This design comes from an exercise in tuning for small area on the open sky130 flow, not from production work.
RTL that was checked went through simulation tests only; none was proved equivalent to the original.
Some runs may be left out. An edit can pass the tests and still lose a function that they never use.
No functional check of the RTL was part of runs 4 to 6.
The clock port is modelled as an ideal driver; clocking choices that lean on that would not hold on a real chip.
No activity file was given, so power comes from the tool's default toggle rates.

[flow/design.v]
module topLevel (input start, stop, clr, countDown, timeSet, lap, clk, reset, output [3:0] an, output [0:6] seg, output dp, output [2:0] stateOut);
	wire enable, up, resetCount, slow_clk, flashing, flashState, lapState, manualTrigger, fastish_clk;
	wire [3:0] mins, tens, ones, tenths;
	controller ctrl( enable, up, resetCount, flashState, lapState, manualTrigger, start, stop, clr, countDown, timeSet, lap, clk, reset, flashing, stateOut);
	counter cnt(mins, tens, ones, tenths, flashing, enable, up, resetCount, manualTrigger, slow_clk , fastish_clk, clk, reset);
	display disp(seg, an, dp, mins, tens, ones, tenths, clk, reset, flashState, lapState);
	clk_div clockDivider(clk, reset, slow_clk, fastish_clk);
endmodule
module controller ( enable, up, resetCount, flashState, lapState, manualTrigger, start, stop, clr, countDown, timeSet, lap, clk, reset, flashing, stateOut);
	output enable, up, resetCount, flashState, lapState , manualTrigger;
	input start, stop, clr, countDown, timeSet, lap, clk, reset, flashing;
	output [2:0] stateOut;
	reg [2:0] presentState, nextState;
	parameter Zero = 3'b000, CntUp = 3'b001, CntDwn = 3'b010, HoldDisp = 3'b011, Flash = 3'b100, Lap = 3'b110, TimeJog = 3'b111;
	always @(posedge clk or posedge reset)
		if(reset) presentState <= Zero;
		else presentState <= nextState;
	always @(start, stop, clr, countDown, timeSet, lap, presentState, flashing) begin
		case (presentState)
			Zero: nextState = timeSet ? TimeJog : (start ? (countDown ? CntDwn : CntUp) : Zero);  
			CntUp: nextState = flashing ? Flash: (lap ? Lap: ( stop ? HoldDisp : CntUp));  
			CntDwn: nextState = flashing ? Flash: ( stop ? HoldDisp : CntDwn);  
			HoldDisp: nextState = clr ? Zero : (timeSet ? TimeJog : ((start ? (countDown ? CntDwn : CntUp) : HoldDisp))); 
			Flash: begin	if( start | stop) nextState = start ? (countDown ? CntDwn : CntUp) : Zero; 
					else nextState = Flash; end
			Lap: nextState = start ? (countDown ? CntDwn : CntUp): Lap;
			TimeJog: nextState = timeSet ? TimeJog : HoldDisp;
			default: nextState = Zero;
		endcase
	end
	assign enable = presentState == Zero | presentState == CntDwn | presentState == CntUp | presentState == Lap | (presentState == TimeJog & start);
	assign up = (presentState == CntUp) | (presentState == HoldDisp & ~countDown) | (presentState == Lap & ~countDown) | (presentState == TimeJog & ~countDown);
	assign resetCount = (presentState == Zero) | presentState == Flash;
	assign flashState = (presentState == Flash);
	assign lapState = presentState == Lap;
	assign stateOut = presentState; 
	assign manualTrigger = (presentState == TimeJog) & start;
endmodule
module counter(mins, tens, ones, tenths, flashTrue, enable, up, resetCount, manualTrigger, slow_clk, fastish_clk, clk, rst);
	output [3:0] mins, tens, ones, tenths;
	output flashTrue;
	input  enable, up, resetCount, manualTrigger, fastish_clk, slow_clk, clk, rst;
	wire tenthsUpEn, tenthsDwnEn;
	wire onesUpEn, onesDwnEn, onesEnable;
	wire tensUpEn, tensDwnEn, tensEnable;
	wire minsEnable;
	wire tenthsRollover, minsRollover;
	wire internalClock;
	assign internalClock = manualTrigger ? fastish_clk : slow_clk;
	count tenthsCount (tenths, clk, rst, internalClock, resetCount, enable, up, tenthsUpEn, tenthsDwnEn, tenthsRollover);
	count onesCount (ones, clk, rst, internalClock, resetCount, onesEnable, up, onesUpEn, onesDwnEn,);
	count5 tensCount (tens, clk, rst, internalClock, resetCount, tensEnable, up, tensUpEn, tensDwnEn);
	count minsCount (mins, clk, rst, internalClock, resetCount, minsEnable, up, , ,minsRollover);  
	assign onesEnable = (resetCount && enable) || tenthsUpEn || tenthsDwnEn;
	assign tensEnable = (resetCount && enable) || onesUpEn || onesDwnEn;
	assign minsEnable = (resetCount && enable) || tensUpEn || tensDwnEn;
	assign flashTrue = ((tenthsRollover  & mins == 0  & tens == 0 & ones == 0 & tenths == 0 & ~up) | (minsRollover & mins == 9 & tens == 5 & ones == 9 & tenths==9 & up)) & enable;
endmodule
module count(cnt,clk,rst,tick,clr,en,up,upen,bken, rollover);
	output [3:0] cnt;
	output       upen, bken;
	output reg rollover;
	input        clk, rst, tick, clr, en, up;
	reg    [3:0] cnt, ncnt;
	always @(posedge clk or posedge rst)
	begin
		if(rst)
			cnt <= 0;
		else if(tick && en)  
			if(clr)
				cnt <=  0;  
			else
				cnt <= ncnt;  
		else
			cnt <= cnt; 
	end
	always @(cnt or up)
	begin
		if(up)begin
			rollover = cnt == 9 ? 1'b1 : 1'b0;
			ncnt=(cnt==9) ? 0 : cnt+1;
		end else begin
			rollover = cnt == 0 ? 1'b1 : 1'b0;
			ncnt=(cnt==0) ? 9 : cnt-1;
		end
	end
	assign upen = (cnt==9) && up && en;
	assign bken = (cnt==0) && !up && en;
endmodule
module count5(cnt,clk,rst,tick,clr,en,up,upen,bken);
	output [3:0] cnt;
	output       upen, bken;
	input        clk, rst, tick, clr, en, up;
	reg    [3:0] cnt, ncnt;
	always @(posedge clk or posedge rst)
	begin
		if(rst)
			cnt <= 0;
		else if(tick && en)
			if(clr)
				cnt <= 0;
			else
				cnt <= ncnt;
		else
			cnt <= cnt;
	end
	always @(cnt or up)
	begin
		if(up)
			ncnt=(cnt==5) ? 0 : cnt+1;
		else
			ncnt=(cnt==0) ? 5 : cnt-1;
	end
	assign upen = (cnt==5) && up && en;
	assign bken = (cnt==0) && !up && en;
endmodule
module display (sevenSeg, displaySelect, decimal, mins, tens, ones, tenths, clk, reset, flashState, lapState);
	output [6:0] sevenSeg;
	output [3:0] displaySelect;
	output decimal;
	input [3:0] mins, tens, ones, tenths;
	input clk, reset, flashState, lapState;
	wire [3:0] hexVal;
	wire [3:0] blankDisp; 
	reg [10:0] clk_div_cnt;
	reg [3:0] minsHold, tensHold, onesHold, tenthsHold;
	reg [3:0] minsLast, tensLast, onesLast, tenthsLast;
	always @(posedge clk)
	   if (!lapState) begin
	       minsLast <= mins;
	       tensLast <= tens;
	       onesLast <= ones;
	       tenthsLast <= tenths;
	   end
	always @(*)
	   if (lapState) begin
	       minsHold =  minsLast;
	       tensHold =  tensLast;
	       onesHold =  onesLast;
	       tenthsHold =  tenthsLast;
	   end
	   else begin 
	       minsHold = mins;
	       tensHold = tens;
	       onesHold = ones;
	       tenthsHold = tenths;
        end
	always @(posedge clk or posedge reset)
	   if (reset) clk_div_cnt <= 0;
	   else clk_div_cnt <= clk_div_cnt + 1;
	assign blankDisp = flashState ? ((clk_div_cnt[10] == 1) ? 4'b1111: 4'b0000) : 4'b0000; 
	Mux4Machine #(.NUMSVAR(6)) mux (hexVal, displaySelect, minsHold, tensHold, onesHold, tenthsHold, clk, reset, blankDisp);
	sevenseghexdecoder decode (sevenSeg, hexVal, flashState);
	assign decimal = ~((displaySelect == 4'b0111) | (displaySelect == 4'b1101));
endmodule
module Mux4Machine(muxd,adrive,A,B,C,D,clk,reset,blank);
  output [3:0] muxd;  
  output [3:0] adrive;   
  input  [3:0] A,B,C,D,blank;
  input        clk,reset;
  reg    [3:0] muxd, adrive;
  parameter NUMSVAR=20;
  reg    [NUMSVAR:1] nS, S;  
  always @(posedge clk)
    if (reset) S <= 0;
    else  S <= nS;
  always @(S)
    nS = S + 1;
  always @(S[NUMSVAR:NUMSVAR-1] or A or B or C or D or blank)
  begin
    case(S[NUMSVAR:NUMSVAR-1])
        2'b11: begin muxd=A; adrive=(!blank[3] ? 4'b0111 : 4'b1111); end
        2'b10: begin muxd=B; adrive=(!blank[2] ? 4'b1011 : 4'b1111); end
        2'b01: begin muxd=C; adrive=(!blank[1] ? 4'b1101 : 4'b1111); end
        2'b00: begin muxd=D; adrive=(!blank[0] ? 4'b1110 : 4'b1111); end
        default: begin muxd=A; adrive=4'b1111; end
    endcase
  end
endmodule
module sevenseghexdecoder(Seg, HexVal, flashState);
	output [0:6] Seg;
	input [3:0] HexVal;
	input flashState;
	reg [0:6] Seg;
	always @(*)
	begin
	   if (~flashState)
            case (HexVal)
                4'h0:	Seg = 7'b000_0001;  
                4'h1:	Seg = 7'b100_1111;
                4'h2:	Seg = 7'b001_0010;
                4'h3:	Seg = 7'b000_0110;
                4'h4:	Seg = 7'b100_1100;
                4'h5:	Seg = 7'b010_0100;
                4'h6:	Seg = 7'b010_0000;
                4'h7:	Seg = 7'b000_1111;
                4'h8:	Seg = 7'b000_0000;
                4'h9:	Seg = 7'b000_0100;
                4'hA:	Seg = 7'b000_1000;
                4'hB:	Seg = 7'b110_0000;
                4'hC:	Seg = 7'b011_0001;
                4'hD:	Seg = 7'b100_0010;
                4'hE:	Seg = 7'b011_0000;
                4'hF:	Seg = 7'b011_1000;	
                default: Seg = 7'b111_1111;  
            endcase
          else Seg = 7'b000_0001;
	end
endmodule
module clk_div(input clk, rst, output clk_divide, faster_clk_divide);
	reg [9:0] clk_cnt;
	wire [9:0] next_cnt;
	always @(posedge clk, posedge rst)
		if (rst) clk_cnt <= 10'd0;
		else clk_cnt <= next_cnt;
	assign next_cnt = (clk_cnt == 10'd610) ? 10'd0 : clk_cnt + 10'd1;  
	assign clk_divide = ~clk_cnt[9] & next_cnt[9];  
	assign faster_clk_divide = ~clk_cnt[7] & next_cnt[7];
endmodule
[flow/run.sh]
#!/bin/bash
# synth_recipe.tcl (not shown) runs the flow's synth.tcl, then flattens the netlist and writes it again
# the make line also repeats each setting of config.mk as NAME=value (left out here)
make -C /OpenROAD-flow-scripts/flow DESIGN_CONFIG=/design/flow/config.mk WORK_HOME=/design/flow/orfs CLKGATE_MAP_FILE= SYNTH_SCRIPT=/design/flow/synth_recipe.tcl finish
[flow/config.mk]
export PLATFORM = sky130hd
export DESIGN_NAME = topLevel
export DESIGN_NICKNAME = topLevel
export VERILOG_FILES = /design/flow/design.v
export SDC_FILE = /design/flow/constraint.sdc
export NUM_CORES = 4
export LEC_CHECK = 0
export CAP_MARGIN = 20
export CORE_MARGIN = 2
export CORE_UTILIZATION = 40
export SLEW_MARGIN = 20
[flow/constraint.sdc]
create_clock -name core_clock -period 6.0 [get_ports {clk}]
set_input_delay 1.2000 -clock core_clock [delete_from_list [all_inputs] [get_ports {clk}]]
set_output_delay 1.2000 -clock core_clock [all_outputs]
set_load 0.01 [all_outputs]
run_1/met1.png
Cells faint in the background.
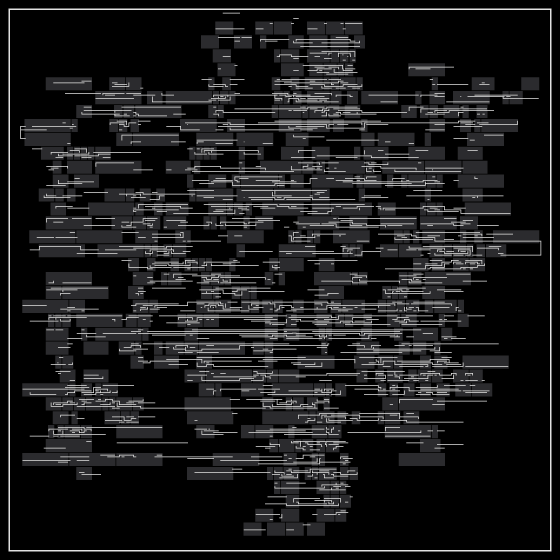
share of all routed wire: 48%
longest straight run: 44.6 µm
wire length on this layer: 4410 µm
nets with wire on the layer: 456
main direction: horizontal

run_1/met2.png
Cells faint in the background.
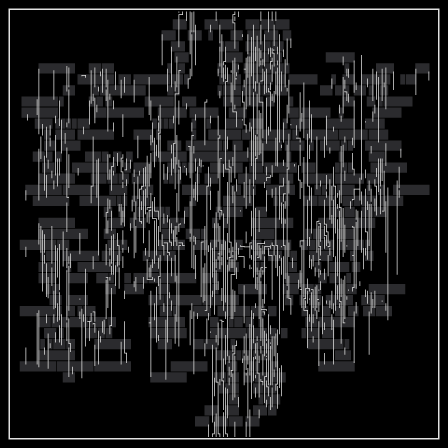
main direction: vertical
wire length on this layer: 4320 µm
share of all routed wire: 47%
longest straight run: 34.3 µm
WL final: 9.264 mm
met2 Resource Use GR: 0.2705
Vias: 3462

==> run_results.csv, run 1 <==
group,metric,value,unit
drt,wl_met3,364,µm
synth,synth_most_common_cell,"nand2_1",
sta,worst_slew_pin_slew,857.9,ps
setup_path,cp_data_arrival_time,3980,ps
floorplan,chipHeight,105.5,µm
cells_and_area,fin_nets,500,
cells_and_area,final_cells,616,
floorplan,die_w,105.5,µm
synth,async_flop_share,0.6452,
synth,synth-edff-count,0,
synth,ys_top_cells_by_area,"dfrtp_1 24%, dfxtp_1 11%, nand2_1 5.6%",
clock_tree,cts_max_level,3,
setup_path,critPathCaptureType,"output port",
cells_and_area,layout-drive-gt1-share,0.09792,
sta,report.final.slew_viol_count,0,
setup_path,crit_path_start_kind,"flop",
sta,rsz0062_at_grt,"no",
synth,ys_top_cells_by_count,"62 x nand2_1, 40 x dfrtp_1, 33 x nor2_1, 27 x o21ai_0, 22 x dfxtp_1",
global_route,overflow,0,
cells_and_area,mostFrequentLayoutCells,"62 x nand2_1, 40 x dfrtp_1, 33 x nor2_1, 27 x o21ai_0",
synth,netlist_area,4123,µm²
sta,period_share,0.8627,
clock_tree,clock-root-buffer,"clkbuf_8",
clock_tree,ctsLongestPathBuffers,2,
synth,syn_inst,467,
synth,ys_seq_area_frac,0.3496,
sta,fmax,0.1932,GHz
place,dp_slack,1207,ps
setup_path,critical_path_class,"reg2out",
place,dp_hpwl,6.569,mm
sta,final.setup.tns,0,ps
sta,relSlewSlack,0.4260,
pwr,leakage,1.858,nW
global_route,use_met1,0.2394,
clock_tree,clk-insertion-delay-late,360,ps
global_route,grt_pass1_wl,15.64,mm
cells_and_area,fillers,996,
drt,drcViolationCount,0,
floorplan,design.die.area,11130,µm²
synth,ys_ff_latch,62,
sta,hold_ws,435.2,ps
global_route,grt.busiest_layer,"met2",
synth,synth.avg_cell_area,8.828,µm²
global_route,grt_max_degree,41,
outcome,status,"finished clean",
cells_and_area,final_common_cell,"nand2_1",
global_route,antenna_found_initial,0,
cells_and_area,area_delta_synth_final,11.29,%
drt,wl_per_cell,15.04,µm
floorplan,fp.coreArea,10180,µm²
cells_and_area,final_util,0.4505,
drt,vias_per_cell,5.620,
drt,antenna_left,0,
clock_tree,ctsResizeCount,0,
synth,ys_warn_count,7,
place,postPlaceCellArea,4394,µm²
sta,skew,6.780,ps
sta,hold_violations,0,
clock_tree,clock_sinks,62,
setup_path,path_max_fanout,30,
drt,met2WireLength,4.323,mm
cells_and_area,diodes,0,
sta,final-setup-viol-count,0,
synth,synth_top_area_share,0.2428,
synth,syn-num-nets,492,
place,dp.cells,600,
sta,worst_slack,824.0,ps
drt,top_layer_used,"met4",
clock_tree,holdBufCountCts,0,
pwr,finalPower,1.276,mW
pwr,powerDensity,278.2,nW/µm²
global_route,grt_pass1_vias,3134,
clock_tree,clk_pin_slew,70,ps
worst_hold_path,hp-class,"reg2reg",
sta,period_needed,5176,ps
cells_and_area,regArea,1441,µm²
flow_run,drv_cap,0,
global_route,grt_usage,0.1749,
cells_and_area,design_area,4588,µm²
drt,met1Wirelength,4.409,mm
place,finalWeightedCongestion,0.8904,
cells_and_area,multi_input_area,2476,µm²
pwr,peakVddDrop,147.5,µV
floorplan,rows,37,
clock_tree,cts_setup_buffers,0,
synth,synth_top_cell_by_area,"dfrtp_1",
place,io_buffer_count,22,
clock_tree,cts_tree,"done",
synth,synth_ff_type,"dfrtp_1",
global_route,met3_usage,0.05195,
drt,drtPass1Iterations,5,
drt,drt_first_iter_violations,204,
floorplan,io_pins,23,
synth,yosysUniqueCellTypes,69,
setup_path,critPathRequiredTime,4800,ps
floorplan,initial_core_util,0.4048,
clock_tree,cts_buffers,9,
run_1/met3.png
Scale bar: 20 µm. Cells faint in the background.
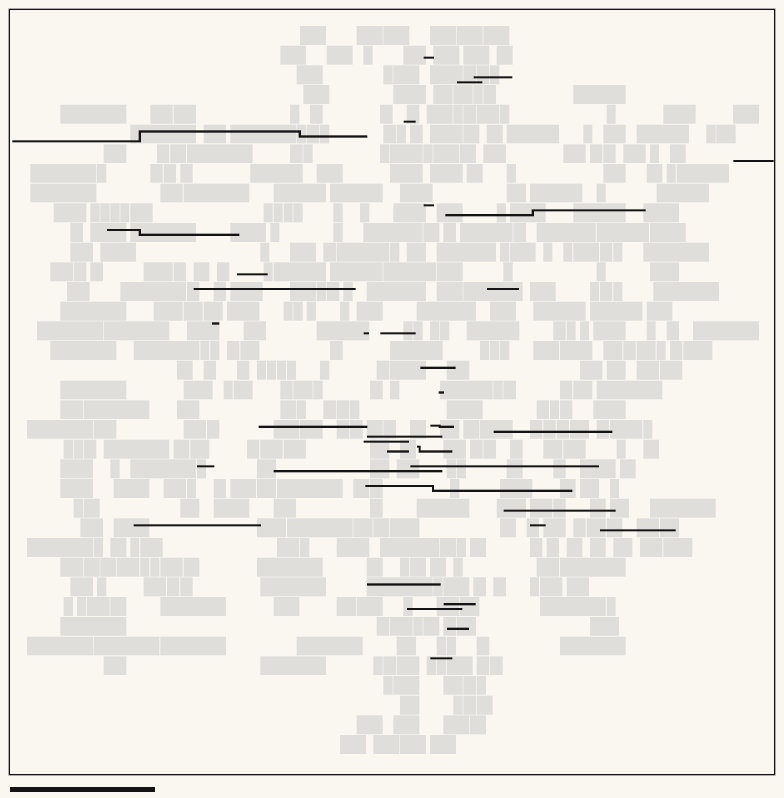
main direction: horizontal
wire length on this layer: 364 µm
longest straight run: 25.8 µm
share of all routed wire: 3.9%

-- run 1: registers in the layout, indices dropped and copies added (netlist names) --
signal                flops
disp.onesLast             4
cnt.tenthsCount.cnt       4
disp.clk_div_cnt         11
ctrl.presentState         3
disp.tensLast             4
cnt.minsCount.cnt         4
disp.minsLast             4
clockDivider.clk_cnt     10
cnt.tensCount.cnt         4
cnt.onesCount.cnt         4
disp.mux.S                6
disp.tenthsLast           4
-- run 1: cell type report --
class                      instances  area share
multi-input combinational        360      0.5397
sequential                        62      0.3142
timing repair buffer              25     0.05290
tap                              136     0.03709
clock buffer                      12     0.03600
inverter                          17     0.01391
clock inverter                     4    0.006272
-- run 1: cells by family (layout without fill, tap and decap cells) --
| kind of cell | count (synthesis) | after routing | synth area share |
|---|---|---|---|
| AND/OR/NAND/NOR | 182 | 182 | 0.2255 |
| AO/OA/AOI/OAI | 107 | 107 | 0.1754 |
| flip-flops | 62 | 62 | 0.3496 |
| buffers and inverters | 45 | 58 | 0.04977 |
| multiplexers | 31 | 31 | 0.09924 |
| XOR/XNOR | 23 | 23 | 0.04886 |
| adder cells (fa/ha/maj) | 17 | 17 | 0.05159 |
-- run 1: power breakdown --
part | leakage (nW) | internal, mW | total (mW) | switching [mW]
clock network | 0.0950 | 0.184 | 0.356 | 0.172
logic | 1.07 | 0.163 | 0.452 | 0.288
registers | 0.692 | 0.432 | 0.468 | 0.0366
-- run 1: critical path, stage by stage (launching register included) --
cell	delay, ps
dfrtp_1	670
and3b_4	540
mux4_2	570
mux2i_1	380
inv_1	160
ha_1	340
nor2_1	110
a21oi_1	60
a211oi_2	220
clkdlybuf4s50_1	560
-- run 1: path summary, 6_finish.rpt --
kind / cells after the start / slack (ps) / from / end
worst max-delay path: 9 / 820 / ctrl.presentState[1]$_DFF_PP0_ / seg[3]
worst min-delay path: 2 / 440 / disp.minsLast[0]$_DFF_P_ / disp.minsLast[0]$_DFF_P_
worst max register to register: 7 / 3500 / cnt.onesCount.cnt[1]$_DFFE_PP0P_ / cnt.tensCount.cnt[1]$_DFFE_PP0P_
worst min register to register: 2 / 440 / disp.minsLast[0]$_DFF_P_ / disp.minsLast[0]$_DFF_P_
max in group asynchronous: 3 / 4170 / reset / cnt.minsCount.cnt[2]$_DFFE_PP0P_
min in group asynchronous: 3 / 1460 / reset / cnt.onesCount.cnt[3]$_DFFE_PP0P_
==> run 1 -> run 2 <==
==> flow/design.v (replaced) <==
module topLevel (input start, stop, clr, countDown, timeSet, lap, clk, reset,
                 output [3:0] an, output [0:6] seg, output dp, output [2:0] stateOut);
	localparam Zero = 3'b000, CntUp = 3'b001, CntDwn = 3'b010, HoldDisp = 3'b011,
	           Flash = 3'b100, Lap = 3'b110, TimeJog = 3'b111;
	reg [2:0] st;
	reg [9:0] div;        
	reg [10:0] scan;      
	reg [3:0] mins, ones, tenths;
	reg [2:0] tens;
	reg [3:0] dMins, dOnes, dTenths;    
	reg [2:0] dTens;
	wire sZero = ~st[2] & ~st[1] & ~st[0];
	wire sFlash = st[2] & ~st[1];
	wire sJog = st[2] & st[1] & st[0];
	wire counting = st[1] ^ st[0];           
	wire jogRun = sJog & start;
	wire [9:0] divInc = div + 10'd1;
	wire slowTick = ~div[9] & (&div[8:0]);
	wire fastTick = ~div[9] & ~div[7] & (&div[6:0]);
	always @(posedge clk)
		if (reset | (div[9] & div[6] & div[5] & div[1])) div <= 10'd0;
		else div <= divInc;
	always @(posedge clk)
		if (reset) scan <= 11'd0;
		else scan <= scan + 11'd1;
	wire up = st[2] ? ~countDown : st[0];
	wire clrD = reset | (sZero & slowTick);
	wire step = (jogRun & fastTick) | (counting & slowTick);
	wire e1 = up ? (tenths[3] & tenths[0]) : (tenths == 4'd0);
	wire e2 = e1 & (up ? (ones[3] & ones[0]) : (ones == 4'd0));
	wire e3 = e2 & (up ? (tens[2] & tens[0]) : (tens == 3'd0));
	wire e4 = e3 & (up ? (mins[3] & mins[0]) : (mins == 4'd0));
	function [3:0] dec10;    
		input [3:0] d;
		input u;
		dec10 = u ? ((d[3] & d[0]) ? 4'd0 : d + 4'd1) : ((d == 4'd0) ? 4'd9 : d - 4'd1);
	endfunction
	function [2:0] dec6;
		input [2:0] d;
		input u;
		dec6 = u ? ((d[2] & d[0]) ? 3'd0 : d + 3'd1) : ((d == 3'd0) ? 3'd5 : d - 3'd1);
	endfunction
	wire [3:0] nTenths = clrD ? 4'd0 : step ? dec10(tenths, up) : tenths;
	wire [3:0] nOnes = clrD ? 4'd0 : (step & e1) ? dec10(ones, up) : ones;
	wire [2:0] nTens = clrD ? 3'd0 : (step & e2) ? dec6(tens, up) : tens;
	wire [3:0] nMins = clrD ? 4'd0 : (step & e3) ? dec10(mins, up) : mins;
	always @(posedge clk) begin
		tenths <= nTenths;
		ones <= nOnes;
		tens <= nTens;
		mins <= nMins;
	end
	wire flashing = e4;      
	wire [2:0] go = countDown ? CntDwn : CntUp;
	reg [2:0] nst;
	always @(*)
		case (st)
			Zero: nst = timeSet ? TimeJog : start ? go : Zero;
			CntUp: nst = flashing ? Flash : lap ? Lap : stop ? HoldDisp : CntUp;
			CntDwn: nst = flashing ? Flash : stop ? HoldDisp : CntDwn;
			HoldDisp: nst = clr ? Zero : timeSet ? TimeJog : start ? go : HoldDisp;
			Flash: nst = start ? go : stop ? Zero : Flash;
			Lap: nst = start ? go : Lap;
			TimeJog: nst = timeSet ? TimeJog : HoldDisp;
			default: nst = Zero;
		endcase
	wire [2:0] nstR = reset ? Zero : nst;
	always @(posedge clk)
		st <= nstR;
	wire nLap = nstR == Lap;
	always @(posedge clk)
		if (!nLap) begin
			dTenths <= nTenths;
			dOnes <= nOnes;
			dTens <= nTens;
			dMins <= nMins;
		end
	wire blank = sFlash & scan[10];
	reg [3:0] hexVal;
	always @(*)
		case (scan[5:4])
			2'b11: hexVal = dMins;
			2'b10: hexVal = {1'b0, dTens};
			2'b01: hexVal = dOnes;
			default: hexVal = dTenths;
		endcase
	assign an = blank ? 4'b1111 : ~(4'b0001 << scan[5:4]);
	assign dp = ~(scan[4] & ~blank);
	wire [3:0] h = sFlash ? 4'd0 : hexVal;
	reg [0:6] dec;
	always @(*)
		case (h)
			4'd0: dec = 7'b000_0001;
			4'd1: dec = 7'b100_1111;
			4'd2: dec = 7'b001_0010;
			4'd3: dec = 7'b000_0110;
			4'd4: dec = 7'b100_1100;
			4'd5: dec = 7'b010_0100;
			4'd6: dec = 7'b010_0000;
			4'd7: dec = 7'b000_1111;
			4'd8: dec = 7'b000_0000;
			default: dec = 7'b000_0100;
		endcase
	assign seg = dec;
	assign stateOut = st;
endmodule
run_2/met3.png
Scale bar: 20 µm. Cells faint in the background.
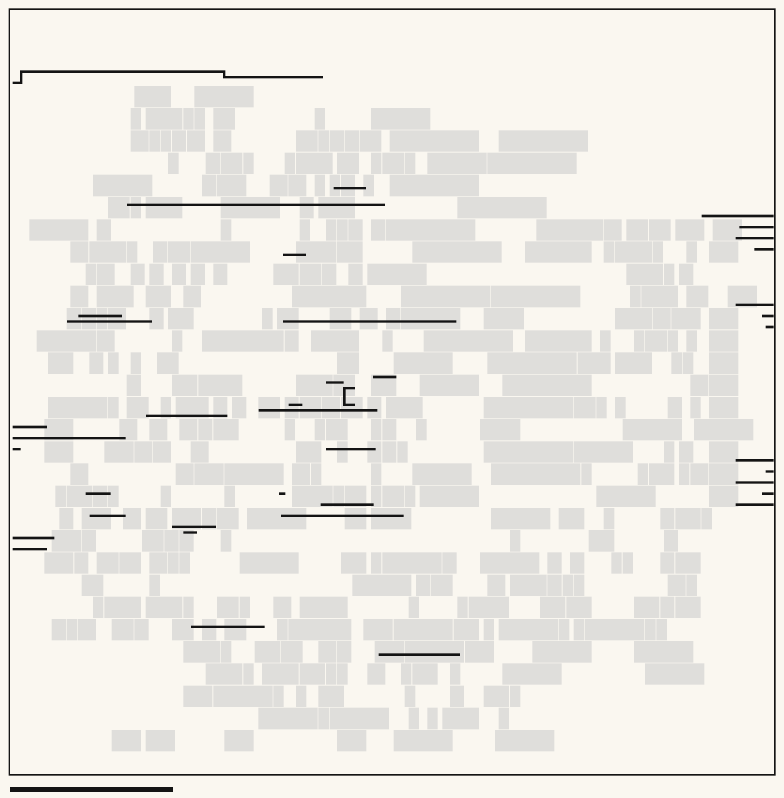
longest straight run: 31.3 µm
wire length on this layer: 273 µm

==> run 2 against run 1 <==
Effect of this change:
- still clean
- sequential share of layout area increased by 2.6 points
- via count is 24% lower
- die area decreased by 21%
- worst hold slack improved by 27 ps
- clock skew fell by 2.0 ps
- highest routed layer unchanged
==> run_results.csv, run 2 <==
group,metric,value,unit
synth,ys_top_cells_by_count,"55 x nor2_1, 39 x dfxtp_1, 25 x nand2_1, 23 x a21oi_1, 22 x inv_1",
drt,drt-total-wl,6.838,mm
cells_and_area,largest_reg_flops,11,
place,dp_hpwl,4.999,mm
drt,met2WireLength,3.036,mm
outcome,status,"finished clean",
clock_tree,cts_buffers,5,
drt,wl_per_cell,14.19,µm
sta,fmax,0.2454,GHz
place,postPlaceCellArea,3501,µm²
global_route,grt_pass1_vias,2344,
worst_hold_path,hold-path-endpoint,"div[0]$_SDFF_PP0_",
pwr,peakVddDrop,147.3,µV
synth,synthAdderAreaFrac,0.08187,
drt,drcViolationCount,0,
sta,final-setup-viol-count,0,
place,io_buffer_count,22,
floorplan,rows,32,
cells_and_area,mostFrequentLayoutCells,"55 x nor2_1, 39 x dfxtp_1, 25 x nand2_1, 23 x a21oi_1",
setup_path,r2r-start,"st[2]$_DFF_P_",
clock_tree,cts_max_level,2,
cells_and_area,multi_input_area,1839,µm²
cells_and_area,fillers,778,
floorplan,io_pins,23,
synth,syn-num-nets,392,
clock_tree,ctsResizeCount,0,
synth,syn_inst,363,
place,finalWeightedCongestion,0.8675,
synth,yosys.area_share.xor_xnor,0.03821,
global_route,grt_usage,0.1670,
pwr,powerDensity,307.8,nW/µm²
drt,met1Wirelength,3.438,mm
synth,synth_top_area_share,0.2433,
synth,ys_warn_count,1,
floorplan,chipHeight,93.57,µm
cells_and_area,reg_top3,"scan x11, div x10",
synth,synth_most_common_cell,"nor2_1",
sta,relSlewSlack,0.3672,
setup_path,r2r_slack,2890,ps
setup_path,critPathRequiredTime,4800,ps
floorplan,die_w,93.57,µm
synth,synth_top_family_by_area,"compound AO/OA/AOI/OAI gates",
synth,synthMuxAreaShare,0.03080,
clock_tree,clk-insertion-delay-late,310,ps
clock_tree,clk_pin_slew,100,ps
worst_hold_path,hold_path_depth,1,
global_route,antenna_found_initial,0,
setup_path,crit_path_start_kind,"flop",
cells_and_area,diodes,0,
setup_path,cp_data_arrival_time,2880,ps
clock_tree,clock-root-buffer,"clkbuf_8",
sta,skew,4.792,ps
setup_path,critical_path_class,"reg2out",
clock_tree,cts_tree,"done",
synth,ys_seq_area_frac,0.3836,
drt,via_count,2615,
cells_and_area,fin_nets,408,
global_route,grt_pass1_wl,11.54,mm
cells_and_area,top_register,"scan",
synth,synth.avg_cell_area,8.841,µm²
drt,wl_met3,272,µm
drt,vias_per_cell,5.425,
clock_tree,cts_setup_buffers,0,
synth,synth_ff_type,"dfxtp_1",
cells_and_area,final_cells,482,
sta,rsz0062_at_grt,"no",
global_route,grt_max_degree,18,
sta,hold_violations,0,
synth,yosys.area_share.simple,0.2090,
worst_hold_path,min_from,"div[0]$_SDFF_PP0_",
run_2/met2.png
Cells faint in the background.
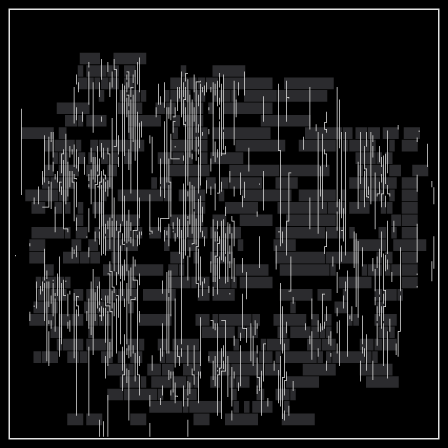
wire length on this layer: 3040 µm
share of all routed wire: 44%
nets with wire on the layer: 319

-- run 2: worst max path at each step --
stage,to,start,slack (ps)
floorplan,dMins[0]$_DFFE_PP_,countDown,2740
global placement,dOnes[3]$_DFFE_PP_,countDown,1930
detailed placement,dOnes[1]$_DFFE_PP_,countDown,1840
CTS,seg[3],scan[5]$_SDFF_PP0_,1890
global route,seg[3],scan[5]$_SDFF_PP0_,1720
finish,seg[3],scan[5]$_SDFF_PP0_,1920
-- run 2: kinds of logic (layout without fill, tap and decap cells) --
group / count (synthesis) / in the layout
muxes: 6 / 6
xor gates and xnor gates: 14 / 14
and+or+nand+nor: 136 / 136
adders and majority gates: 21 / 21
buffers and inverters: 35 / 52
DFF: 54 / 54
AOI/OAI and AO/OA: 97 / 97
-- run 2: power breakdown --
| part | internal, mW | leakage [nW] | total, mW | switching [mW] |
|---|---|---|---|---|
| Clock | 0.121 | 0.0600 | 0.246 | 0.126 |
| Combinational | 0.173 | 0.762 | 0.409 | 0.236 |
| Sequential | 0.421 | 0.497 | 0.458 | 0.0363 |
| Total | 0.715 | 1.32 | 1.11 | 0.398 |
-- run 2: metal layers --
layer / GRT usage / up-vias
li1: - / 1343
met1: 0.2398 / 1210
met3: 0.03304 / 7
met4: 0.05918 / 0
met5: 0 / -
met2: 0.2494 / 55
-- run 2: final cells by class --
class,count,share of cell area
clock inverter,1,0.002421
tap,102,0.03528
sequential,54,0.3404
multi-input combinational,274,0.5085
inverter,22,0.02283
timing repair buffer,22,0.06088
clock buffer,7,0.02975
-- run 2: critical path: stages (launching register included) --
cell and delay [ps]:
dfxtp_1 670, mux4_2 560, and2_1 200, inv_1 110, ha_1 250, nor2_1 100
a21oi_1 50, nor2_1 90, clkdlybuf4s50_1 540
==> run 2 -> run 3 <==
==> flow/flow/run.sh (new file) <==
#!/bin/bash
# The standard layout, with an area-oriented abc script, no adder cells, and buf_1 port buffers.
set -euo pipefail
W=$(pwd)
bash standard.sh SYNTH_SCRIPT=$W/flow/synth.tcl AREA_ABC_SCRIPT=$W/flow/area.abc ADDER_MAP_FILE= \
  "BUFFER_PORTS_ARGS=-buffer_cell sky130_fd_sc_hd__buf_1" finish > $W/standard.log 2>&1
==> flow/flow/area.abc (new file) <==
strash
&get -n
&st
&dch -f
&nf -R 1000
&put
==> flow/flow/synth.tcl (new file) <==
# synth_recipe.tcl with one change: abc maps with the area script in flow/area.abc.
proc synth {args} { yosys synth -nofsm -noshare {*}$args }
proc abc {args} {
  set i [lsearch $args -script]
  if { $i >= 0 } { lset args [expr {$i + 1}] $::env(AREA_ABC_SCRIPT) }
  yosys abc {*}$args
}
source $::env(SCRIPTS_DIR)/synth.tcl
# left out here: clear keep_hierarchy, flatten, clean up, hide names made inside functions, write 1_2_yosys.v
==> flow/standard.sh (new file) <==
#!/bin/bash
# synth_recipe.tcl (not shown) runs the flow's synth.tcl, then flattens the netlist and writes it again
# the make line also repeats each setting of config.mk as NAME=value (left out here)
make -C /OpenROAD-flow-scripts/flow DESIGN_CONFIG=/design/flow/config.mk WORK_HOME=/design/flow/orfs CLKGATE_MAP_FILE= SYNTH_SCRIPT=/design/flow/synth_recipe.tcl "${@:-finish}"
removed: flow/run.sh
run_3/wire_density.png
17 x 17 tiles, from dark blue (low) to red (high), scaled to the fullest tile. Values are wire area over tile area, all layers added.
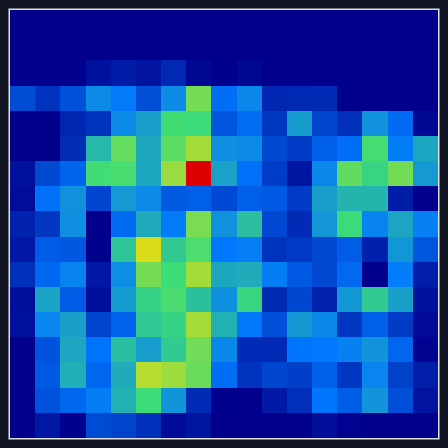
nearly empty tiles: 26%
emptiest ninth of the die: upper right
tiles over half the peak: 8.3%
mean over tiles: 0.11
fullest tile: 0.57

==> run 3 against run 2 <==
Effect of this change:
- still clean
- largest power group unchanged
- core utilization grew 0.088 points
- critical endpoint unchanged
- global-route usage shrank 1.9 points
- first-iteration DRC count shrank 44%
- critical path type unchanged
==> run_results.csv, run 3 <==
group,metric,value,unit
pwr,peakVddDrop,132.6,µV
setup_path,cp_top_family,"compound AO/OA/AOI/OAI gates",
sta,period_share,0.5937,
floorplan,chipHeight,83.57,µm
cells_and_area,fillers,607,
drt,drt-total-wl,5.012,mm
setup_path,critical_path_class,"reg2out",
setup_path,path_buf_inv,2,
synth,synth_ff_type,"dfxtp_1",
sta,final-setup-viol-count,0,
cells_and_area,largest_reg_flops,11,
clock_tree,cts_tree,"done",
cells_and_area,final_util,0.4666,
pwr,switching_power,336.9,µW
setup_path,path_cells,"nor2b_1, a22oi_1, a31oi_1, clkinv_1, a21oi_1, o21ai_0, a21oi_1, buf_1",
drt,vias_per_cell,5.326,
sta,skew,11.88,ps
pwr,swShare,0.3570,
synth,async_flop_share,0,
synth,ys_seq_area_frac,0.4862,
pwr,powerDensity,335.6,nW/µm²
clock_tree,clk_pin_slew,110,ps
sta,report.final.slew_viol_count,0,
floorplan,fp.coreArea,6026,µm²
sta,worst_slew_pin_slew,711.8,ps
clock_tree,cts_buffers,5,
pwr,intPower,606.7,µW
cells_and_area,final_common_cell,"nor2_1",
pwr,pwr-share-comb,0.286,
synth,netlist_area,2532,µm²
drt,drcViolationCount,0,
sta,fmax,0.2807,GHz
cells_and_area,top_register,"scan",
place,postPlaceCellArea,2716,µm²
clock_tree,clock-root-buffer,"clkbuf_8",
cells_and_area,layout-drive-gt1-share,0.02857,
clock_tree,cts_setup_buffers,0,
place,dp_hpwl,3.642,mm
sta,relSlewSlack,0.5192,
sta,final.setup.tns,0,ps
global_route,antenna_found_initial,0,
pwr,leakage,0.9892,nW
outcome,status,"finished clean",
global_route,grt_pass1_wl,8.514,mm
setup_path,slowest_delay,440,ps
setup_path,cpMostUsedCell,"a21oi_1",
synth,yosysUniqueCellTypes,39,
synth,ys_ff_latch,54,
sta,rsz0062_at_grt,"no",
setup_path,cpMaxStageDelayCell,"dfxtp_1",
synth,ys_top_cells_by_count,"50 x nor2_1, 39 x dfxtp_1, 32 x nand2_1, 19 x a21oi_1, 18 x nor3_1",
worst_hold_path,hp-class,"reg2reg",
clock_tree,holdBufCountCts,0,
drt,wl_per_cell,12.85,µm
synth,synth_top_area_share,0.3083,
setup_path,crit_path_start_kind,"flop",
drt,via_count,2077,
synth,syn_inst,284,
synth,synth_most_common_cell,"nor2_1",
sta,period_needed,3562,ps
synth,ys_top_cells_by_area,"dfxtp_1 31%, edfxtp_1 18%, nor2_1 7.4%",
place,io_buffer_count,22,
synth,synth_top_cell_by_area,"dfxtp_1",
pwr,finalPower,943.6,µW
cells_and_area,design_area,2811,µm²
sta,hold_ws,477.5,ps
flow_run,drv_cap,0,
cells_and_area,fin_nets,322,
setup_path,critPathRequiredTime,4800,ps
setup_path,cp_data_arrival_time,2360,ps
pwr,clock_power_share,0.227,
synth,ys_warn_count,1,
pwr,seq_power_share,0.487,
floorplan,io_pins,23,
clock_tree,clk-insertion-delay-late,310,ps
global_route,grt_max_degree,20,
drt,antenna_left,0,
floorplan,design.die.area,6984,µm²
synth,syn-num-nets,292,
cells_and_area,area_delta_synth_final,11.02,%
setup_path,critPathCaptureType,"output port",
floorplan,die_w,83.57,µm
global_route,grt_usage,0.1478,
synth,synth-edff-count,15,
cells_and_area,diodes,0,
drt,drtPass1Iterations,7,
clock_tree,ctsResizeCount,0,
setup_path,path_max_fanout,7,
clock_tree,clock_sinks,54,
synth,synth.avg_cell_area,8.917,µm²
clock_tree,ctsLongestPathBuffers,2,
place,finalWeightedCongestion,0.7758,
global_route,grt_pass1_vias,1866,
drt,drt_first_iter_violations,104,
sta,hold_violations,0,
clock_tree,cts_max_level,2,
global_route,overflow,0,
floorplan,rows,28,
cells_and_area,reg_top3,"scan x11, div x10",
floorplan,initial_core_util,0.4203,
cells_and_area,mostFrequentLayoutCells,"50 x nor2_1, 39 x dfxtp_1, 32 x nand2_1, 22 x buf_1, 19 x a21oi_1",
run_3/met1.png
Cells faint in the background.
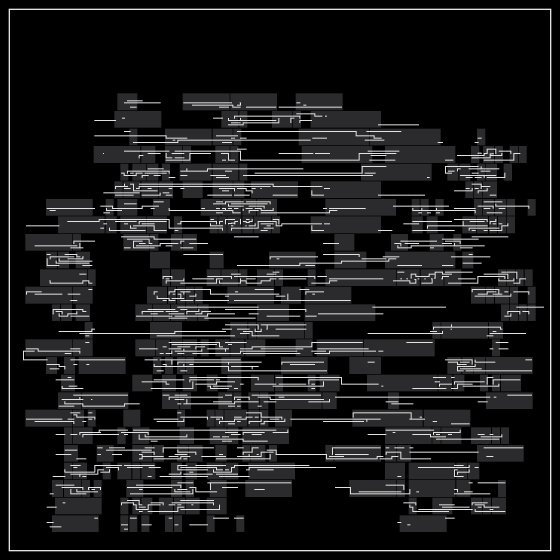
share of all routed wire: 52%
nets with wire on the layer: 297
wire length on this layer: 2590 µm
longest straight run: 23.9 µm

==> run 3: cell types whose count changed after synthesis, sizes merged, moves of 6 or more <==
| cell | previous run | this run |
|---|---|---|
| inv | 22 | 0 |
| ha | 21 | 0 |
| clkbuf | 12 | 0 |
| nand3 | 12 | 2 |
| nor3 | 8 | 18 |
| o21ai | 17 | 7 |
| a211oi | 15 | 8 |
| nand2 | 25 | 32 |
| xnor2 | 6 | 13 |
| and3 | 3 | 9 |
==> run 3: metal layers <==
| metal | routed length (µm) | global-route usage | up-vias | part of all wire |
|---|---|---|---|---|
| met5 | 0 | 0 | - | 0 |
| met2 | 2206 | 0.2240 | 42 | 0.44 |
| met3 | 179 | 0.04253 | 4 | 0.036 |
| met4 | 36 | 0.03812 | 0 | 0.0072 |
| met1 | 2589 | 0.2073 | 927 | 0.52 |
| li1 | - | - | 1104 | - |
==> run 3: through the flow <==
step / std cells / setup WS [ps]
floorplan: 284 / 2755
global placement: 382 / 2268
detailed placement: 382 / 2184
CTS: 390 / 2462
global route: 390 / 2193
finish: 390 / 2438
==> run 3: power by group through the flow <==
| stage | combinational [mW] | clock, mW | sequential (mW) |
|---|---|---|---|
| after floorplan | 0.200 | 0 | 0.460 |
| after global placement | 0.265 | 0 | 0.469 |
| after detailed placement | 0.270 | 0 | 0.469 |
| after CTS | 0.270 | 0.223 | 0.461 |
| after global routing | 0.303 | 0.239 | 0.468 |
| final | 0.270 | 0.214 | 0.460 |
==> run 3: cell families after synthesis <==
logic type             count (synthesis)  synth area share
multiplexers                           3           0.01285
XOR/XNOR                              20           0.06917
buffers and inverters                  1          0.001481
AO/OA/AOI/OAI                         69            0.1803
flip-flops                            54            0.4862
AND/OR/NAND/NOR                      137            0.2500
==> run 3: final timing paths <==
check	start	to	slack (ps)	depth (start not counted)
setup reg to reg	st[2]$_DFF_P_	dTens[2]$_DFFE_PP_	2820	10
hold reg to reg	scan[0]$_SDFF_PP0_	scan[0]$_SDFF_PP0_	480	1
hold / removal	scan[0]$_SDFF_PP0_	scan[0]$_SDFF_PP0_	480	1
setup / recovery	scan[4]$_SDFF_PP0_	seg[3]	2440	8
==> run 3: cell type report <==
cell class                 count  area (µm²)  share of cell area
sequential                    54        1231              0.4379
tap                           75       93.84             0.03338
timing repair buffer          23       90.09             0.03204
clock buffer                   5       68.82             0.02448
multi-input combinational    229        1297              0.4615
inverter                       1       3.754            0.001335
clock inverter                 3       26.28            0.009346
==> run 3 -> run 4 <==
==> flow/design.v (replaced) <==
module topLevel (input start, stop, clr, countDown, timeSet, lap, clk, reset,
                 output [3:0] an, output [0:6] seg, output dp, output [2:0] stateOut);
	reg [2:0] st;
	reg [9:0] div;        
	reg [10:0] scan;      
	reg [3:0] mins, ones, tenths;
	reg [2:0] tens;
	reg [3:0] dMins, dOnes, dTenths;    
	reg [2:0] dTens;
	wire sZero = ~st[2] & ~st[1] & ~st[0];
	wire sFlash = st[2] & ~st[1];
	wire sJog = st[2] & st[1] & st[0];
	wire counting = st[1] ^ st[0];           
	wire slowTick = ~div[9] & (&div[8:0]);
	wire fastTick = ~div[9] & ~div[7] & (&div[6:0]);
	always @(posedge clk)
		if (reset | (div[9] & div[6] & div[5] & div[1])) div <= 10'd0;
		else div <= div + 10'd1;
	always @(posedge clk)
		if (reset) scan <= 11'd0;
		else scan <= scan + 11'd1;
	wire up = st[2] ? ~countDown : st[0];
	wire c = reset | (sZero & slowTick);
	wire step = (sJog & start & fastTick) | (counting & slowTick);
	wire [3:0] pT = ~(tenths ^ {4{up}});
	wire [3:0] pO = ~(ones ^ {4{up}});
	wire [2:0] pS = ~(tens ^ {3{up}});
	wire [3:0] pM = ~(mins ^ {4{up}});
	wire wT = pT[0] & (up ? tenths[3] : (pT[1] & pT[2] & pT[3]));
	wire wO = pO[0] & (up ? ones[3] : (pO[1] & pO[2] & pO[3]));
	wire wS = pS[0] & (up ? tens[2] : (pS[1] & pS[2]));
	wire wM = pM[0] & (up ? mins[3] : (pM[1] & pM[2] & pM[3]));
	wire sT = step;
	wire sO = sT & wT;
	wire sS = sO & wO;
	wire sM = sS & wS;
	wire [3:0] nTenths = c ? 4'd0 : tenths ^ ({4{sT}} & {(pT[0] & pT[1] & pT[2]) | wT, pT[0] & pT[1] & ~wT, pT[0] & ~wT, 1'b1});
	wire [3:0] nOnes = c ? 4'd0 : ones ^ ({4{sO}} & {(pO[0] & pO[1] & pO[2]) | wO, pO[0] & pO[1] & ~wO, pO[0] & ~wO, 1'b1});
	wire [2:0] nTens = c ? 3'd0 : tens ^ ({3{sS}} & {(pS[0] & pS[1]) | wS, pS[0] & ~wS, 1'b1});
	wire [3:0] nMins = c ? 4'd0 : mins ^ ({4{sM}} & {(pM[0] & pM[1] & pM[2]) | wM, pM[0] & pM[1] & ~wM, pM[0] & ~wM, 1'b1});
	always @(posedge clk) begin
		tenths <= nTenths;
		ones <= nOnes;
		tens <= nTens;
		mins <= nMins;
	end
	wire f = wT & wO & wS & wM;
	wire ts = timeSet, sa = start, sp = stop, cd = countDown, cl = clr, lp = lap;
	wire s2 = st[2], s1 = st[1], s0 = st[0];
	reg [2:0] nst;
	always @(*)
		case (st)
			3'd0: nst = {ts, ts | (sa & cd), ts | (sa & ~cd)};
			3'd1: nst = {f | lp, ~f & (lp | sp), ~f & ~lp};
			3'd2: nst = {f, ~f, ~f & sp};
			3'd3: nst = {~cl & ts, ~cl & (ts | ~sa | cd), ~cl & (ts | ~sa | ~cd)};
			3'd4: nst = {~sa & ~sp, sa & cd, sa & ~cd};
			3'd5: nst = {ts, sa & cd, sa & ~cd};
			3'd6: nst = {~sa, ~sa | cd, sa & ~cd};
			default: nst = {ts, 1'b1, 1'b1};
		endcase
	wire [2:0] nstR = reset ? 3'd0 : nst;
	always @(posedge clk)
		st <= nstR;
	wire nLap = nstR == 3'd6;
	always @(posedge clk)
		if (!nLap) begin
			dTenths <= nTenths;
			dOnes <= nOnes;
			dTens <= nTens;
			dMins <= nMins;
		end
	wire blank = sFlash & scan[10];
	reg [3:0] hexVal;
	always @(*)
		case (scan[5:4])
			2'b11: hexVal = dMins;
			2'b10: hexVal = {1'b0, dTens};
			2'b01: hexVal = dOnes;
			default: hexVal = dTenths;
		endcase
	assign an = blank ? 4'b1111 : ~(4'b0001 << scan[5:4]);
	assign dp = ~(scan[4] & ~blank);
	wire [3:0] h = sFlash ? 4'd0 : hexVal;
	reg [0:6] dec;
	always @(*)
		case (h)
			4'd0: dec = 7'b000_0001;
			4'd1: dec = 7'b100_1111;
			4'd2: dec = 7'b001_0010;
			4'd3: dec = 7'b000_0110;
			4'd4: dec = 7'b100_1100;
			4'd5: dec = 7'b010_0100;
			4'd6: dec = 7'b010_0000;
			4'd7: dec = 7'b000_1111;
			4'd8: dec = 7'b000_0000;
			default: dec = 7'b000_0100;
		endcase
	assign seg = dec;
	assign stateOut = st;
endmodule
--- a/flow/config.mk
+++ b/flow/config.mk
@@ -8,4 +8,7 @@
 export CAP_MARGIN = 20
 export CORE_MARGIN = 2
 export CORE_UTILIZATION = 40
+export CTS_BUF_LIST = sky130_fd_sc_hd__clkbuf_16
+export CTS_CLUSTER_DIAMETER = 500
+export CTS_CLUSTER_SIZE = 100
 export SLEW_MARGIN = 20
run_4/met1.png
Cells faint in the background.
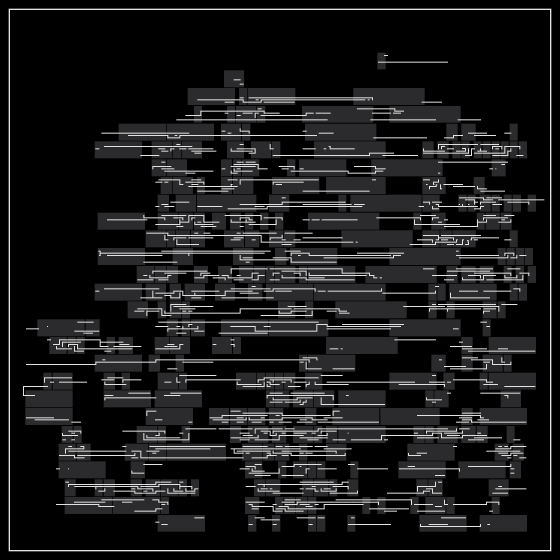
main direction: horizontal
share of all routed wire: 51%
WL final: 4.812 mm
Vias: 1925
routing usage on met1: 0.1907

==> run 4 against run 3 <==
Effect of this change:
- cell count is 4.1% lower
- register-to-register slack worse by 230 ps
- non-clock buffer count is 1 lower
- critical endpoint is now dMins[3]$_DFFE_PP_
- still clean
- global-route usage hardly changed
- core utilization is 0.12 points lower
- area after synthesis is 2.4% lower
- via count is 7.3% lower
==> run_results.csv, run 4 <==
group,metric,value,unit
cells_and_area,final_common_cell,"nor2_1",
worst_hold_path,hp-class,"reg2reg",
place,finalWeightedCongestion,0.8659,
global_route,overflow,0,
sta,final-setup-viol-count,0,
floorplan,rows,28,
sta,worst_slew_pin_slew,1013,ps
cells_and_area,mostFrequentLayoutCells,"48 x nor2_1, 39 x dfxtp_1, 25 x nand2_1, 22 x buf_1, 21 x xnor2_1",
drt,drtPass1Iterations,4,
clock_tree,clk-insertion-delay-late,290,ps
clock_tree,holdBufCountCts,0,
place,io_buffer_count,22,
synth,ys_ff_latch,54,
clock_tree,ctsLongestPathBuffers,2,
sta,period_needed,3890,ps
setup_path,path_max_fanout,19,
synth,synth_top_cell_by_area,"dfxtp_1",
floorplan,io_pins,23,
drt,drcViolationCount,0,
synth,syn-num-nets,280,
sta,hold_ws,437.8,ps
floorplan,die_w,82.60,µm
synth,async_flop_share,0,
synth,ys_top_cells_by_area,"dfxtp_1 32%, edfxtp_1 18%, xnor2_1 7.4%",
pwr,peakVddDrop,158.9,µV
clock_tree,clk_pin_slew,70,ps
synth,synth.avg_cell_area,9.085,µm²
flow_run,drv_cap,0,
clock_tree,cts_tree,"done",
synth,netlist_area,2471,µm²
setup_path,slowest_delay,790,ps
cells_and_area,fillers,604,
pwr,leakage,0.9981,nW
sta,final.setup.tns,0,ps
synth,syn_inst,272,
synth,yosysUniqueCellTypes,34,
drt,antenna_left,0,
synth,synth_ff_type,"dfxtp_1",
floorplan,fp.coreArea,5956,µm²
cells_and_area,regArea,1231,µm²
cells_and_area,diodes,0,
place,dp.cells,366,
synth,synth_top_area_share,0.3159,
sta,rsz0062_at_grt,"no",
sta,skew,4.475,ps
floorplan,initial_core_util,0.4149,
floorplan,chipHeight,82.60,µm
drt,drt_first_iter_violations,94,
sta,period_share,0.6484,
drt,vias_per_cell,5.147,
sta,fmax,0.2571,GHz
cells_and_area,reg_top3,"scan x11, div x10",
synth,synth-edff-count,15,
clock_tree,ctsResizeCount,0,
global_route,grt_pass1_vias,1657,
cells_and_area,area_delta_synth_final,12.15,%
cells_and_area,fin_nets,306,
synth,ys_warn_count,1,
cells_and_area,final_cells,374,
sta,hold_violations,0,
setup_path,cpMaxStageDelayCell,"a21oi_2",
setup_path,critPathRequiredTime,6100,ps
synth,synth_most_common_cell,"nor2_1",
synth,ys_seq_area_frac,0.4982,
global_route,antenna_found_initial,0,
clock_tree,cts_setup_buffers,0,
cells_and_area,final_util,0.4653,
drt,wl_per_cell,12.87,µm
sta,relSlewSlack,0.3250,
global_route,grt_pass1_wl,7.569,mm
outcome,status,"finished clean",
setup_path,critical_path_class,"in2reg",
global_route,grt_usage,0.1478,
cells_and_area,layout-drive-gt1-share,0.02676,
setup_path,path_buf_inv,1,
global_route,grt_max_degree,20,
sta,report.final.slew_viol_count,0,
cells_and_area,multi_input_area,1210,µm²
setup_path,cp_data_arrival_time,3990,ps
pwr,powerDensity,386.3,nW/µm²
setup_path,critPathCaptureType,"flop",
place,dp_hpwl,3.509,mm
cells_and_area,top_register,"scan",
clock_tree,clock-root-buffer,"clkbuf_16",
setup_path,crit_path_start_kind,"input pin",
synth,ys_top_cells_by_count,"48 x nor2_1, 39 x dfxtp_1, 25 x nand2_1, 21 x xnor2_1, 20 x nor3_1",
setup_path,path_cells,"buf_1, a21oi_2, xnor2_1, nor2b_1, nor2b_1, and2_0, nand2_1, nor2_1, nor2_1, a211oi_1",
setup_path,cp_top_family,"simple AND/OR/NAND/NOR gates",
floorplan,design.die.area,6823,µm²
cells_and_area,largest_reg_flops,11,
run_4/cts_layout.png
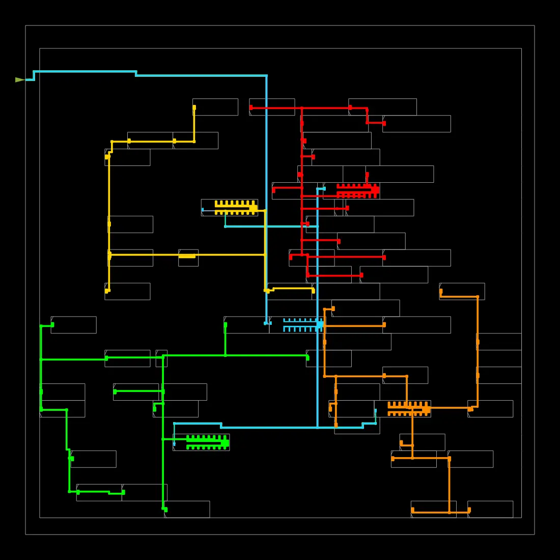
Clock Sinks: 54
H-tree lvl count: 2
CTS buffer count: 5
sequential cells: 54

-- run 4: changes by cell type after synthesis, sizes merged, moves of 3 or more --
cell	delta
xor2	+3
nor4	+4
a211oi	-6
nand2b	-3
o31ai	-4
buf	+3
a31oi	-3
xnor2	+8
o22ai	-5
nand2	-7
-- run 4: where the power goes --
part	leakage, nW	switching [mW]	internal [mW]
combinational	0.424	0.221	0.130
sequential	0.498	0.0311	0.407
clock	0.0754	0.128	0.154
total	0.998	0.380	0.690
-- run 4: final cells by class --
class / instances / share of cell area
clock buffer: 5 / 0.04515
clock inverter: 3 / 0.006321
inverter: 3 / 0.004063
sequential: 54 / 0.4442
tap: 75 / 0.03386
multi-input combinational: 212 / 0.4366
timing repair buffer: 22 / 0.02980
-- run 4: logic make-up after synthesis --
kind of cell / after synthesis / share of synthesized area
AO/OA/AOI/OAI: 46 / 0.1185
XOR/XNOR: 31 / 0.1099
buffers and inverters: 6 / 0.01367
flip-flops: 54 / 0.4982
AND/OR/NAND/NOR: 135 / 0.2597
-- run 4: final timing paths --
path	from	to	slack, ps	cells after the start
max	countDown	dMins[3]$_DFFE_PP_	2110	10
min	div[0]$_SDFF_PP0_	div[0]$_SDFF_PP0_	440	1
max reg2reg	st[2]$_DFF_P_	dMins[3]$_DFFE_PP_	2590	10
min reg2reg	div[0]$_SDFF_PP0_	div[0]$_SDFF_PP0_	440	1
-- run 4: through the flow --
| stage | setup slack, ps | cell area (µm²) | total power [mW] |
|---|---|---|---|
| CTS | 2067 | 2771 | 1.077 |
| detailed placement | 1777 | 2629 | 0.7934 |
| finish | 2110 | 2771 | 1.071 |
| global route | 1721 | 2771 | 1.146 |
| global placement | 1856 | 2629 | 0.7869 |
| floorplan | 1935 | 2471 | 0.7237 |
-- run 4: metal layers --
| layer | global-route usage | vias to the layer above | wire length, µm |
|---|---|---|---|
| met5 | 0 | - | 0 |
| met4 | 0.05902 | 0 | 78 |
| met3 | 0.04239 | 6 | 188 |
| met2 | 0.2331 | 32 | 2106 |
| met1 | 0.1907 | 874 | 2438 |
| li1 | - | 1013 | - |
==> run 4 -> run 5 <==
==> flow/config.mk (replaced) <==
export PLATFORM = sky130hd
export DESIGN_NAME = topLevel
export DESIGN_NICKNAME = topLevel
export VERILOG_FILES = /design/flow/design.v
export SDC_FILE = /design/flow/constraint.sdc
export NUM_CORES = 4
export LEC_CHECK = 0
export CAP_MARGIN = 20
export CORE_MARGIN = 2
export CORE_UTILIZATION = 60
export CTS_BUF_LIST = sky130_fd_sc_hd__clkbuf_4 sky130_fd_sc_hd__clkbuf_8
export CTS_CLUSTER_SIZE = 30
export SLEW_MARGIN = 20
run_5/met2.png
Cells faint in the background.
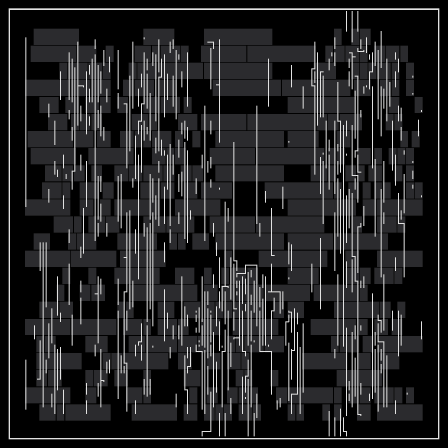
longest straight run: 35.2 µm
wire length on this layer: 2110 µm

==> run 5 against run 4 <==
Effect of this change:
- highest routed layer unchanged
- via count up 2.3%
- critical endpoint is now dOnes[3]$_DFFE_PP_
- fmax down 1.8%
- sequential power about the same
- core utilization up 22 points
==> run_results.csv, run 5 <==
group,metric,value,unit
synth,syn_inst,272,
global_route,antenna_found_initial,0,
cells_and_area,layout-drive-gt1-share,0.03010,
place,dp.cells,341,
synth,yosys.area_share.simple,0.2597,
sta,period_share,0.6605,
place,postPlaceCellArea,2597,µm²
sta,fmax,0.2523,GHz
setup_path,crit_path_start_kind,"input pin",
sta,skew,7.274,ps
setup_path,path_cells,"buf_1, a21oi_2, xnor2_1, nor2b_1, nand4_1, a21oi_1, o32ai_1, nor2_1, nand3b_1",
place,io_buffer_count,22,
drt,drtPass1Iterations,4,
synth,ys_ff_latch,54,
clock_tree,cts_setup_buffers,0,
sta,final.setup.tns,0,ps
cells_and_area,largest_reg_flops,11,
floorplan,rows,23,
setup_path,critical_path_class,"in2reg",
cells_and_area,area_delta_synth_final,9.722,%
synth,synth_top_family_by_area,"simple AND/OR/NAND/NOR gates",
clock_tree,cts_max_level,2,
clock_tree,clk-insertion-delay-late,310,ps
setup_path,cpMaxStageDelayCell,"a21oi_2",
cells_and_area,top_register,"scan",
setup_path,slowest_delay,810,ps
floorplan,design.die.area,4648,µm²
cells_and_area,diodes,0,
cells_and_area,multi_input_area,1210,µm²
synth,synth_ff_type,"dfxtp_1",
cells_and_area,reg_top3,"scan x11, div x10",
drt,vias_per_cell,5.642,
sta,period_needed,3963,ps
outcome,status,"finished clean",
global_route,overflow,0,
clock_tree,clk_pin_slew,90,ps
synth,async_flop_share,0,
global_route,grt_pass1_vias,1757,
floorplan,initial_core_util,0.6222,
setup_path,critPathCaptureType,"flop",
synth,synth.avg_cell_area,9.085,µm²
clock_tree,ctsLongestPathBuffers,2,
flow_run,drv_cap,0,
synth,yosysUniqueCellTypes,34,
clock_tree,cts_tree,"done",
synth,ys_seq_area_frac,0.4982,
cells_and_area,design_area,2711,µm²
floorplan,chipHeight,68.18,µm
synth,synth-edff-count,15,
drt,wl_per_cell,13.77,µm
place,dp_hpwl,3.427,mm
drt,antenna_left,0,
floorplan,io_pins,23,
run_5/met1.png
Cells faint in the background.
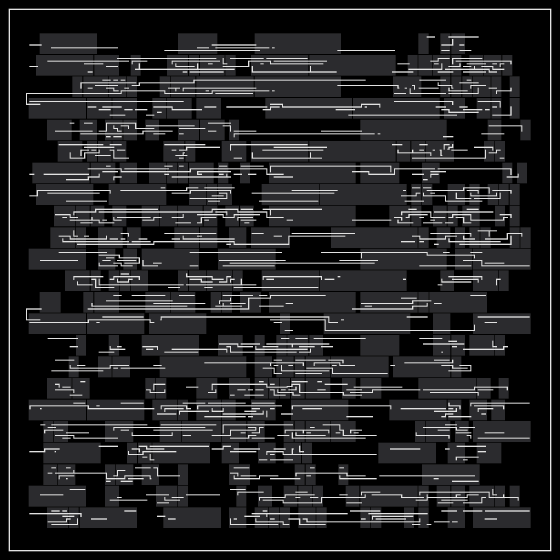
Vias: 1969
WL final: 4.804 mm
routing usage on met1: 0.3091

==> run 5: changes by cell type in the layout (fill, tap and decap cells not counted), sizes merged <==
cell      change
inv           -2
clkbuf        +1
clkinvlp      +1
clkinv        -1
bufinv        +1
==> run 5: metrics by stage <==
step	hold WS, ps	worst slack, ps
2_1_floorplan	409.5	1935
3_3_place_gp	420.7	1866
3_5_place_dp	439.5	1753
4_1_cts	459.6	2084
5_1_grt	487.8	1739
6_report	458.1	2037
==> run 5: worst max-delay path: cells and delay by family <==
kind	cells	cell delay (ps)
AO/OA/AOI/OAI	3	1090
XOR/XNOR	1	260
buffers and inverters	1	160
AND/OR/NAND/NOR	4	1130
==> run 5: power by group <==
part           internal [mW]  total [mW]  switching, mW  leakage [nW]
combinational          0.130       0.351          0.221         0.424
clock                  0.129       0.247          0.118        0.0548
sequential             0.406       0.438         0.0318         0.498
total                  0.665        1.04          0.371         0.978
==> run 5: path summary, 6_finish.rpt <==
kind / start / to / slack, ps / cells past startpoint
hold / removal: div[0]$_SDFF_PP0_ / div[0]$_SDFF_PP0_ / 460 / 1
setup / recovery: countDown / dOnes[3]$_DFFE_PP_ / 2040 / 9
hold reg to reg: div[0]$_SDFF_PP0_ / div[0]$_SDFF_PP0_ / 460 / 1
setup reg to reg: st[0]$_DFF_P_ / dOnes[3]$_DFFE_PP_ / 2500 / 9
==> run 5: per-layer routing <==
metal  vias up  global-route usage  share of wire
met3        10             0.03618          0.042
met2        47              0.3592           0.44
met1       885              0.3091           0.50
met5         -                   0              0
li1       1027                   -              -
met4         0             0.09750          0.022
==> run 5: cell type report <==
cell class,instances,area share
flip-flops and latches,54,0.4541
repair buffers,22,0.03046
clock inverters,2,0.01384
inverters,3,0.004153
well taps,50,0.02307
clock buffers,6,0.02815
multi-input cells,212,0.4462
==> run 5: kinds of logic (layout without fill, tap and decap cells) <==
group,count (synthesis),after routing
xor+xnor,31,31
compound gates,46,46
simple gates,135,135
buf+inv,6,33
flops,54,54
==> run 5 -> run 6 <==
==> flow/flow/run.sh (replaced) <==
#!/bin/bash
# The standard layout with these changes: synthesis maps with the abc script in
# flow/area.abc and without adder cells; ports get buf_1 buffers; the clock port drives
# four clkbuf_8 buffers, each feeding a group of nearby registers (flow/pre_cts.tcl).
set -euo pipefail
W=$(pwd)
bash standard.sh SYNTH_SCRIPT=$W/flow/synth.tcl AREA_ABC_SCRIPT=$W/flow/area.abc ADDER_MAP_FILE= \
  "BUFFER_PORTS_ARGS=-buffer_cell sky130_fd_sc_hd__buf_1" \
  PRE_CTS_TCL=$W/flow/pre_cts.tcl ONE_CLKBUF=sky130_fd_sc_hd__clkbuf_8 ONE_CLKBUF_N=4 \
  finish > $W/standard.log 2>&1
==> flow/flow/area.abc (replaced) <==
strash
&get -n
&st
&deepsyn -I 10 -J 100
&dch -f
&nf -R 1000 -p
&put
==> flow/flow/pre_cts.tcl (new file) <==
# Clock tree: the clock port drives ONE_CLKBUF_N buffers (ONE_CLKBUF), each placed at the
# centroid of a group of registers found by k-means on their locations.
set block [ord::get_db_block]
set clknet [$block findNet clk]
set master [[ord::get_db] findMaster $::env(ONE_CLKBUF)]
set k $::env(ONE_CLKBUF_N)
set sinks {}
set xs {}
set ys {}
foreach it [$clknet getITerms] {
  set b [[$it getInst] getBBox]
  lappend sinks $it
  lappend xs [expr {([$b xMin] + [$b xMax]) / 2.0}]
  lappend ys [expr {([$b yMin] + [$b yMax]) / 2.0}]
}
set n [llength $sinks]
# start the centres on sinks spread through the list sorted by y then x
set order [lsort -integer -indices [lmap x $xs y $ys {expr {int($y) * 100000 + int($x)}}]]
set cx {}
set cy {}
for {set j 0} {$j < $k} {incr j} {
  set i [lindex $order [expr {int(($j + 0.5) * $n / $k)}]]
  lappend cx [lindex $xs $i]
  lappend cy [lindex $ys $i]
}
set cap [expr {int(ceil(double($n) / $k))}]
for {set iter 0} {$iter < 50} {incr iter} {
  # balanced assignment: each sink goes to the nearest centre that still has room,
  # taking sinks in order of how much they prefer their best centre
  set cnt [lrepeat $k 0]
  set asg [lrepeat $n -1]
  set pairs {}
  for {set i 0} {$i < $n} {incr i} {
    for {set j 0} {$j < $k} {incr j} {
      set d [expr {abs([lindex $xs $i] - [lindex $cx $j]) + abs([lindex $ys $i] - [lindex $cy $j])}]
      lappend pairs [list $d $i $j]
    }
  }
  foreach p [lsort -real -index 0 $pairs] {
    lassign $p d i j
    if { [lindex $asg $i] >= 0 || [lindex $cnt $j] >= $cap } { continue }
    lset asg $i $j
    lset cnt $j [expr {[lindex $cnt $j] + 1}]
  }
  set nx [lrepeat $k 0.0]
  set ny [lrepeat $k 0.0]
  for {set i 0} {$i < $n} {incr i} {
    set j [lindex $asg $i]
    lset nx $j [expr {[lindex $nx $j] + [lindex $xs $i]}]
    lset ny $j [expr {[lindex $ny $j] + [lindex $ys $i]}]
  }
  for {set j 0} {$j < $k} {incr j} {
    if { [lindex $cnt $j] > 0 } {
      lset cx $j [expr {[lindex $nx $j] / [lindex $cnt $j]}]
      lset cy $j [expr {[lindex $ny $j] / [lindex $cnt $j]}]
    }
  }
}
for {set j 0} {$j < $k} {incr j} {
  set inst [odb::dbInst_create $block $master clkbuf_leaf_$j]
  set net [odb::dbNet_create $block clknet_leaf_$j]
  $net setSigType CLOCK
  [$inst findITerm A] connect $clknet
  [$inst findITerm X] connect $net
  $inst setLocation [expr {int([lindex $cx $j])}] [expr {int([lindex $cy $j])}]
  $inst setPlacementStatus PLACED
  set nets($j) $net
}
for {set i 0} {$i < $n} {incr i} {
  set it [lindex $sinks $i]
  $it disconnect
  $it connect $nets([lindex $asg $i])
}
puts "clock: $k [$master getName] buffers, sinks per buffer: $cnt"
# The clock port now drives only the buffers above; point CTS at a net with a single
# sink so that it builds nothing.
foreach net [$block getNets] {
  if { [$net getSigType] ne "SIGNAL" || [llength [$net getBTerms]] > 0 } { continue }
  if { [llength [$net getITerms]] == 2 } {
    set ::env(CTS_ARGS) "-clk_nets [$net getName]"
    break
  }
}
puts "CTS_ARGS: $::env(CTS_ARGS)"
--- a/flow/config.mk
+++ b/flow/config.mk
@@ -8,6 +8,4 @@
 export CAP_MARGIN = 20
 export CORE_MARGIN = 2
 export CORE_UTILIZATION = 60
-export CTS_BUF_LIST = sky130_fd_sc_hd__clkbuf_4 sky130_fd_sc_hd__clkbuf_8
-export CTS_CLUSTER_SIZE = 30
 export SLEW_MARGIN = 20
run_6/met3.png
Scale bar: 20 µm. Cells faint in the background.
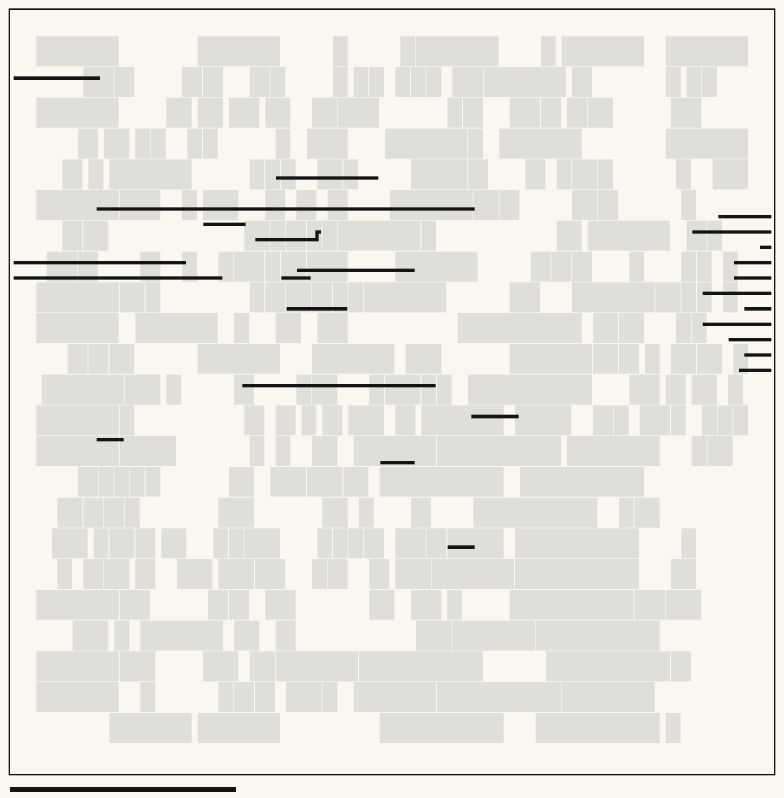
Vias: 1916
WL final: 4.530 mm
met3 usage: 0.01833

==> run 6 against run 5 <==
Effect of this change:
- total power is 20% lower
- design area down 4.0%
- largest cell class unchanged
- largest power group unchanged
- still clean
- critical endpoint is now dTens[0]$_DFFE_PP_
- via count down 2.7%
- sequential power grew 3%
- register-to-register slack worse by 110 ps
==> run_results.csv, run 6 <==
group,metric,value,unit
sta,period_needed,4164,ps
floorplan,io_pins,23,
setup_path,crit_path_start_kind,"input pin",
flow_run,drv_cap,0,
synth,ys_seq_area_frac,0.5077,
drt,wl_per_cell,13.44,µm
synth,synth.avg_cell_area,9.185,µm²
setup_path,critical_path_class,"in2reg",
setup_path,critPathCaptureType,"flop",
global_route,use_met1,0.3003,
floorplan,design.die.area,4566,µm²
synth,async_flop_share,0,
synth,synth_ff_type,"dfxtp_1",
sta,worst_slack,1836,ps
synth,synth_top_family_by_area,"simple AND/OR/NAND/NOR gates",
synth,synth-edff-count,15,
cells_and_area,design_area,2603,µm²
cells_and_area,reg_top3,"scan x11, div x10",
floorplan,chipHeight,67.57,µm
outcome,status,"finished clean",
clock_tree,clk-insertion-delay-late,150,ps
floorplan,rows,23,
global_route,overflow,0,
synth,synthMuxAreaShare,0.02683,
global_route,grt_pass1_vias,1578,
sta,hold_violations,0,
sta,final.setup.tns,0,ps
floorplan,initial_core_util,0.6150,
clock_tree,clk_pin_slew,80,ps
place,dp_slack,1680,ps
cells_and_area,area_delta_synth_final,7.327,%
sta,fmax,0.2402,GHz
clock_tree,cts_setup_buffers,0,
cells_and_area,largest_reg_flops,11,
drt,antenna_left,0,
synth,yosys.area_share.simple,0.2508,
place,dp_hpwl,3.398,mm
place,postPlaceCellArea,2547,µm²
place,finalWeightedCongestion,0.8246,
synth,ys_ff_latch,54,
place,io_buffer_count,22,
global_route,grt.busiest_layer,"met2",
synth,yosysUniqueCellTypes,39,
drt,vias_per_cell,5.685,
drt,drtPass1Iterations,4,
sta,skew,8.778,ps
global_route,antenna_found_initial,0,
run_6/met2.png
Cells faint in the background.
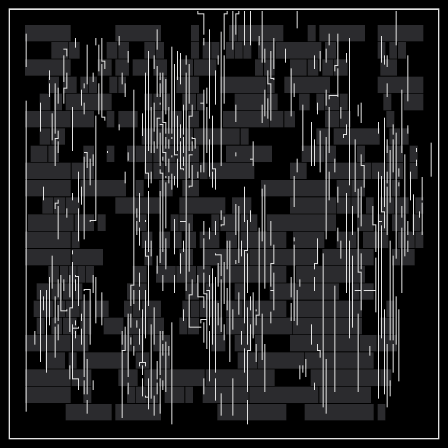
main direction: vertical
wire length on this layer: 2020 µm
share of all routed wire: 45%
nets with wire on the layer: 238
longest straight run: 49.0 µm
met2 Resource Use GR: 0.3382

-- run 6: power breakdown --
group / internal [mW] / leakage, nW / switching (mW)
Combinational: 0.0878 / 0.425 / 0.145
Clock: 0.0613 / 0.0288 / 0.0872
Sequential: 0.419 / 0.497 / 0.0316
Total: 0.568 / 0.950 / 0.264
-- run 6: kinds of logic (layout without fill, tap and decap cells) --
kind of cell,count (synthesis),in the layout
AND/OR/NAND/NOR,126,126
AO/OA/AOI/OAI,56,56
flip-flops,54,54
XOR/XNOR,14,14
buffers and inverters,10,33
multiplexers,4,4
-- run 6: worst paths after layout --
kind | start | endpoint | slack, ps | cells after the start
setup / recovery | countDown | dTens[0]$_DFFE_PP_ | 1840 | 12
hold / removal | div[0]$_SDFF_PP0_ | div[0]$_SDFF_PP0_ | 470 | 1
setup reg to reg | st[2]$_DFF_P_ | dTens[0]$_DFFE_PP_ | 2390 | 9
hold reg to reg | div[0]$_SDFF_PP0_ | div[0]$_SDFF_PP0_ | 470 | 1
-- run 6: final cells by class --
type,count,area (µm²),share of cell area
plain buffers,4,55.05,0.02115
inverters,7,26.28,0.01010
multi-input cells,200,1145,0.4399
flip-flops and latches,54,1231,0.4731
well taps,50,62.56,0.02404
repair buffers,22,82.58,0.03173
-- run 6: through the flow --
step,hold slack (ps),power (mW),instances,util
after floorplan,433.6,0.6371,264,-
after global placement,449.1,0.6882,333,0.6461
after detailed placement,459.3,0.6922,333,0.6461
after CTS,459.3,0.8075,337,0.6601
after global routing,491.4,0.8847,337,0.6601
final,471.4,0.8312,337,0.6601
-- run 6: worst max-delay path, cell delays in order --
cell and delay (ps):
buf_1 100, mux2i_1 310, or3_1 440, nor3_1 200
a31oi_1 120, a211o_1 340, nor2_1 140, nand2_1 70
nand3_1 120, nor2_1 60, nor3_1 250, nand3b_1 520
-- run 6: layer usage --
metal / vias up / part of all wire
li1: 1000 / -
met1: 873 / 0.50
met2: 35 / 0.45
met3: 8 / 0.039
met4: 0 / 0.017
met5: - / 0
==> run 6 -> run 7 <==
--- a/flow/design.v
+++ b/flow/design.v
@@ -24,20 +24,20 @@
 	wire step = (sJog & start & fastTick) | (counting & slowTick);
 	wire [3:0] pT = ~(tenths ^ {4{up}});
 	wire [3:0] pO = ~(ones ^ {4{up}});
-	wire [2:0] pS = ~(tens ^ {3{up}});
 	wire [3:0] pM = ~(mins ^ {4{up}});
-	wire wT = pT[0] & (up ? tenths[3] : (pT[1] & pT[2] & pT[3]));
-	wire wO = pO[0] & (up ? ones[3] : (pO[1] & pO[2] & pO[3]));
-	wire wS = pS[0] & (up ? tens[2] : (pS[1] & pS[2]));
-	wire wM = pM[0] & (up ? mins[3] : (pM[1] & pM[2] & pM[3]));
+	wire wT = pT[3] & pT[2];
+	wire wO = pO[3] & pO[2];
+	wire wM = pM[3] & pM[2];
+	wire wS = up ? (tens == 3'd0) : (tens == 3'd3);
 	wire sT = step;
 	wire sO = sT & wT;
 	wire sS = sO & wO;
 	wire sM = sS & wS;
-	wire [3:0] nTenths = c ? 4'd0 : tenths ^ ({4{sT}} & {(pT[0] & pT[1] & pT[2]) | wT, pT[0] & pT[1] & ~wT, pT[0] & ~wT, 1'b1});
-	wire [3:0] nOnes = c ? 4'd0 : ones ^ ({4{sO}} & {(pO[0] & pO[1] & pO[2]) | wO, pO[0] & pO[1] & ~wO, pO[0] & ~wO, 1'b1});
-	wire [2:0] nTens = c ? 3'd0 : tens ^ ({3{sS}} & {(pS[0] & pS[1]) | wS, pS[0] & ~wS, 1'b1});
-	wire [3:0] nMins = c ? 4'd0 : mins ^ ({4{sM}} & {(pM[0] & pM[1] & pM[2]) | wM, pM[0] & pM[1] & ~wM, pM[0] & ~wM, 1'b1});
+	wire [3:0] nTenths = c ? 4'd3 : tenths ^ ({4{sT}} & {(pT[0] & pT[1] & pT[2]) | wT, (pT[0] & pT[1]) | wT, pT[0] | wT, 1'b1});
+	wire [3:0] nOnes = c ? 4'd3 : ones ^ ({4{sO}} & {(pO[0] & pO[1] & pO[2]) | wO, (pO[0] & pO[1]) | wO, pO[0] | wO, 1'b1});
+	wire [3:0] nMins = c ? 4'd3 : mins ^ ({4{sM}} & {(pM[0] & pM[1] & pM[2]) | wM, (pM[0] & pM[1]) | wM, pM[0] | wM, 1'b1});
+	wire [2:0] tensStep = up ? (wS ? 3'd3 : tens + 3'd1) : (wS ? 3'd0 : tens - 3'd1);
+	wire [2:0] nTens = c ? 3'd3 : sS ? tensStep : tens;
 	always @(posedge clk) begin
 		tenths <= nTenths;
 		ones <= nOnes;
@@ -71,30 +71,25 @@
 			dMins <= nMins;
 		end
 	wire blank = sFlash & scan[10];
-	reg [3:0] hexVal;
-	always @(*)
-		case (scan[5:4])
-			2'b11: hexVal = dMins;
-			2'b10: hexVal = {1'b0, dTens};
-			2'b01: hexVal = dOnes;
-			default: hexVal = dTenths;
-		endcase
+	wire [3:0] sel = {4{~sFlash}} & (4'b0001 << scan[5:4]);
+	wire [3:0] h = ({4{sel[3]}} & dMins) | ({4{sel[2]}} & {~(|dTens), dTens}) |
+	               ({4{sel[1]}} & dOnes) | ({4{sel[0]}} & dTenths);
 	assign an = blank ? 4'b1111 : ~(4'b0001 << scan[5:4]);
 	assign dp = ~(scan[4] & ~blank);
-	wire [3:0] h = sFlash ? 4'd0 : hexVal;
 	reg [0:6] dec;
 	always @(*)
 		case (h)
-			4'd0: dec = 7'b000_0001;
-			4'd1: dec = 7'b100_1111;
-			4'd2: dec = 7'b001_0010;
-			4'd3: dec = 7'b000_0110;
-			4'd4: dec = 7'b100_1100;
-			4'd5: dec = 7'b010_0100;
-			4'd6: dec = 7'b010_0000;
-			4'd7: dec = 7'b000_1111;
-			4'd8: dec = 7'b000_0000;
-			default: dec = 7'b000_0100;
+			4'd3: dec = 7'b000_0001;
+			4'd4: dec = 7'b100_1111;
+			4'd5: dec = 7'b001_0010;
+			4'd6: dec = 7'b000_0110;
+			4'd7: dec = 7'b100_1100;
+			4'd8: dec = 7'b010_0100;
+			4'd9: dec = 7'b010_0000;
+			4'd10: dec = 7'b000_1111;
+			4'd11: dec = 7'b000_0000;
+			4'd12: dec = 7'b000_0100;
+			default: dec = 7'b000_0001;
 		endcase
 	assign seg = dec;
 	assign stateOut = st;
run_7/met3.png
Scale bar: 20 µm. Cells faint in the background.
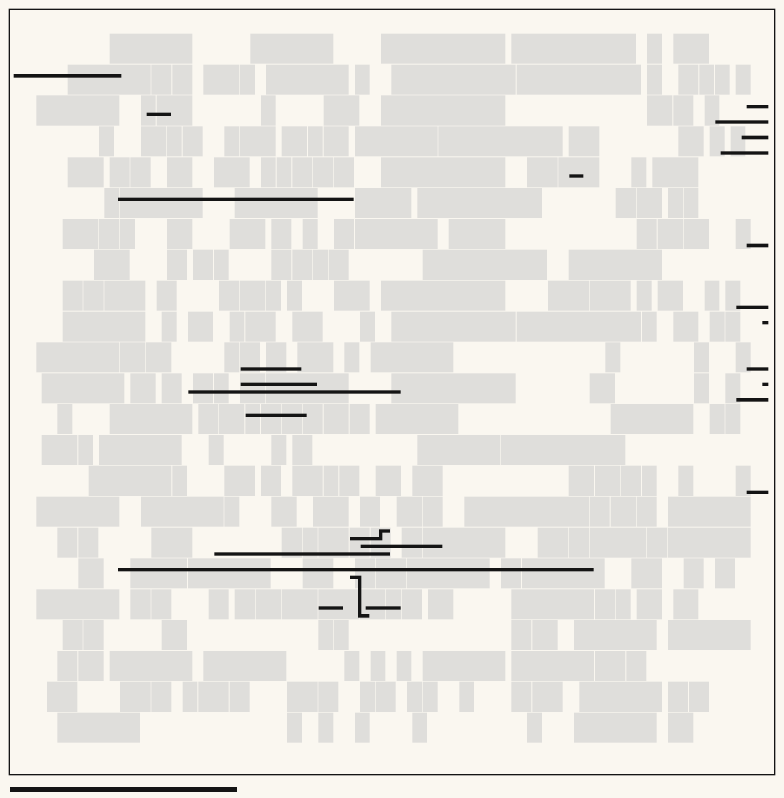
longest straight run: 41.6 µm
share of all routed wire: 3.8%
main direction: horizontal
wire length on this layer: 167 µm
nets with wire on the layer: 23

==> run 7 against run 6 <==
Effect of this change:
- still clean
- via count shrank 0.94%
- combinational power is essentially flat
- flip-flop and latch count is the same
- synthesized cell count shrank 1.1%
- area after synthesis shrank 0.72%
- die area shrank 0.68%
- core utilization shrank 0.44 points
- critical endpoint is now dOnes[3]$_DFFE_PP_
- largest cell class unchanged
- largest power group unchanged
==> run_results.csv, run 7 <==
group,metric,value,unit
outcome,status,"finished clean",
setup_path,critPathCaptureType,"flop",
cells_and_area,regArea,1231,µm²
cells_and_area,reg_top3,"scan x11, div x10",
drt,antenna_left,0,
global_route,grt_pass1_vias,1694,
pwr,pwr-share-comb,0.281,
clock_tree,cts_setup_buffers,0,
synth,ys_seq_area_frac,0.5114,
setup_path,crit_path_start_kind,"input pin",
sta,fmax,0.2396,GHz
clock_tree,clk_pin_slew,80,ps
setup_path,r2r_slack,2330,ps
place,dp_hpwl,3.272,mm
sta,hold_violations,0,
global_route,use_met2,0.3502,
synth,synth.avg_cell_area,9.223,µm²
pwr,leakage,0.9719,nW
synth,synth-edff-count,15,
place,dp.cells,330,
worst_hold_path,hold_path_depth,1,
setup_path,critical_path_class,"in2reg",
drt,drtPass1Iterations,5,
cells_and_area,final_cells,334,
setup_path,slowest_delay,790,ps
setup_path,ff2ff_path_depth,11,
pwr,switching_power,262.3,µW
synth,synth_ff_type,"dfxtp_1",
synth,syn_inst,261,
global_route,antenna_found_initial,0,
floorplan,initial_core_util,0.6106,
sta,hold_ws,479.0,ps
clock_tree,holdBufCountCts,0,
setup_path,cp_top_family,"compound AO/OA/AOI/OAI gates",
place,finalWeightedCongestion,0.8836,
global_route,grt.busiest_layer,"met2",
cells_and_area,final_util,0.6557,
setup_path,cpMostUsedCell,"a21oi_1",
synth,ys_ff_latch,54,
pwr,powerDensity,318.1,nW/µm²
place,dp_slack,1616,ps
synth,synthMuxAreaShare,0.02235,
global_route,met3_usage,0.02000,
setup_path,r2r-start,"div[1]$_SDFF_PP0_",
pwr,seq_power_share,0.542,
setup_path,cpMaxStageDelayCell,"a21oi_1",
sta,skew,7.900,ps
sta,worst_slack,1826,ps
global_route,use_met1,0.3052,
sta,report.final.slew_viol_count,0,
floorplan,chipHeight,67.34,µm
setup_path,worst_r2r_endpoint,"dTens[2]$_DFFE_PP_",
sta,final.setup.tns,0,ps
setup_path,path_buf_inv,1,
floorplan,design.die.area,4535,µm²
worst_hold_path,min_from,"div[0]$_SDFF_PP0_",
clock_tree,clk-insertion-delay-late,140,ps
cells_and_area,largest_reg_flops,11,
synth,synth_top_family_by_area,"simple AND/OR/NAND/NOR gates",
floorplan,io_pins,23,
pwr,intPower,559.9,µW
synth,yosys.area_share.simple,0.2401,
global_route,overflow,0,
floorplan,rows,23,
setup_path,path_cells,"buf_1, a21oi_1, nand3_1, nor3_1, o21bai_1, o31ai_1, a21oi_1, nand2b_1, a31oi_1, nand3b_1",
place,io_buffer_count,22,
synth,yosysUniqueCellTypes,38,
drt,wl_per_cell,13.22,µm
drt,vias_per_cell,5.683,
setup_path,cp.depth,10,
pwr,swShare,0.3190,
cells_and_area,area_delta_synth_final,7.380,%
flow_run,drv_cap,0,
synth,ys_top_cells_by_area,"dfxtp_1 32%, edfxtp_1 19%, a21oi_1 7.1%",
worst_hold_path,hold-path-endpoint,"div[0]$_SDFF_PP0_",
synth,async_flop_share,0,
cells_and_area,multi_input_area,1150,µm²
sta,period_needed,4174,ps
run_7/met1.png
Cells faint in the background.
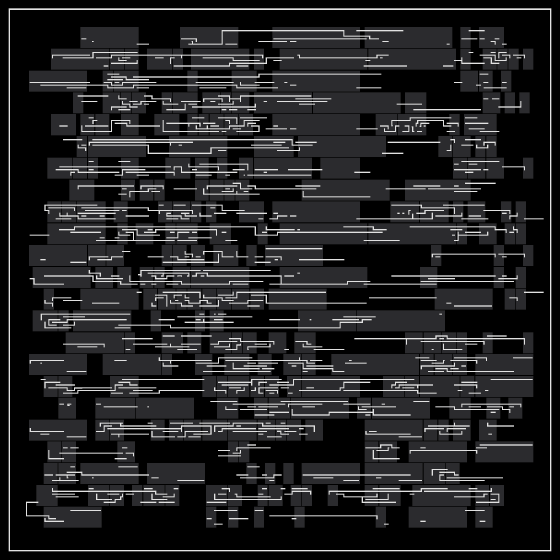
Vias: 1898
WL final: 4.416 mm

## run 7: cell count changes after synthesis, moves of 4 or more
cell,delta
nor2_1,-17
a31oi_1,-6
o21ai_0,+7
nand2_1,+8
xor2_1,-5
a21oi_1,+13
nor3_1,-4
clkinv_1,-6
and3_1,+6
## run 7: routing by layer
layer	vias up	share of wire
met4	0	0.0097
li1	1008	-
met5	-	0
met3	3	0.038
met2	39	0.45
met1	848	0.50
## run 7: cell families after synthesis
kind of cell / after synthesis
AOI/OAI and AO/OA: 71
and+or+nand+nor: 117
buffers and inverters: 4
xor gates and xnor gates: 11
muxes: 4
DFF: 54
## run 7: worst max path at each step
stage,start,endpoint,slack (ps)
after CTS,countDown,dOnes[3]$_DFFE_PP_,1630
after global routing,countDown,dMins[2]$_DFFE_PP_,1450
after detailed placement,countDown,dOnes[3]$_DFFE_PP_,1620
final,countDown,dOnes[3]$_DFFE_PP_,1830
after floorplan,scan[4]$_SDFF_PP0_,seg[0],2240
after global placement,countDown,dOnes[1]$_DFFE_PP_,1750
## run 7: worst register-to-register path: stages, from the launching register on
cell,delay [ps]
dfxtp_1,400
and3_1,260
and3_1,260
and3_1,290
and3_1,280
nand3b_1,100
a21oi_1,320
o21ai_0,340
a21oi_1,470
o21ai_0,240
or3_1,380
a21oi_1,180
## run 7: power groups by stage
stage / combinational (mW) / clock [mW] / sequential (mW)
6_report: 0.231 / 0.145 / 0.446
5_1_grt: 0.265 / 0.162 / 0.453
4_1_cts: 0.233 / 0.115 / 0.454
3_5_place_dp: 0.232 / 0 / 0.454
3_3_place_gp: 0.228 / 0 / 0.454
2_1_floorplan: 0.193 / 0 / 0.442
## run 7: final cells by class
| class | instances | share of cell area |
|---|---|---|
| inverter | 1 | 0.001452 |
| tap | 50 | 0.02420 |
| buffer | 4 | 0.02130 |
| timing repair buffer | 22 | 0.03195 |
| multi-input combinational | 203 | 0.4448 |
| sequential | 54 | 0.4763 |
## run 7: metrics by stage
step	area (µm²)	power [mW]
final	2585	0.8222
after global routing	2585	0.8791
after CTS	2585	0.8014
after detailed placement	2530	0.6857
after global placement	2530	0.6819
after floorplan	2407	0.6352
==> run 7 -> run 8 <==
--- a/flow/design.v
+++ b/flow/design.v
@@ -55,7 +55,7 @@
 			3'd2: nst = {f, ~f, ~f & sp};
 			3'd3: nst = {~cl & ts, ~cl & (ts | ~sa | cd), ~cl & (ts | ~sa | ~cd)};
 			3'd4: nst = {~sa & ~sp, sa & cd, sa & ~cd};
-			3'd5: nst = {ts, sa & cd, sa & ~cd};
+			3'd5: nst = {~sa, 1'b1, 1'b1};
 			3'd6: nst = {~sa, ~sa | cd, sa & ~cd};
 			default: nst = {ts, 1'b1, 1'b1};
 		endcase
==> flow/flow/run.sh (replaced) <==
#!/bin/bash
# The standard layout with these changes: synthesis maps with the abc script in
# flow/area.abc and without adder cells; ports get buf_1 buffers; the clock port drives
# three clkbuf_8 buffers, each feeding a group of nearby registers (flow/pre_cts.tcl).
set -euo pipefail
W=$(pwd)
bash standard.sh SYNTH_SCRIPT=$W/flow/synth.tcl AREA_ABC_SCRIPT=$W/flow/area.abc ADDER_MAP_FILE= \
  "BUFFER_PORTS_ARGS=-buffer_cell sky130_fd_sc_hd__buf_1" \
  PRE_CTS_TCL=$W/flow/pre_cts.tcl ONE_CLKBUF=sky130_fd_sc_hd__clkbuf_8 ONE_CLKBUF_N=3 \
  finish > $W/standard.log 2>&1
run_8/met2.png
Cells faint in the background.
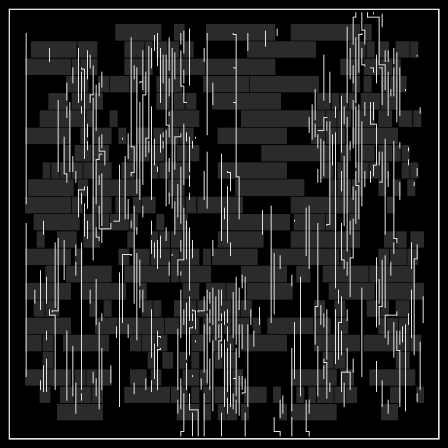
WL final: 4.367 mm
Vias: 1908

==> run 8 against run 7 <==
Effect of this change:
- total power increased by 2.8%
- fmax increased by 8.6%
- register-to-register slack improved by 240 ps
- sequential power about the same
- critical path depth increased by 1
- first-iteration DRC count decreased by 30%
- critical endpoint is now seg[2]
- flip-flop and latch count unchanged
- clock power decreased by 7%
- core utilization about the same
- worst setup slack improved by 330 ps
- cell count increased by 2.7%
==> run_results.csv, run 8 <==
group,metric,value,unit
outcome,status,"finished clean",
setup_path,crit_path_start_kind,"flop",
sta,final.setup.tns,0,ps
sta,rsz0062_at_grt,"no",
floorplan,fp.coreArea,3943,µm²
sta,period_share,0.6405,
cells_and_area,fillers,334,
cells_and_area,reg_top3,"scan x11, div x10",
sta,period_needed,3843,ps
clock_tree,holdBufCountCts,0,
place,dp_hpwl,3.268,mm
cells_and_area,diodes,0,
cells_and_area,fin_nets,303,
cells_and_area,regArea,1231,µm²
floorplan,initial_core_util,0.6125,
synth,synth_ff_type,"dfxtp_1",
pwr,peakVddDrop,150.1,µV
drt,antenna_left,0,
synth,synth_top_cell_by_area,"dfxtp_1",
cells_and_area,top_register,"scan",
global_route,grt_max_degree,20,
synth,synth_top_area_share,0.3233,
drt,drcViolationCount,0,
clock_tree,clk_pin_slew,120,ps
setup_path,critPathRequiredTime,4800,ps
flow_run,drv_cap,0,
clock_tree,clk-insertion-delay-late,170,ps
drt,drtPass1Iterations,4,
pwr,leakage,0.9192,nW
sta,report.final.slew_viol_count,0,
cells_and_area,largest_reg_flops,11,
synth,synth.avg_cell_area,8.944,µm²
synth,synth_most_common_cell,"dfxtp_1",
sta,fmax,0.2602,GHz
sta,relSlewSlack,0.5209,
setup_path,cp_data_arrival_time,2640,ps
setup_path,path_max_fanout,12,
cells_and_area,area_delta_synth_final,7.098,%
worst_hold_path,hp-class,"reg2reg",
synth,syn-num-nets,278,
clock_tree,ctsResizeCount,0,
sta,hold_violations,0,
synth,ys_seq_area_frac,0.5098,
setup_path,critical_path_class,"reg2out",
sta,skew,16.19,ps
synth,synth-edff-count,15,
global_route,grt_pass1_wl,7.210,mm
floorplan,rows,23,
drt,drt_first_iter_violations,66,
global_route,grt_pass1_vias,1614,
cells_and_area,multi_input_area,1146,µm²
floorplan,design.die.area,4548,µm²
cells_and_area,design_area,2586,µm²
synth,async_flop_share,0,
drt,wl_per_cell,12.73,µm
cells_and_area,layout-drive-gt1-share,0.01365,
synth,ys_ff_latch,54,
place,postPlaceCellArea,2545,µm²
synth,netlist_area,2415,µm²
drt,vias_per_cell,5.563,
global_route,overflow,0,
synth,ys_top_cells_by_count,"39 x dfxtp_1, 33 x nor2_1, 32 x a21oi_1, 28 x nand2_1, 21 x nor3_1",
sta,worst_slew_pin_slew,718.6,ps
cells_and_area,final_common_cell,"dfxtp_1",
floorplan,chipHeight,67.44,µm
synth,ys_warn_count,1,
synth,yosysUniqueCellTypes,36,
cells_and_area,mostFrequentLayoutCells,"39 x dfxtp_1, 33 x nor2_1, 32 x a21oi_1, 28 x nand2_1, 22 x buf_1",
place,io_buffer_count,22,
clock_tree,cts_setup_buffers,0,
floorplan,die_w,67.44,µm
synth,syn_inst,270,
place,finalWeightedCongestion,0.8669,
pwr,powerDensity,326.7,nW/µm²
cells_and_area,final_util,0.6560,
global_route,antenna_found_initial,0,
setup_path,critPathCaptureType,"output port",
global_route,grt_usage,0.2012,
synth,ys_top_cells_by_area,"dfxtp_1 32%, edfxtp_1 19%, a21oi_1 6.6%",
floorplan,io_pins,23,
run_8/met1.png
Cells faint in the background.
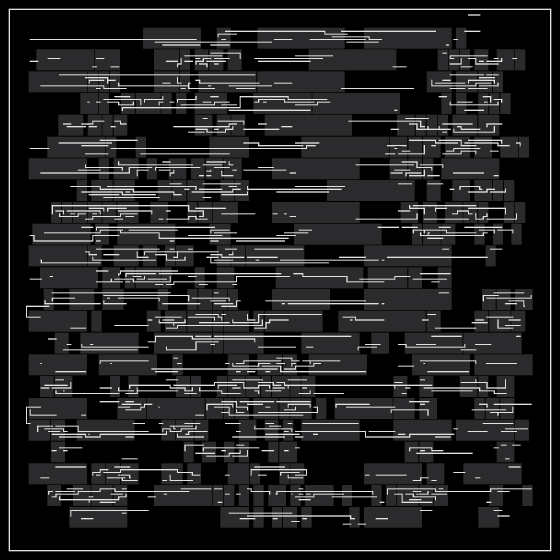
routing usage on met1: 0.2819

[run 8: cell types whose count changed after synthesis, moves of 4 or more]
cell      previous run  this run
nand2b_1             3         7
nor2_1              27        33
nor2b_1              9         3
o22ai_1              0         4
[run 8: stage by stage]
step                      hold slack, ps  setup slack [ps]  power, mW  instances
after global routing               504.7              1878     0.8994        343
after detailed placement           454.8              2001     0.7163        340
after floorplan                    433.5              2185     0.6553        270
final                              480.1              2157     0.8449        343
after global placement             448.5              2126     0.7133        340
after CTS                          455.9              2000     0.8180        343
[run 8: final cells by class]
type                    count  area share
flip-flops and latches     54      0.4761
multi-input cells         209      0.4432
repair buffers             23     0.03483
well taps                  50     0.02419
plain buffers               3     0.01597
inverters                   4    0.005806
[run 8: final timing paths]
check | from | to | slack (ps) | depth (start not counted)
setup / recovery | scan[4]$_SDFF_PP0_ | seg[2] | 2160 | 11
hold / removal | scan[0]$_SDFF_PP0_ | scan[0]$_SDFF_PP0_ | 480 | 1
setup reg to reg | div[1]$_SDFF_PP0_ | dTens[2]$_DFFE_PP_ | 2570 | 12
hold reg to reg | scan[0]$_SDFF_PP0_ | scan[0]$_SDFF_PP0_ | 480 | 1
[run 8: critical path: stages (launching register included)]
cell and delay, ps:
dfxtp_1 540, nand2b_1 250, o22ai_1 90, or3_1 310, or3_1 390, nor2_1 130
a211oi_1 70, nand2_1 120, o21ai_0 100, o21bai_1 190, nor2_1 120, buf_1 170
[run 8: layer usage]
metal  GRT usage  part of all wire  routed length (µm)  vias up
met2      0.3540              0.46                2011       26
met5           0                 0                   0        -
met3     0.01167             0.027                 116        9
met4     0.02551             0.015                  67        0
met1      0.2819              0.50                2172      848
li1            -                 -                   -     1025
[run 8: power breakdown]
part	leakage, nW	switching [mW]	internal [mW]
clock	0.0216	0.0882	0.0466
combinational	0.434	0.167	0.0992
sequential	0.464	0.0340	0.410
[run 8: cell families (layout without fill, tap and decap cells)]
group,Yosys count,after routing,share of synthesized area
and+or+nand+nor,122,122,0.2415
muxes,3,3,0.01295
buffers and inverters,7,30,0.01554
AOI/OAI and AO/OA,71,71,0.1731
DFF,54,54,0.5098
xor gates and xnor gates,13,13,0.04715
==> run 8 -> run 9 <==
--- a/flow/design.v
+++ b/flow/design.v
@@ -55,7 +55,7 @@
 			3'd2: nst = {f, ~f, ~f & sp};
 			3'd3: nst = {~cl & ts, ~cl & (ts | ~sa | cd), ~cl & (ts | ~sa | ~cd)};
 			3'd4: nst = {~sa & ~sp, sa & cd, sa & ~cd};
-			3'd5: nst = {~sa, 1'b1, 1'b1};
+			3'd5: nst = {ts, sa & cd, sa & ~cd};
 			3'd6: nst = {~sa, ~sa | cd, sa & ~cd};
 			default: nst = {ts, 1'b1, 1'b1};
 		endcase
run_9/wire_density.png
13 x 13 tiles, from dark blue (low) to red (high), scaled to the fullest tile. Values are wire area over tile area, all layers added.
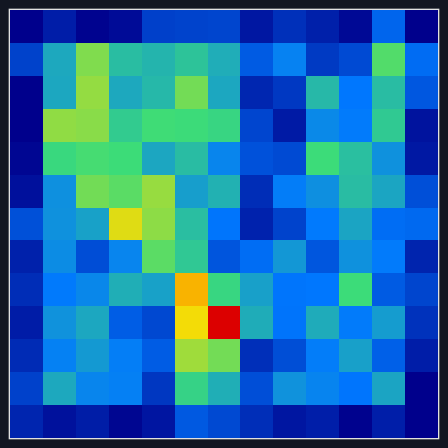
nearly empty tiles: 6.5%
mean over tiles: 0.15
fullest tile: 0.55
tiles over half the peak: 11%

==> run 9 against run 8 <==
Effect of this change:
- cell count down 2.9%
- via count down 0.73%
- flip-flop and latch count unchanged
- design area down 0.58%
- worst setup slack worse by 310 ps
- largest cell class unchanged
- highest routed layer unchanged
==> run_results.csv, run 9 <==
group,metric,value,unit
cells_and_area,diodes,0,
setup_path,r2r-start,"div[1]$_SDFF_PP0_",
sta,period_needed,4152,ps
sta,report.final.slew_viol_count,0,
floorplan,initial_core_util,0.6106,
outcome,status,"finished clean",
cells_and_area,fillers,335,
sta,period_share,0.6920,
sta,skew,7.045,ps
worst_hold_path,hp-class,"reg2reg",
drt,drt_first_iter_violations,84,
floorplan,fp.coreArea,3943,µm²
clock_tree,cts_setup_buffers,0,
setup_path,cpMaxStageDelayCell,"a21oi_1",
floorplan,design.die.area,4535,µm²
sta,relSlewSlack,0.3486,
clock_tree,ctsResizeCount,0,
setup_path,critical_path_class,"in2reg",
clock_tree,clk_pin_slew,100,ps
cells_and_area,layout-drive-gt1-share,0.01413,
cells_and_area,largest_reg_flops,11,
synth,syn_inst,261,
synth,synth_most_common_cell,"dfxtp_1",
synth,ys_top_cells_by_count,"39 x dfxtp_1, 34 x a21oi_1, 27 x nand2_1, 27 x nor2_1, 18 x nor3_1",
drt,antenna_left,0,
pwr,leakage,0.9647,nW
synth,ys_ff_latch,54,
synth,netlist_area,2407,µm²
setup_path,startpoint,"countDown",
cells_and_area,fin_nets,293,
place,finalWeightedCongestion,0.8836,
flow_run,drv_cap,0,
cells_and_area,final_util,0.6522,
floorplan,rows,23,
global_route,antenna_found_initial,0,
synth,ys_top_cells_by_area,"dfxtp_1 32%, edfxtp_1 19%, a21oi_1 7.1%",
worst_hold_path,min_from,"scan[0]$_SDFF_PP0_",
cells_and_area,final_common_cell,"dfxtp_1",
setup_path,crit_path_start_kind,"input pin",
setup_path,path_max_fanout,15,
synth,synth_top_area_share,0.3243,
pwr,peakVddDrop,221.2,µV
pwr,powerDensity,313.6,nW/µm²
synth,async_flop_share,0,
place,dp_hpwl,3.272,mm
cells_and_area,regArea,1231,µm²
synth,yosysUniqueCellTypes,38,
cells_and_area,area_delta_synth_final,6.809,%
synth,synth-edff-count,15,
cells_and_area,mostFrequentLayoutCells,"39 x dfxtp_1, 34 x a21oi_1, 27 x nand2_1, 27 x nor2_1, 22 x buf_1",
synth,synth_top_cell_by_area,"dfxtp_1",
sta,worst_slew_pin_slew,977.0,ps
synth,syn-num-nets,269,
run_9/met2.png
Cells faint in the background.
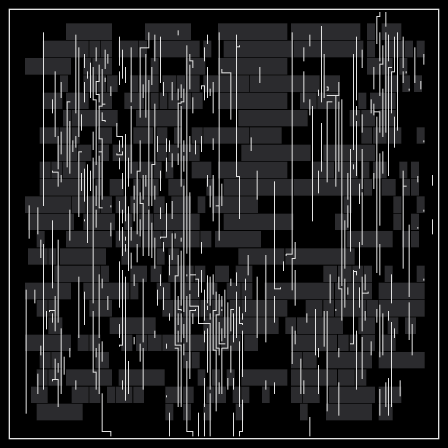
share of all routed wire: 46%
main direction: vertical
wire length on this layer: 2020 µm
longest straight run: 34.9 µm
nets with wire on the layer: 239
met2 Resource Use GR: 0.3601
Vias: 1894
WL final: 4.399 mm

run 9: cell count changes after synthesis, moves of 4 or more:
cell      delta
nor2b_1      +6
nand2b_1     -4
o22ai_1      -4
nor2_1       -6
run 9: layout make-up:
class	instances	share of cell area
buffer	3	0.01606
inverter	1	0.001460
multi-input combinational	203	0.4472
sequential	54	0.4788
tap	50	0.02433
timing repair buffer	22	0.03212
run 9: path summary, 6_finish.rpt:
| kind | to | slack (ps) | cells past startpoint |
|---|---|---|---|
| worst max-delay path | dOnes[1]$_DFFE_PP_ | 1850 | 10 |
| worst min-delay path | scan[0]$_SDFF_PP0_ | 480 | 1 |
| worst max register to register | dTens[2]$_DFFE_PP_ | 2300 | 11 |
| worst min register to register | scan[0]$_SDFF_PP0_ | 480 | 1 |
run 9: critical path, delay by kind of cell:
family                 cells  cell delay (ps)
AND/OR/NAND/NOR            4             1040
buffers and inverters      1              120
AO/OA/AOI/OAI              5             1530
run 9: cell families after synthesis:
| logic type | Yosys count | share of synthesized area |
|---|---|---|
| buf+inv | 4 | 0.01091 |
| simple gates | 117 | 0.2401 |
| flops | 54 | 0.5114 |
| compound gates | 71 | 0.1752 |
| xor+xnor | 11 | 0.04002 |
| mux | 4 | 0.02235 |
run 9: power by group:
part	leakage, nW	total [mW]	switching, mW	internal [mW]
Combinational	0.481	0.232	0.144	0.0877
Clock	0.0216	0.129	0.0826	0.0465
Sequential	0.462	0.445	0.0344	0.411
Total	0.965	0.806	0.261	0.545
run 9: per-layer routing:
layer	wire [µm]	part of all wire	up-vias	global-route usage
met4	61	0.014	0	0.02806
li1	-	-	1006	-
met1	2177	0.49	840	0.3042
met5	0	0	-	0
met3	143	0.033	7	0.01333
met2	2017	0.46	41	0.3601
run 9: metrics by stage:
step | setup WS [ps] | total power [mW] | std cells | instance area, µm² | hold slack [ps]
after floorplan | 2241 | 0.6352 | 261 | 2407 | 433.5
after global placement | 1749 | 0.6819 | 330 | 2530 | 449.3
after detailed placement | 1616 | 0.6857 | 330 | 2530 | 460.8
after CTS | 1626 | 0.7868 | 333 | 2571 | 461.0
after global routing | 1477 | 0.8640 | 333 | 2571 | 520.7
final | 1848 | 0.8062 | 333 | 2571 | 484.2
==> run 9 -> run 10 <==
--- a/flow/design.v
+++ b/flow/design.v
@@ -55,7 +55,7 @@
 			3'd2: nst = {f, ~f, ~f & sp};
 			3'd3: nst = {~cl & ts, ~cl & (ts | ~sa | cd), ~cl & (ts | ~sa | ~cd)};
 			3'd4: nst = {~sa & ~sp, sa & cd, sa & ~cd};
-			3'd5: nst = {ts, sa & cd, sa & ~cd};
+			3'd5: nst = {~sa, 1'b1, 1'b1};
 			3'd6: nst = {~sa, ~sa | cd, sa & ~cd};
 			default: nst = {ts, 1'b1, 1'b1};
 		endcase
==> flow/flow/run.sh (replaced) <==
#!/bin/bash
# The standard layout with these changes: synthesis maps the logic with each abc script
# flow/abc_*.abc, keeps the smallest result, and uses no adder cells; ports get buf_1
# buffers; the clock port drives three clkbuf_8 buffers, each feeding a group of nearby
# registers (flow/pre_cts.tcl).
set -euo pipefail
W=$(pwd)
bash standard.sh SYNTH_SCRIPT=$W/flow/synth.tcl "AREA_ABC_SCRIPTS=$(ls $W/flow/abc_*.abc | tr '\n' ' ')" ADDER_MAP_FILE= \
  "BUFFER_PORTS_ARGS=-buffer_cell sky130_fd_sc_hd__buf_1" \
  PRE_CTS_TCL=$W/flow/pre_cts.tcl ONE_CLKBUF=sky130_fd_sc_hd__clkbuf_8 ONE_CLKBUF_N=3 \
  finish > $W/standard.log 2>&1
==> flow/flow/abc_b6.abc (new file) <==
strash
&get -n
&st
&deepsyn -I 10 -J 100
&dch -f
&nf -R 1000 -p
&put
==> flow/flow/abc_e3.abc (new file) <==
strash
&get -n
&st
&deepsyn -I 10 -J 100
&dch -f
&nf -R 1000 -p -E 100
&put
==> flow/flow/abc_s4.abc (new file) <==
strash
&get -n
&st
&deepsyn -I 10 -J 100 -S 3
&dch -f
&nf -R 1000 -p
&put
==> flow/flow/abc_s5.abc (new file) <==
strash
&get -n
&st
&deepsyn -I 10 -J 100 -S 5
&dch -f
&nf -R 1000 -p -E 100
&put
==> flow/flow/synth.tcl (replaced) <==
# synth_recipe.tcl with one change: abc maps the logic with each script in AREA_ABC_SCRIPTS
# (in flow/) and keeps the smallest result.
proc synth {args} { yosys synth -nofsm -noshare {*}$args }
proc abc {args} {
  set i [lsearch $args -script]
  set lib [lindex $args [expr {[lsearch $args -liberty] + 1}]]
  yosys design -save pre_abc
  set best_area 1e18
  set best ""
  foreach script $::env(AREA_ABC_SCRIPTS) {
    yosys design -load pre_abc
    lset args [expr {$i + 1}] $script
    yosys abc {*}$args
    yosys tee -q -o $::env(OBJECTS_DIR)/abc_area.txt stat -liberty $lib
    set f [open $::env(OBJECTS_DIR)/abc_area.txt]
    set txt [read $f]
    close $f
    regexp {Chip area for module[^:]*:\s*([0-9.]+)} $txt -> area
    puts "abc script $script: area $area"
    if { $area < $best_area } {
      set best_area $area
      set best $script
      yosys design -save best_abc
    }
  }
  yosys design -load best_abc
  puts "abc: kept $best (area $best_area)"
}
source $::env(SCRIPTS_DIR)/synth.tcl
# left out here: clear keep_hierarchy, flatten, clean up, hide names made inside functions, write 1_2_yosys.v
removed: flow/flow/area.abc
run_10/met3.png
Scale bar: 20 µm. Cells faint in the background.
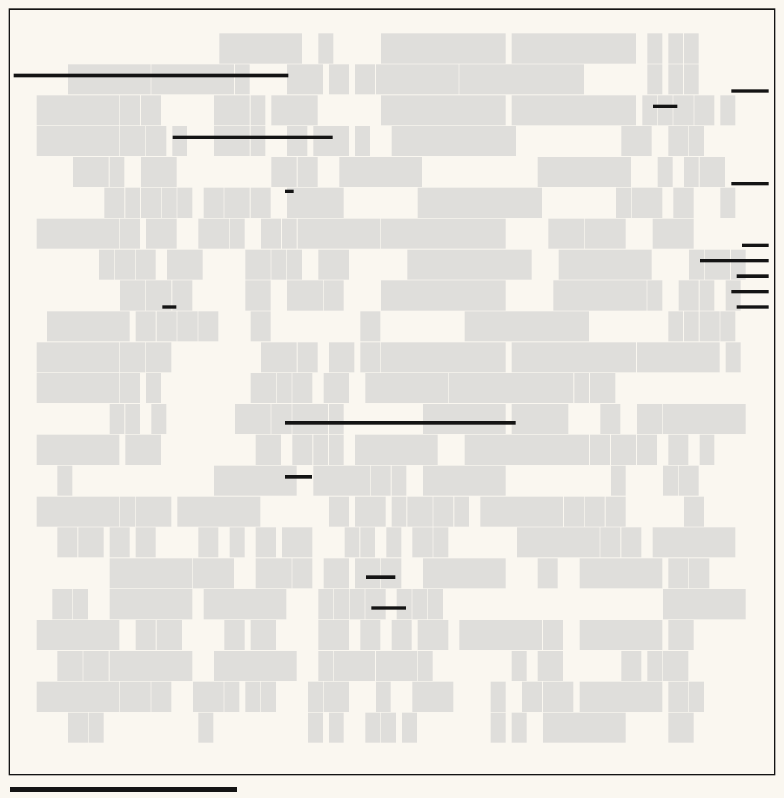
share of all routed wire: 2.1%
nets with wire on the layer: 13

==> run 10 against run 9 <==
Effect of this change:
- worst hold slack got worse by 30 ps
- cell count increased by 0.30%
- area after synthesis shrank 0.10%
- largest power group unchanged
- still clean on timing, DRC and antenna
- combinational power increased by 4%
- total power up 0.61%
==> run_results.csv, run 10 <==
group,metric,value,unit
outcome,status,"finished clean",
floorplan,design.die.area,4531,µm²
pwr,pwr-share-comb,0.298,
drt,wl_per_cell,12.72,µm
cells_and_area,layout-drive-gt1-share,0.02465,
sta,rsz0062_at_grt,"no",
setup_path,cp_data_arrival_time,2450,ps
drt,vias_per_cell,5.635,
cells_and_area,largest_reg_flops,11,
setup_path,r2r-start,"div[1]$_SDFF_PP0_",
clock_tree,holdBufCountCts,0,
floorplan,io_pins,23,
synth,async_flop_share,0,
sta,report.final.slew_viol_count,0,
setup_path,critPathRequiredTime,4800,ps
global_route,antenna_found_initial,0,
sta,relSlewSlack,0.5309,
drt,antenna_left,0,
setup_path,critical_path_class,"reg2out",
sta,final-setup-viol-count,0,
synth,syn_inst,261,
synth,synth_most_common_cell,"dfxtp_1",
pwr,switching_power,267.1,µW
pwr,seq_power_share,0.542,
synth,ys_top_cells_by_count,"39 x dfxtp_1, 37 x nor2_1, 24 x a21oi_1, 23 x o21ai_0, 20 x nand2_1",
global_route,grt_max_degree,20,
cells_and_area,design_area,2576,µm²
floorplan,fp.coreArea,3914,µm²
sta,hold_ws,454.7,ps
drt,drcViolationCount,0,
synth,synth_ff_type,"dfxtp_1",
sta,final.setup.tns,0,ps
floorplan,chipHeight,67.31,µm
cells_and_area,fin_nets,294,
pwr,swShare,0.3292,
setup_path,path_max_fanout,11,
place,finalWeightedCongestion,0.8228,
pwr,peakVddDrop,131.8,µV
synth,synth-edff-count,15,
pwr,powerDensity,314.9,nW/µm²
clock_tree,ctsResizeCount,0,
global_route,overflow,0,
global_route,grt_usage,0.1969,
synth,synth_top_cell_by_area,"dfxtp_1",
sta,period_share,0.6085,
synth,ys_top_cells_by_area,"dfxtp_1 32%, edfxtp_1 19%, nor2_1 5.8%",
sta,worst_slack,2349,ps
synth,syn-num-nets,269,
setup_path,critical_path.endpoint,"seg[2]",
place,dp_slack,2300,ps
place,io_buffer_count,22,
drt,drt-total-wl,4.249,mm
clock_tree,clk-insertion-delay-late,160,ps
floorplan,rows,23,
global_route,grt_pass1_vias,1597,
place,dp.cells,331,
synth,netlist_area,2405,µm²
setup_path,startpoint,"scan[4]$_SDFF_PP0_",
drt,drtPass1Iterations,7,
cells_and_area,final_util,0.6582,
drt,drt_first_iter_violations,54,
sta,skew,8.782,ps
cells_and_area,final_cells,334,
pwr,intPower,544.1,µW
sta,worst_slew_pin_slew,696.2,ps
synth,ys_warn_count,1,
synth,ys_seq_area_frac,0.5120,
floorplan,initial_core_util,0.6144,
synth,synth_top_area_share,0.3247,
pwr,leakage,0.9119,nW
cells_and_area,diodes,0,
global_route,grt_pass1_wl,7.017,mm
clock_tree,cts_setup_buffers,0,
synth,ys_ff_latch,54,
clock_tree,clk_pin_slew,100,ps
setup_path,ff2ff_path_depth,14,
flow_run,drv_cap,0,
setup_path,r2r_slack,2490,ps
floorplan,die_w,67.31,µm
cells_and_area,final_common_cell,"dfxtp_1",
synth,yosysUniqueCellTypes,35,
cells_and_area,reg_top3,"scan x11, div x10",
synth,synth.avg_cell_area,9.214,µm²
sta,hold_violations,0,
setup_path,crit_path_start_kind,"flop",
pwr,clock_power_share,0.161,
cells_and_area,mostFrequentLayoutCells,"39 x dfxtp_1, 37 x nor2_1, 24 x a21oi_1, 23 x o21ai_0, 22 x buf_1",
cells_and_area,top_register,"scan",
drt,via_count,1882,
setup_path,critPathCaptureType,"output port",
place,dp_hpwl,3.206,mm
pwr,finalPower,811.2,µW
cells_and_area,area_delta_synth_final,7.128,%
worst_hold_path,hp-class,"reg2reg",
place,postPlaceCellArea,2535,µm²
sta,fmax,0.2739,GHz
sta,period_needed,3651,ps
setup_path,worst_r2r_endpoint,"dOnes[3]$_DFFE_PP_",
run_10/wire_density.png
13 x 13 tiles, from dark blue (low) to red (high), scaled to the fullest tile. Values are wire area over tile area, all layers added.
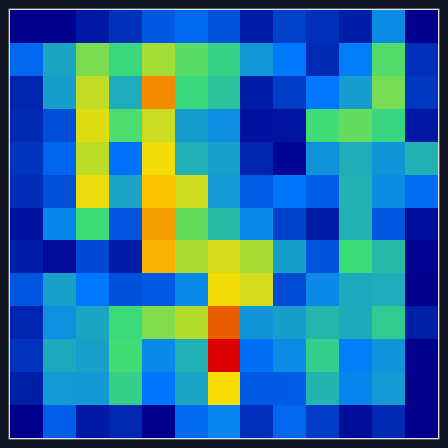
mean over tiles: 0.14
fullest tile: 0.47
nearly empty tiles: 6.5%
densest ninth of the die: center

==> run 10: cell types whose count changed after synthesis, sizes merged, moves of 4 or more <==
cell and delta:
nor2 +10, and2 +5, nand3 +4, a21oi -10, nor2b -9, o21a -4
clkinv +7, nand2 -7, o21ai +9, and3 -4
==> run 10: metal layers <==
metal	track usage	vias up	part of all wire
met5	0	-	0
met4	0.01276	0	0.0082
met3	0.01000	4	0.021
met2	0.3453	20	0.46
met1	0.2831	874	0.51
li1	-	984	-
==> run 10: cells by family (layout without fill, tap and decap cells) <==
kind of cell | after synthesis | count (layout) | share of synthesized area
flip-flops | 54 | 54 | 0.5120
buffers and inverters | 11 | 34 | 0.02185
XOR/XNOR | 11 | 11 | 0.04006
AND/OR/NAND/NOR | 116 | 116 | 0.2326
AO/OA/AOI/OAI | 61 | 61 | 0.1441
multiplexers | 8 | 8 | 0.04943
==> run 10: layout make-up <==
type,instances,area (µm²)
fill,323,1338
sequential,54,1231
multi-input combinational,196,1121
timing repair buffer,23,90.09
tap,50,62.56
buffer,3,41.29
inverter,8,30.03
==> run 10: worst min path at each step <==
stage	cells past startpoint	slack (ps)	end	from
final	1	450	scan[10]$_SDFF_PP0_	scan[10]$_SDFF_PP0_
after global routing	1	500	scan[10]$_SDFF_PP0_	scan[10]$_SDFF_PP0_
after CTS	1	440	scan[10]$_SDFF_PP0_	scan[10]$_SDFF_PP0_
after detailed placement	1	440	scan[10]$_SDFF_PP0_	scan[10]$_SDFF_PP0_
after global placement	1	430	scan[10]$_SDFF_PP0_	scan[10]$_SDFF_PP0_
after floorplan	1	420	scan[10]$_SDFF_PP0_	scan[10]$_SDFF_PP0_
==> run 10: power groups by stage <==
stage	Combinational (mW)	Clock, mW	Sequential, mW
after global placement	0.237	0	0.446
after global routing	0.273	0.148	0.443
after floorplan	0.195	0	0.437
after detailed placement	0.240	0	0.448
after CTS	0.241	0.100	0.448
final	0.241	0.130	0.439
==> run 10: critical path, cell delays in order, from the launching register on <==
cell,delay [ps]
dfxtp_1,580
mux4_2,610
nor2_1,180
mux2i_1,230
a21oi_1,90
nand2_1,90
o21ai_0,100
o21bai_1,190
nor2_1,90
buf_1,150
==> run 10 -> run 11 <==
--- a/flow/design.v
+++ b/flow/design.v
@@ -9,7 +9,7 @@
 	reg [2:0] dTens;
 	wire sZero = ~st[2] & ~st[1] & ~st[0];
 	wire sFlash = st[2] & ~st[1];
-	wire sJog = st[2] & st[1] & st[0];
+	wire sJog = st[2] & st[0];
 	wire counting = st[1] ^ st[0];           
 	wire slowTick = ~div[9] & (&div[8:0]);
 	wire fastTick = ~div[9] & ~div[7] & (&div[6:0]);
==> flow/flow/run.sh (replaced) <==
#!/bin/bash
# The standard layout with these changes:
# - synthesis maps the logic with abc (no adder cells): each script flow/abc_*.abc is tried
#   in a synthesis of its own (try_*/, logs in try_*.log), and the layout uses the script
#   whose netlist has the smallest cell area;
# - ports get buf_1 buffers;
# - the clock port drives three clkbuf_8 buffers, each feeding a group of nearby
#   registers (flow/pre_cts.tcl).
set -euo pipefail
W=$(pwd)
COMMON=(ADDER_MAP_FILE= "BUFFER_PORTS_ARGS=-buffer_cell sky130_fd_sc_hd__buf_1"
  PRE_CTS_TCL=$W/flow/pre_cts.tcl ONE_CLKBUF=sky130_fd_sc_hd__clkbuf_8 ONE_CLKBUF_N=3)
for s in $W/flow/abc_*.abc; do
  n=$(basename $s .abc)
  bash standard.sh SYNTH_SCRIPT=$W/flow/synth.tcl "AREA_ABC_SCRIPTS=$s" "${COMMON[@]}" \
    WORK_HOME=$W/try_$n synth > $W/try_$n.log 2>&1 &
  while [ $(jobs -rp | wc -l) -ge ${NUM_CORES:-4} ]; do sleep 1; done
done
wait
best=""
best_area=""
for s in $W/flow/abc_*.abc; do
  n=$(basename $s .abc)
  f=$W/try_$n/reports/sky130hd/topLevel/base/synth_stat.txt
  [ -f $f ] || continue
  a=$(grep -m1 "Chip area" $f | awk '{print $NF}')
  echo "$n: $a" >> $W/synth_choice.log
  if [ -z "$best" ] || awk -v a=$a -v b=$best_area 'BEGIN{exit !(a < b)}'; then
    best=$s
    best_area=$a
  fi
done
echo "kept $best ($best_area)" >> $W/synth_choice.log
bash standard.sh SYNTH_SCRIPT=$W/flow/synth.tcl "AREA_ABC_SCRIPTS=$best" "${COMMON[@]}" \
  finish > $W/standard.log 2>&1
--- a/flow/config.mk
+++ b/flow/config.mk
@@ -5,7 +5,7 @@
 export SDC_FILE = /design/flow/constraint.sdc
 export NUM_CORES = 4
 export LEC_CHECK = 0
-export CAP_MARGIN = 20
+export CAP_MARGIN = 0
 export CORE_MARGIN = 2
 export CORE_UTILIZATION = 60
-export SLEW_MARGIN = 20
+export SLEW_MARGIN = 0
removed: flow/flow/abc_b6.abc
removed: flow/flow/abc_s4.abc
removed: flow/flow/abc_s5.abc
run_11/wire_density.png
13 x 13 tiles, from dark blue (low) to red (high), scaled to the fullest tile. Values are wire area over tile area, all layers added.
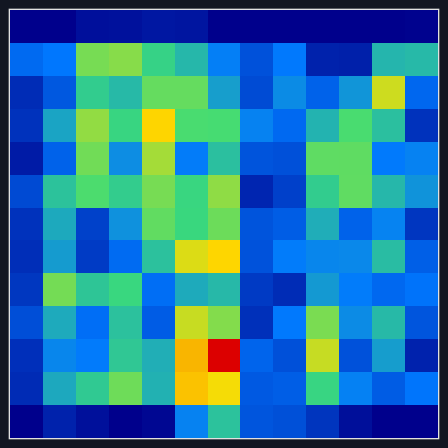
Total Routing Usage GR: 0.1996
WL final: 4.193 mm
Vias: 1843
WL/cell: 12.82 µm

==> run 11 against run 10 <==
Effect of this change:
- still clean on timing, DRC and antenna
- via count decreased by 2.1%
- total power decreased by 3.0%
- core utilization rose by 2.2 points
- largest cell class unchanged
==> run_results.csv, run 11 <==
group,metric,value,unit
worst_hold_path,hold_path_depth,1,
setup_path,worst_r2r_endpoint,"dOnes[3]$_DFFE_PP_",
synth,syn_inst,256,
global_route,overflow,0,
sta,period_needed,3599,ps
floorplan,rows,22,
cells_and_area,largest_reg_flops,11,
cells_and_area,area_delta_synth_final,7.105,%
setup_path,r2r-start,"div[0]$_SDFF_PP0_",
setup_path,cpMaxStageDelayCell,"dfxtp_1",
sta,period_share,0.5999,
sta,hold_ws,485.4,ps
place,finalWeightedCongestion,0.9734,
floorplan,die_w,66.95,µm
cells_and_area,final_common_cell,"dfxtp_1",
setup_path,path_max_fanout,10,
synth,ys_ff_latch,54,
synth,ys_seq_area_frac,0.5179,
outcome,status,"finished clean",
synth,syn-num-nets,264,
pwr,peakVddDrop,145.2,µV
sta,final-setup-viol-count,0,
synth,async_flop_share,0,
sta,hold_violations,0,
global_route,antenna_found_initial,0,
synth,ys_top_cells_by_count,"39 x dfxtp_1, 31 x nor2_1, 29 x a21oi_1, 29 x nand2_1, 17 x nor3_1",
floorplan,design.die.area,4482,µm²
synth,synth_ff_type,"dfxtp_1",
clock_tree,cts_setup_buffers,0,
floorplan,fp.coreArea,3744,µm²
floorplan,io_pins,23,
synth,synth_top_area_share,0.3284,
synth,ys_warn_count,1,
setup_path,critPathRequiredTime,4800,ps
sta,final.setup.tns,0,ps
drt,antenna_left,0,
cells_and_area,reg_top3,"scan x11, div x10",
place,dp_hpwl,3.161,mm
sta,skew,10.04,ps
cells_and_area,fillers,321,
place,io_buffer_count,22,
floorplan,chipHeight,66.95,µm
sta,relSlewSlack,0.5211,
setup_path,slowest_delay,520,ps
sta,fmax,0.2778,GHz
setup_path,critical_path_class,"reg2out",
setup_path,path_cells,"nor2b_1, or3b_1, o21ai_0, nand2_1, nor2_1, nand2_1, o22ai_1, o21bai_1, nor2_1, buf_1",
synth,synth.avg_cell_area,9.286,µm²
setup_path,critPathCaptureType,"output port",
synth,synth_top_cell_by_area,"dfxtp_1",
synth,yosysUniqueCellTypes,39,
cells_and_area,mostFrequentLayoutCells,"39 x dfxtp_1, 31 x nor2_1, 29 x nand2_1, 29 x a21oi_1, 22 x buf_1",
clock_tree,clk_pin_slew,110,ps
drt,drcViolationCount,0,
clock_tree,holdBufCountCts,0,
synth,synth_most_common_cell,"dfxtp_1",
setup_path,r2r_slack,2890,ps
synth,synth-edff-count,15,
drt,vias_per_cell,5.636,
sta,report.final.slew_viol_count,0,
global_route,grt_pass1_wl,7.086,mm
cells_and_area,layout-drive-gt1-share,0.01792,
synth,netlist_area,2377,µm²
worst_hold_path,min_from,"scan[0]$_SDFF_PP0_",
cells_and_area,diodes,0,
clock_tree,ctsResizeCount,0,
floorplan,initial_core_util,0.6350,
sta,rsz0062_at_grt,"no",
flow_run,drv_cap,0,
drt,drt_first_iter_violations,65,
setup_path,crit_path_start_kind,"flop",
synth,ys_top_cells_by_area,"dfxtp_1 33%, edfxtp_1 19%, a21oi_1 6.1%",
setup_path,ff2ff_path_depth,12,
cells_and_area,top_register,"scan",
worst_hold_path,hold-path-endpoint,"scan[0]$_SDFF_PP0_",
drt,drtPass1Iterations,4,
global_route,grt_pass1_vias,1601,
sta,worst_slew_pin_slew,718.4,ps
worst_hold_path,hp-class,"reg2reg",
pwr,powerDensity,308.9,nW/µm²
global_route,grt_max_degree,19,
clock_tree,clk-insertion-delay-late,170,ps
cells_and_area,fin_nets,289,
setup_path,cp_data_arrival_time,2400,ps
pwr,leakage,0.9036,nW
run_11/met1.png
Cells faint in the background.
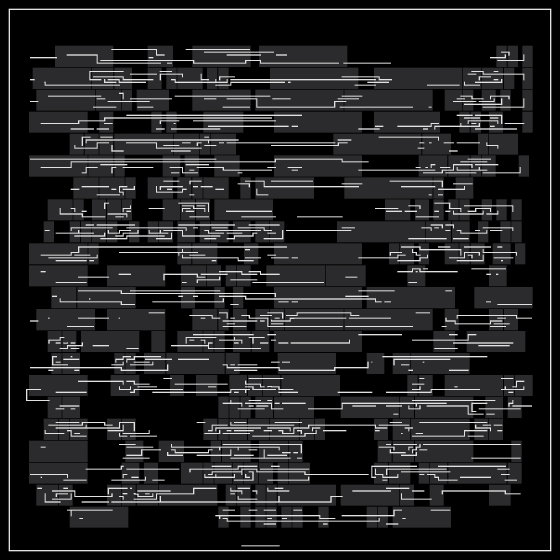
routing usage on met1: 0.2901

[run 11: worst max path at each step]
stage,from,end,slack [ps],cells after the start
2_1_floorplan,countDown,dMins[0]$_DFFE_PP_,2480,10
3_3_place_gp,countDown,dTens[0]$_DFFE_PP_,2440,12
3_5_place_dp,countDown,dTenths[0]$_DFFE_PP_,2350,12
4_1_cts,countDown,dTenths[0]$_DFFE_PP_,2330,12
5_1_grt,scan[5]$_SDFF_PP0_,seg[2],2130,9
6_report,scan[5]$_SDFF_PP0_,seg[2],2400,10
[run 11: cells by family after synthesis]
logic type	Yosys count	share of synthesized area
AOI/OAI and AO/OA	65	0.1663
xor gates and xnor gates	16	0.05895
buffers and inverters	5	0.01263
DFF	54	0.5179
muxes	3	0.01842
and+or+nand+nor	113	0.2258
[run 11: critical path: cells and delay by family (launching register included)]
kind                   cells  cell delay, ps
buffers and inverters      1             120
AND/OR/NAND/NOR            6            1080
AO/OA/AOI/OAI              3             520
flip-flops                 1             520
[run 11: cell type report]
class	instances	area, µm²	share of cell area
buffer	3	41.29	0.01622
inverter	2	7.507	0.002948
multi-input combinational	197	1116	0.4383
sequential	54	1231	0.4835
tap	48	60.06	0.02359
timing repair buffer	23	90.09	0.03538
[run 11: per-layer routing]
layer,global-route usage,wire (µm),share of wire,up-vias
met2,0.3463,1873,0.45,33
met4,0.01531,31,0.0074,0
met3,0.008446,114,0.027,3
li1,-,-,-,968
met5,0,0,0,-
met1,0.2901,2174,0.52,839
[run 11: through the flow]
step | std cells | power, mW | worst slack (ps) | cell area [µm²] | utilization
final | 327 | 0.7865 | 2401 | 2546 | 0.6801
after detailed placement | 324 | 0.6592 | 2351 | 2505 | 0.6691
after CTS | 327 | 0.7600 | 2334 | 2546 | 0.6801
after global routing | 327 | 0.8358 | 2129 | 2546 | 0.6801
after floorplan | 256 | 0.6107 | 2481 | 2377 | -
after global placement | 324 | 0.6574 | 2444 | 2505 | 0.6691
[run 11: power breakdown]
group / internal (mW) / switching (mW)
combinational: 0.0821 / 0.132
clock: 0.0467 / 0.0895
sequential: 0.411 / 0.0250
==> run 11 -> run 12 <==
--- a/flow/flow/run.sh
+++ b/flow/flow/run.sh
@@ -9,7 +9,7 @@
 set -euo pipefail
 W=$(pwd)
 COMMON=(ADDER_MAP_FILE= "BUFFER_PORTS_ARGS=-buffer_cell sky130_fd_sc_hd__buf_1"
-  PRE_CTS_TCL=$W/flow/pre_cts.tcl ONE_CLKBUF=sky130_fd_sc_hd__clkbuf_8 ONE_CLKBUF_N=3)
+  PRE_GLOBAL_PLACE_TCL=$W/flow/pre_place.tcl PRE_CTS_TCL=$W/flow/pre_cts.tcl ONE_CLKBUF=sky130_fd_sc_hd__clkbuf_8 ONE_CLKBUF_N=3)
 for s in $W/flow/abc_*.abc; do
   n=$(basename $s .abc)
   bash standard.sh SYNTH_SCRIPT=$W/flow/synth.tcl "AREA_ABC_SCRIPTS=$s" "${COMMON[@]}" \
==> flow/flow/pre_place.tcl (new file) <==
# Placement is not timing-driven here, so remove the synthesis buffers as timing-driven
# placement would.
remove_buffers
--- a/flow/config.mk
+++ b/flow/config.mk
@@ -5,7 +5,8 @@
 export SDC_FILE = /design/flow/constraint.sdc
 export NUM_CORES = 4
 export LEC_CHECK = 0
-export CAP_MARGIN = 0
+export CAP_MARGIN = 20
 export CORE_MARGIN = 2
 export CORE_UTILIZATION = 60
-export SLEW_MARGIN = 0
+export GPL_TIMING_DRIVEN = 0
+export SLEW_MARGIN = 20
run_12/wire_density.png
13 x 13 tiles, from dark blue (low) to red (high), scaled to the fullest tile. Values are wire area over tile area, all layers added.
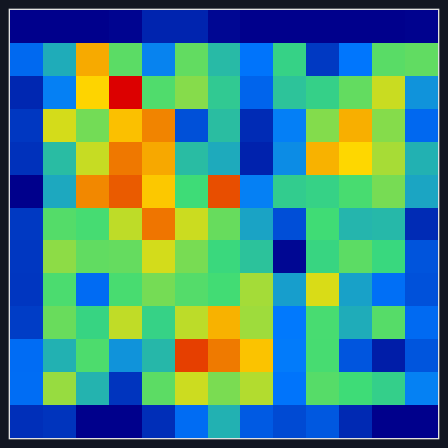
mean over tiles: 0.15
fullest tile: 0.36
tiles over half the peak: 41%

==> run 12 against run 11 <==
Effect of this change:
- cell count is 0.31% lower
- register-to-register slack lost 550 ps
- clock skew decreased by 6.4 ps
- synthesized cell count stayed put
- worst setup slack got worse by 490 ps
- fmax decreased by 12%
- area after synthesis did not move
- die area unchanged
- sequential share of layout area is 0.14 points higher
- first-iteration DRC count up 3.1%
- critical path type is now in2reg
==> run_results.csv, run 12 <==
group,metric,value,unit
drt,drt_first_iter_violations,67,
outcome,status,"finished clean",
sta,hold_violations,0,
sta,rsz0062_at_grt,"no",
sta,period_share,0.6822,
synth,synth-edff-count,15,
floorplan,fp.coreArea,3744,µm²
cells_and_area,top_register,"scan",
floorplan,rows,22,
synth,syn_inst,256,
setup_path,cp_data_arrival_time,3880,ps
global_route,grt_pass1_vias,1649,
drt,drtPass1Iterations,4,
synth,ys_warn_count,1,
worst_hold_path,hp-class,"reg2reg",
sta,skew,3.642,ps
cells_and_area,fin_nets,288,
sta,final-setup-viol-count,0,
cells_and_area,area_delta_synth_final,6.789,%
synth,synth.avg_cell_area,9.286,µm²
synth,ys_seq_area_frac,0.5179,
cells_and_area,multi_input_area,1116,µm²
synth,netlist_area,2377,µm²
clock_tree,ctsResizeCount,0,
synth,synth_top_area_share,0.3284,
setup_path,cpMaxStageDelayCell,"a21oi_1",
cells_and_area,layout-drive-gt1-share,0.01439,
clock_tree,holdBufCountCts,0,
synth,yosysUniqueCellTypes,39,
synth,async_flop_share,0,
cells_and_area,design_area,2539,µm²
cells_and_area,final_common_cell,"dfxtp_1",
synth,synth_most_common_cell,"dfxtp_1",
place,finalWeightedCongestion,0.9346,
sta,report.final.slew_viol_count,0,
drt,drcViolationCount,0,
synth,syn-num-nets,264,
setup_path,critical_path_class,"in2reg",
pwr,powerDensity,308.2,nW/µm²
setup_path,path_cells,"buf_1, a21oi_1, nand2_1, nand2_1, o21ai_0, nor4_1, nand2_1, o21ai_0, nand2_1, a31oi_1, nand2b_1",
place,dp.cells,323,
run_12/met1.png
Cells faint in the background.
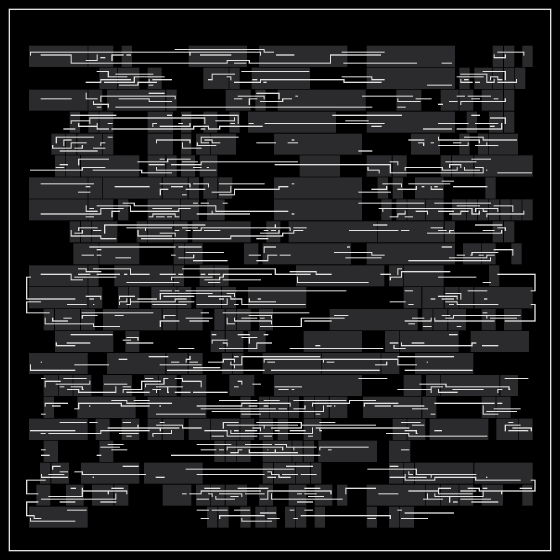
nets with wire on the layer: 261
longest straight run: 31.7 µm
main direction: horizontal
wire length on this layer: 2180 µm
Vias: 1792
routing usage on met1: 0.2973
WL final: 4.253 mm

==> run 12: cells by family after synthesis <==
| logic type | Yosys count | synth area share |
|---|---|---|
| AND/OR/NAND/NOR | 113 | 0.2258 |
| AO/OA/AOI/OAI | 65 | 0.1663 |
| flip-flops | 54 | 0.5179 |
| XOR/XNOR | 16 | 0.05895 |
| buffers and inverters | 5 | 0.01263 |
| multiplexers | 3 | 0.01842 |
==> run 12: cell type report <==
class | count | area share
Tap cell | 48 | 0.02366
Buffer | 3 | 0.01626
Multi-Input combinational cell | 197 | 0.4396
Sequential cell | 54 | 0.4850
Inverter | 2 | 0.002957
Timing Repair Buffer | 22 | 0.03253
==> run 12: path summary, 6_finish.rpt <==
path,start,slack (ps),end
setup reg to reg,st[2]$_DFF_P_,2340,dOnes[0]$_DFFE_PP_
hold reg to reg,scan[0]$_SDFF_PP0_,480,scan[0]$_SDFF_PP0_
hold / removal,scan[0]$_SDFF_PP0_,480,scan[0]$_SDFF_PP0_
setup / recovery,countDown,1910,dOnes[0]$_DFFE_PP_
==> run 12: critical path, delay by kind of cell <==
kind	cells	cell delay, ps
AOI/OAI and AO/OA	4	1290
buffers and inverters	1	80
and+or+nand+nor	6	1290
==> run 12: report_power, final <==
part | leakage (nW) | internal, mW | total [mW] | switching [mW]
combinational | 0.415 | 0.0773 | 0.214 | 0.136
clock | 0.0216 | 0.0466 | 0.132 | 0.0854
sequential | 0.462 | 0.411 | 0.437 | 0.0254
total | 0.899 | 0.535 | 0.782 | 0.247
==> run 12: per-layer routing <==
layer / GRT usage / routed length [µm] / vias up
li1: - / - / 970
met1: 0.2973 / 2184 / 802
met2: 0.3738 / 1944 / 18
met3: 0.01182 / 102 / 2
met4: 0.01276 / 21 / 0
met5: 0 / 0 / -

-- port drivers added, routing unchanged --
The results above use ideal ports. As a check the final layouts listed here were re-extracted and re-timed, cells and wires unchanged. Step 1: set_driving_cell puts a clkbuf_16 on clk and a buf_2 on each other input, an assumption about the parent block. Step 2 adds t to the input delays and takes it off the output delays; t is the mean of the earliest and latest rising clock arrival at the registers after step 1. Input paths then give back, and output paths get back, about the clock's delay inside the block. Three values: no drivers, after step 1, after step 2; two values: the first two.
| run | t (ns) | setup WS [ns] | hold WS [ns] | pins driven straight from the clock port |
|---|---|---|---|---|
| run 1 | 0.385 | 0.824 / 0.793 / 1.178 | 0.435 / 0.435 / 0.435 | 1 |
| run 2 | 0.344 | 1.924 / 1.891 / 1.869 | 0.462 / 0.462 / 0.462 | 1 |
| run 3 | 0.336 | 2.438 / 2.409 / 2.195 | 0.477 / 0.477 / 0.477 | 1 |
| run 4 | 0.324 | 2.110 / 2.121 / 1.797 | 0.438 / 0.438 / 0.438 | 1 |
| run 5 | 0.334 | 2.037 / 2.044 / 1.710 | 0.458 / 0.458 / 0.458 | 1 |
| run 6 | 0.197 | 1.836 / 1.863 / 1.666 | 0.471 / 0.471 / 0.471 | 4 |
| run 7 | 0.195 | 1.826 / 1.861 / 1.666 | 0.479 / 0.479 / 0.479 | 4 |
| run 8 | 0.205 | 2.157 / 2.114 / 2.012 | 0.480 / 0.480 / 0.480 | 3 |
| run 9 | 0.204 | 1.848 / 1.875 / 1.671 | 0.484 / 0.484 / 0.484 | 3 |
| run 10 | 0.200 | 2.349 / 2.305 / 2.281 | 0.455 / 0.455 / 0.455 | 3 |
| run 11 | 0.203 | 2.401 / 2.359 / 2.308 | 0.485 / 0.485 / 0.485 | 3 |
| run 12 | 0.200 | 1.907 / 1.926 / 1.726 | 0.483 / 0.483 / 0.483 | 3 |
After both steps setup and hold are still met in every run listed. The setup slack of run 5, which loses most, moves by +0.007 ns with the drivers and by -0.327 ns with both steps.
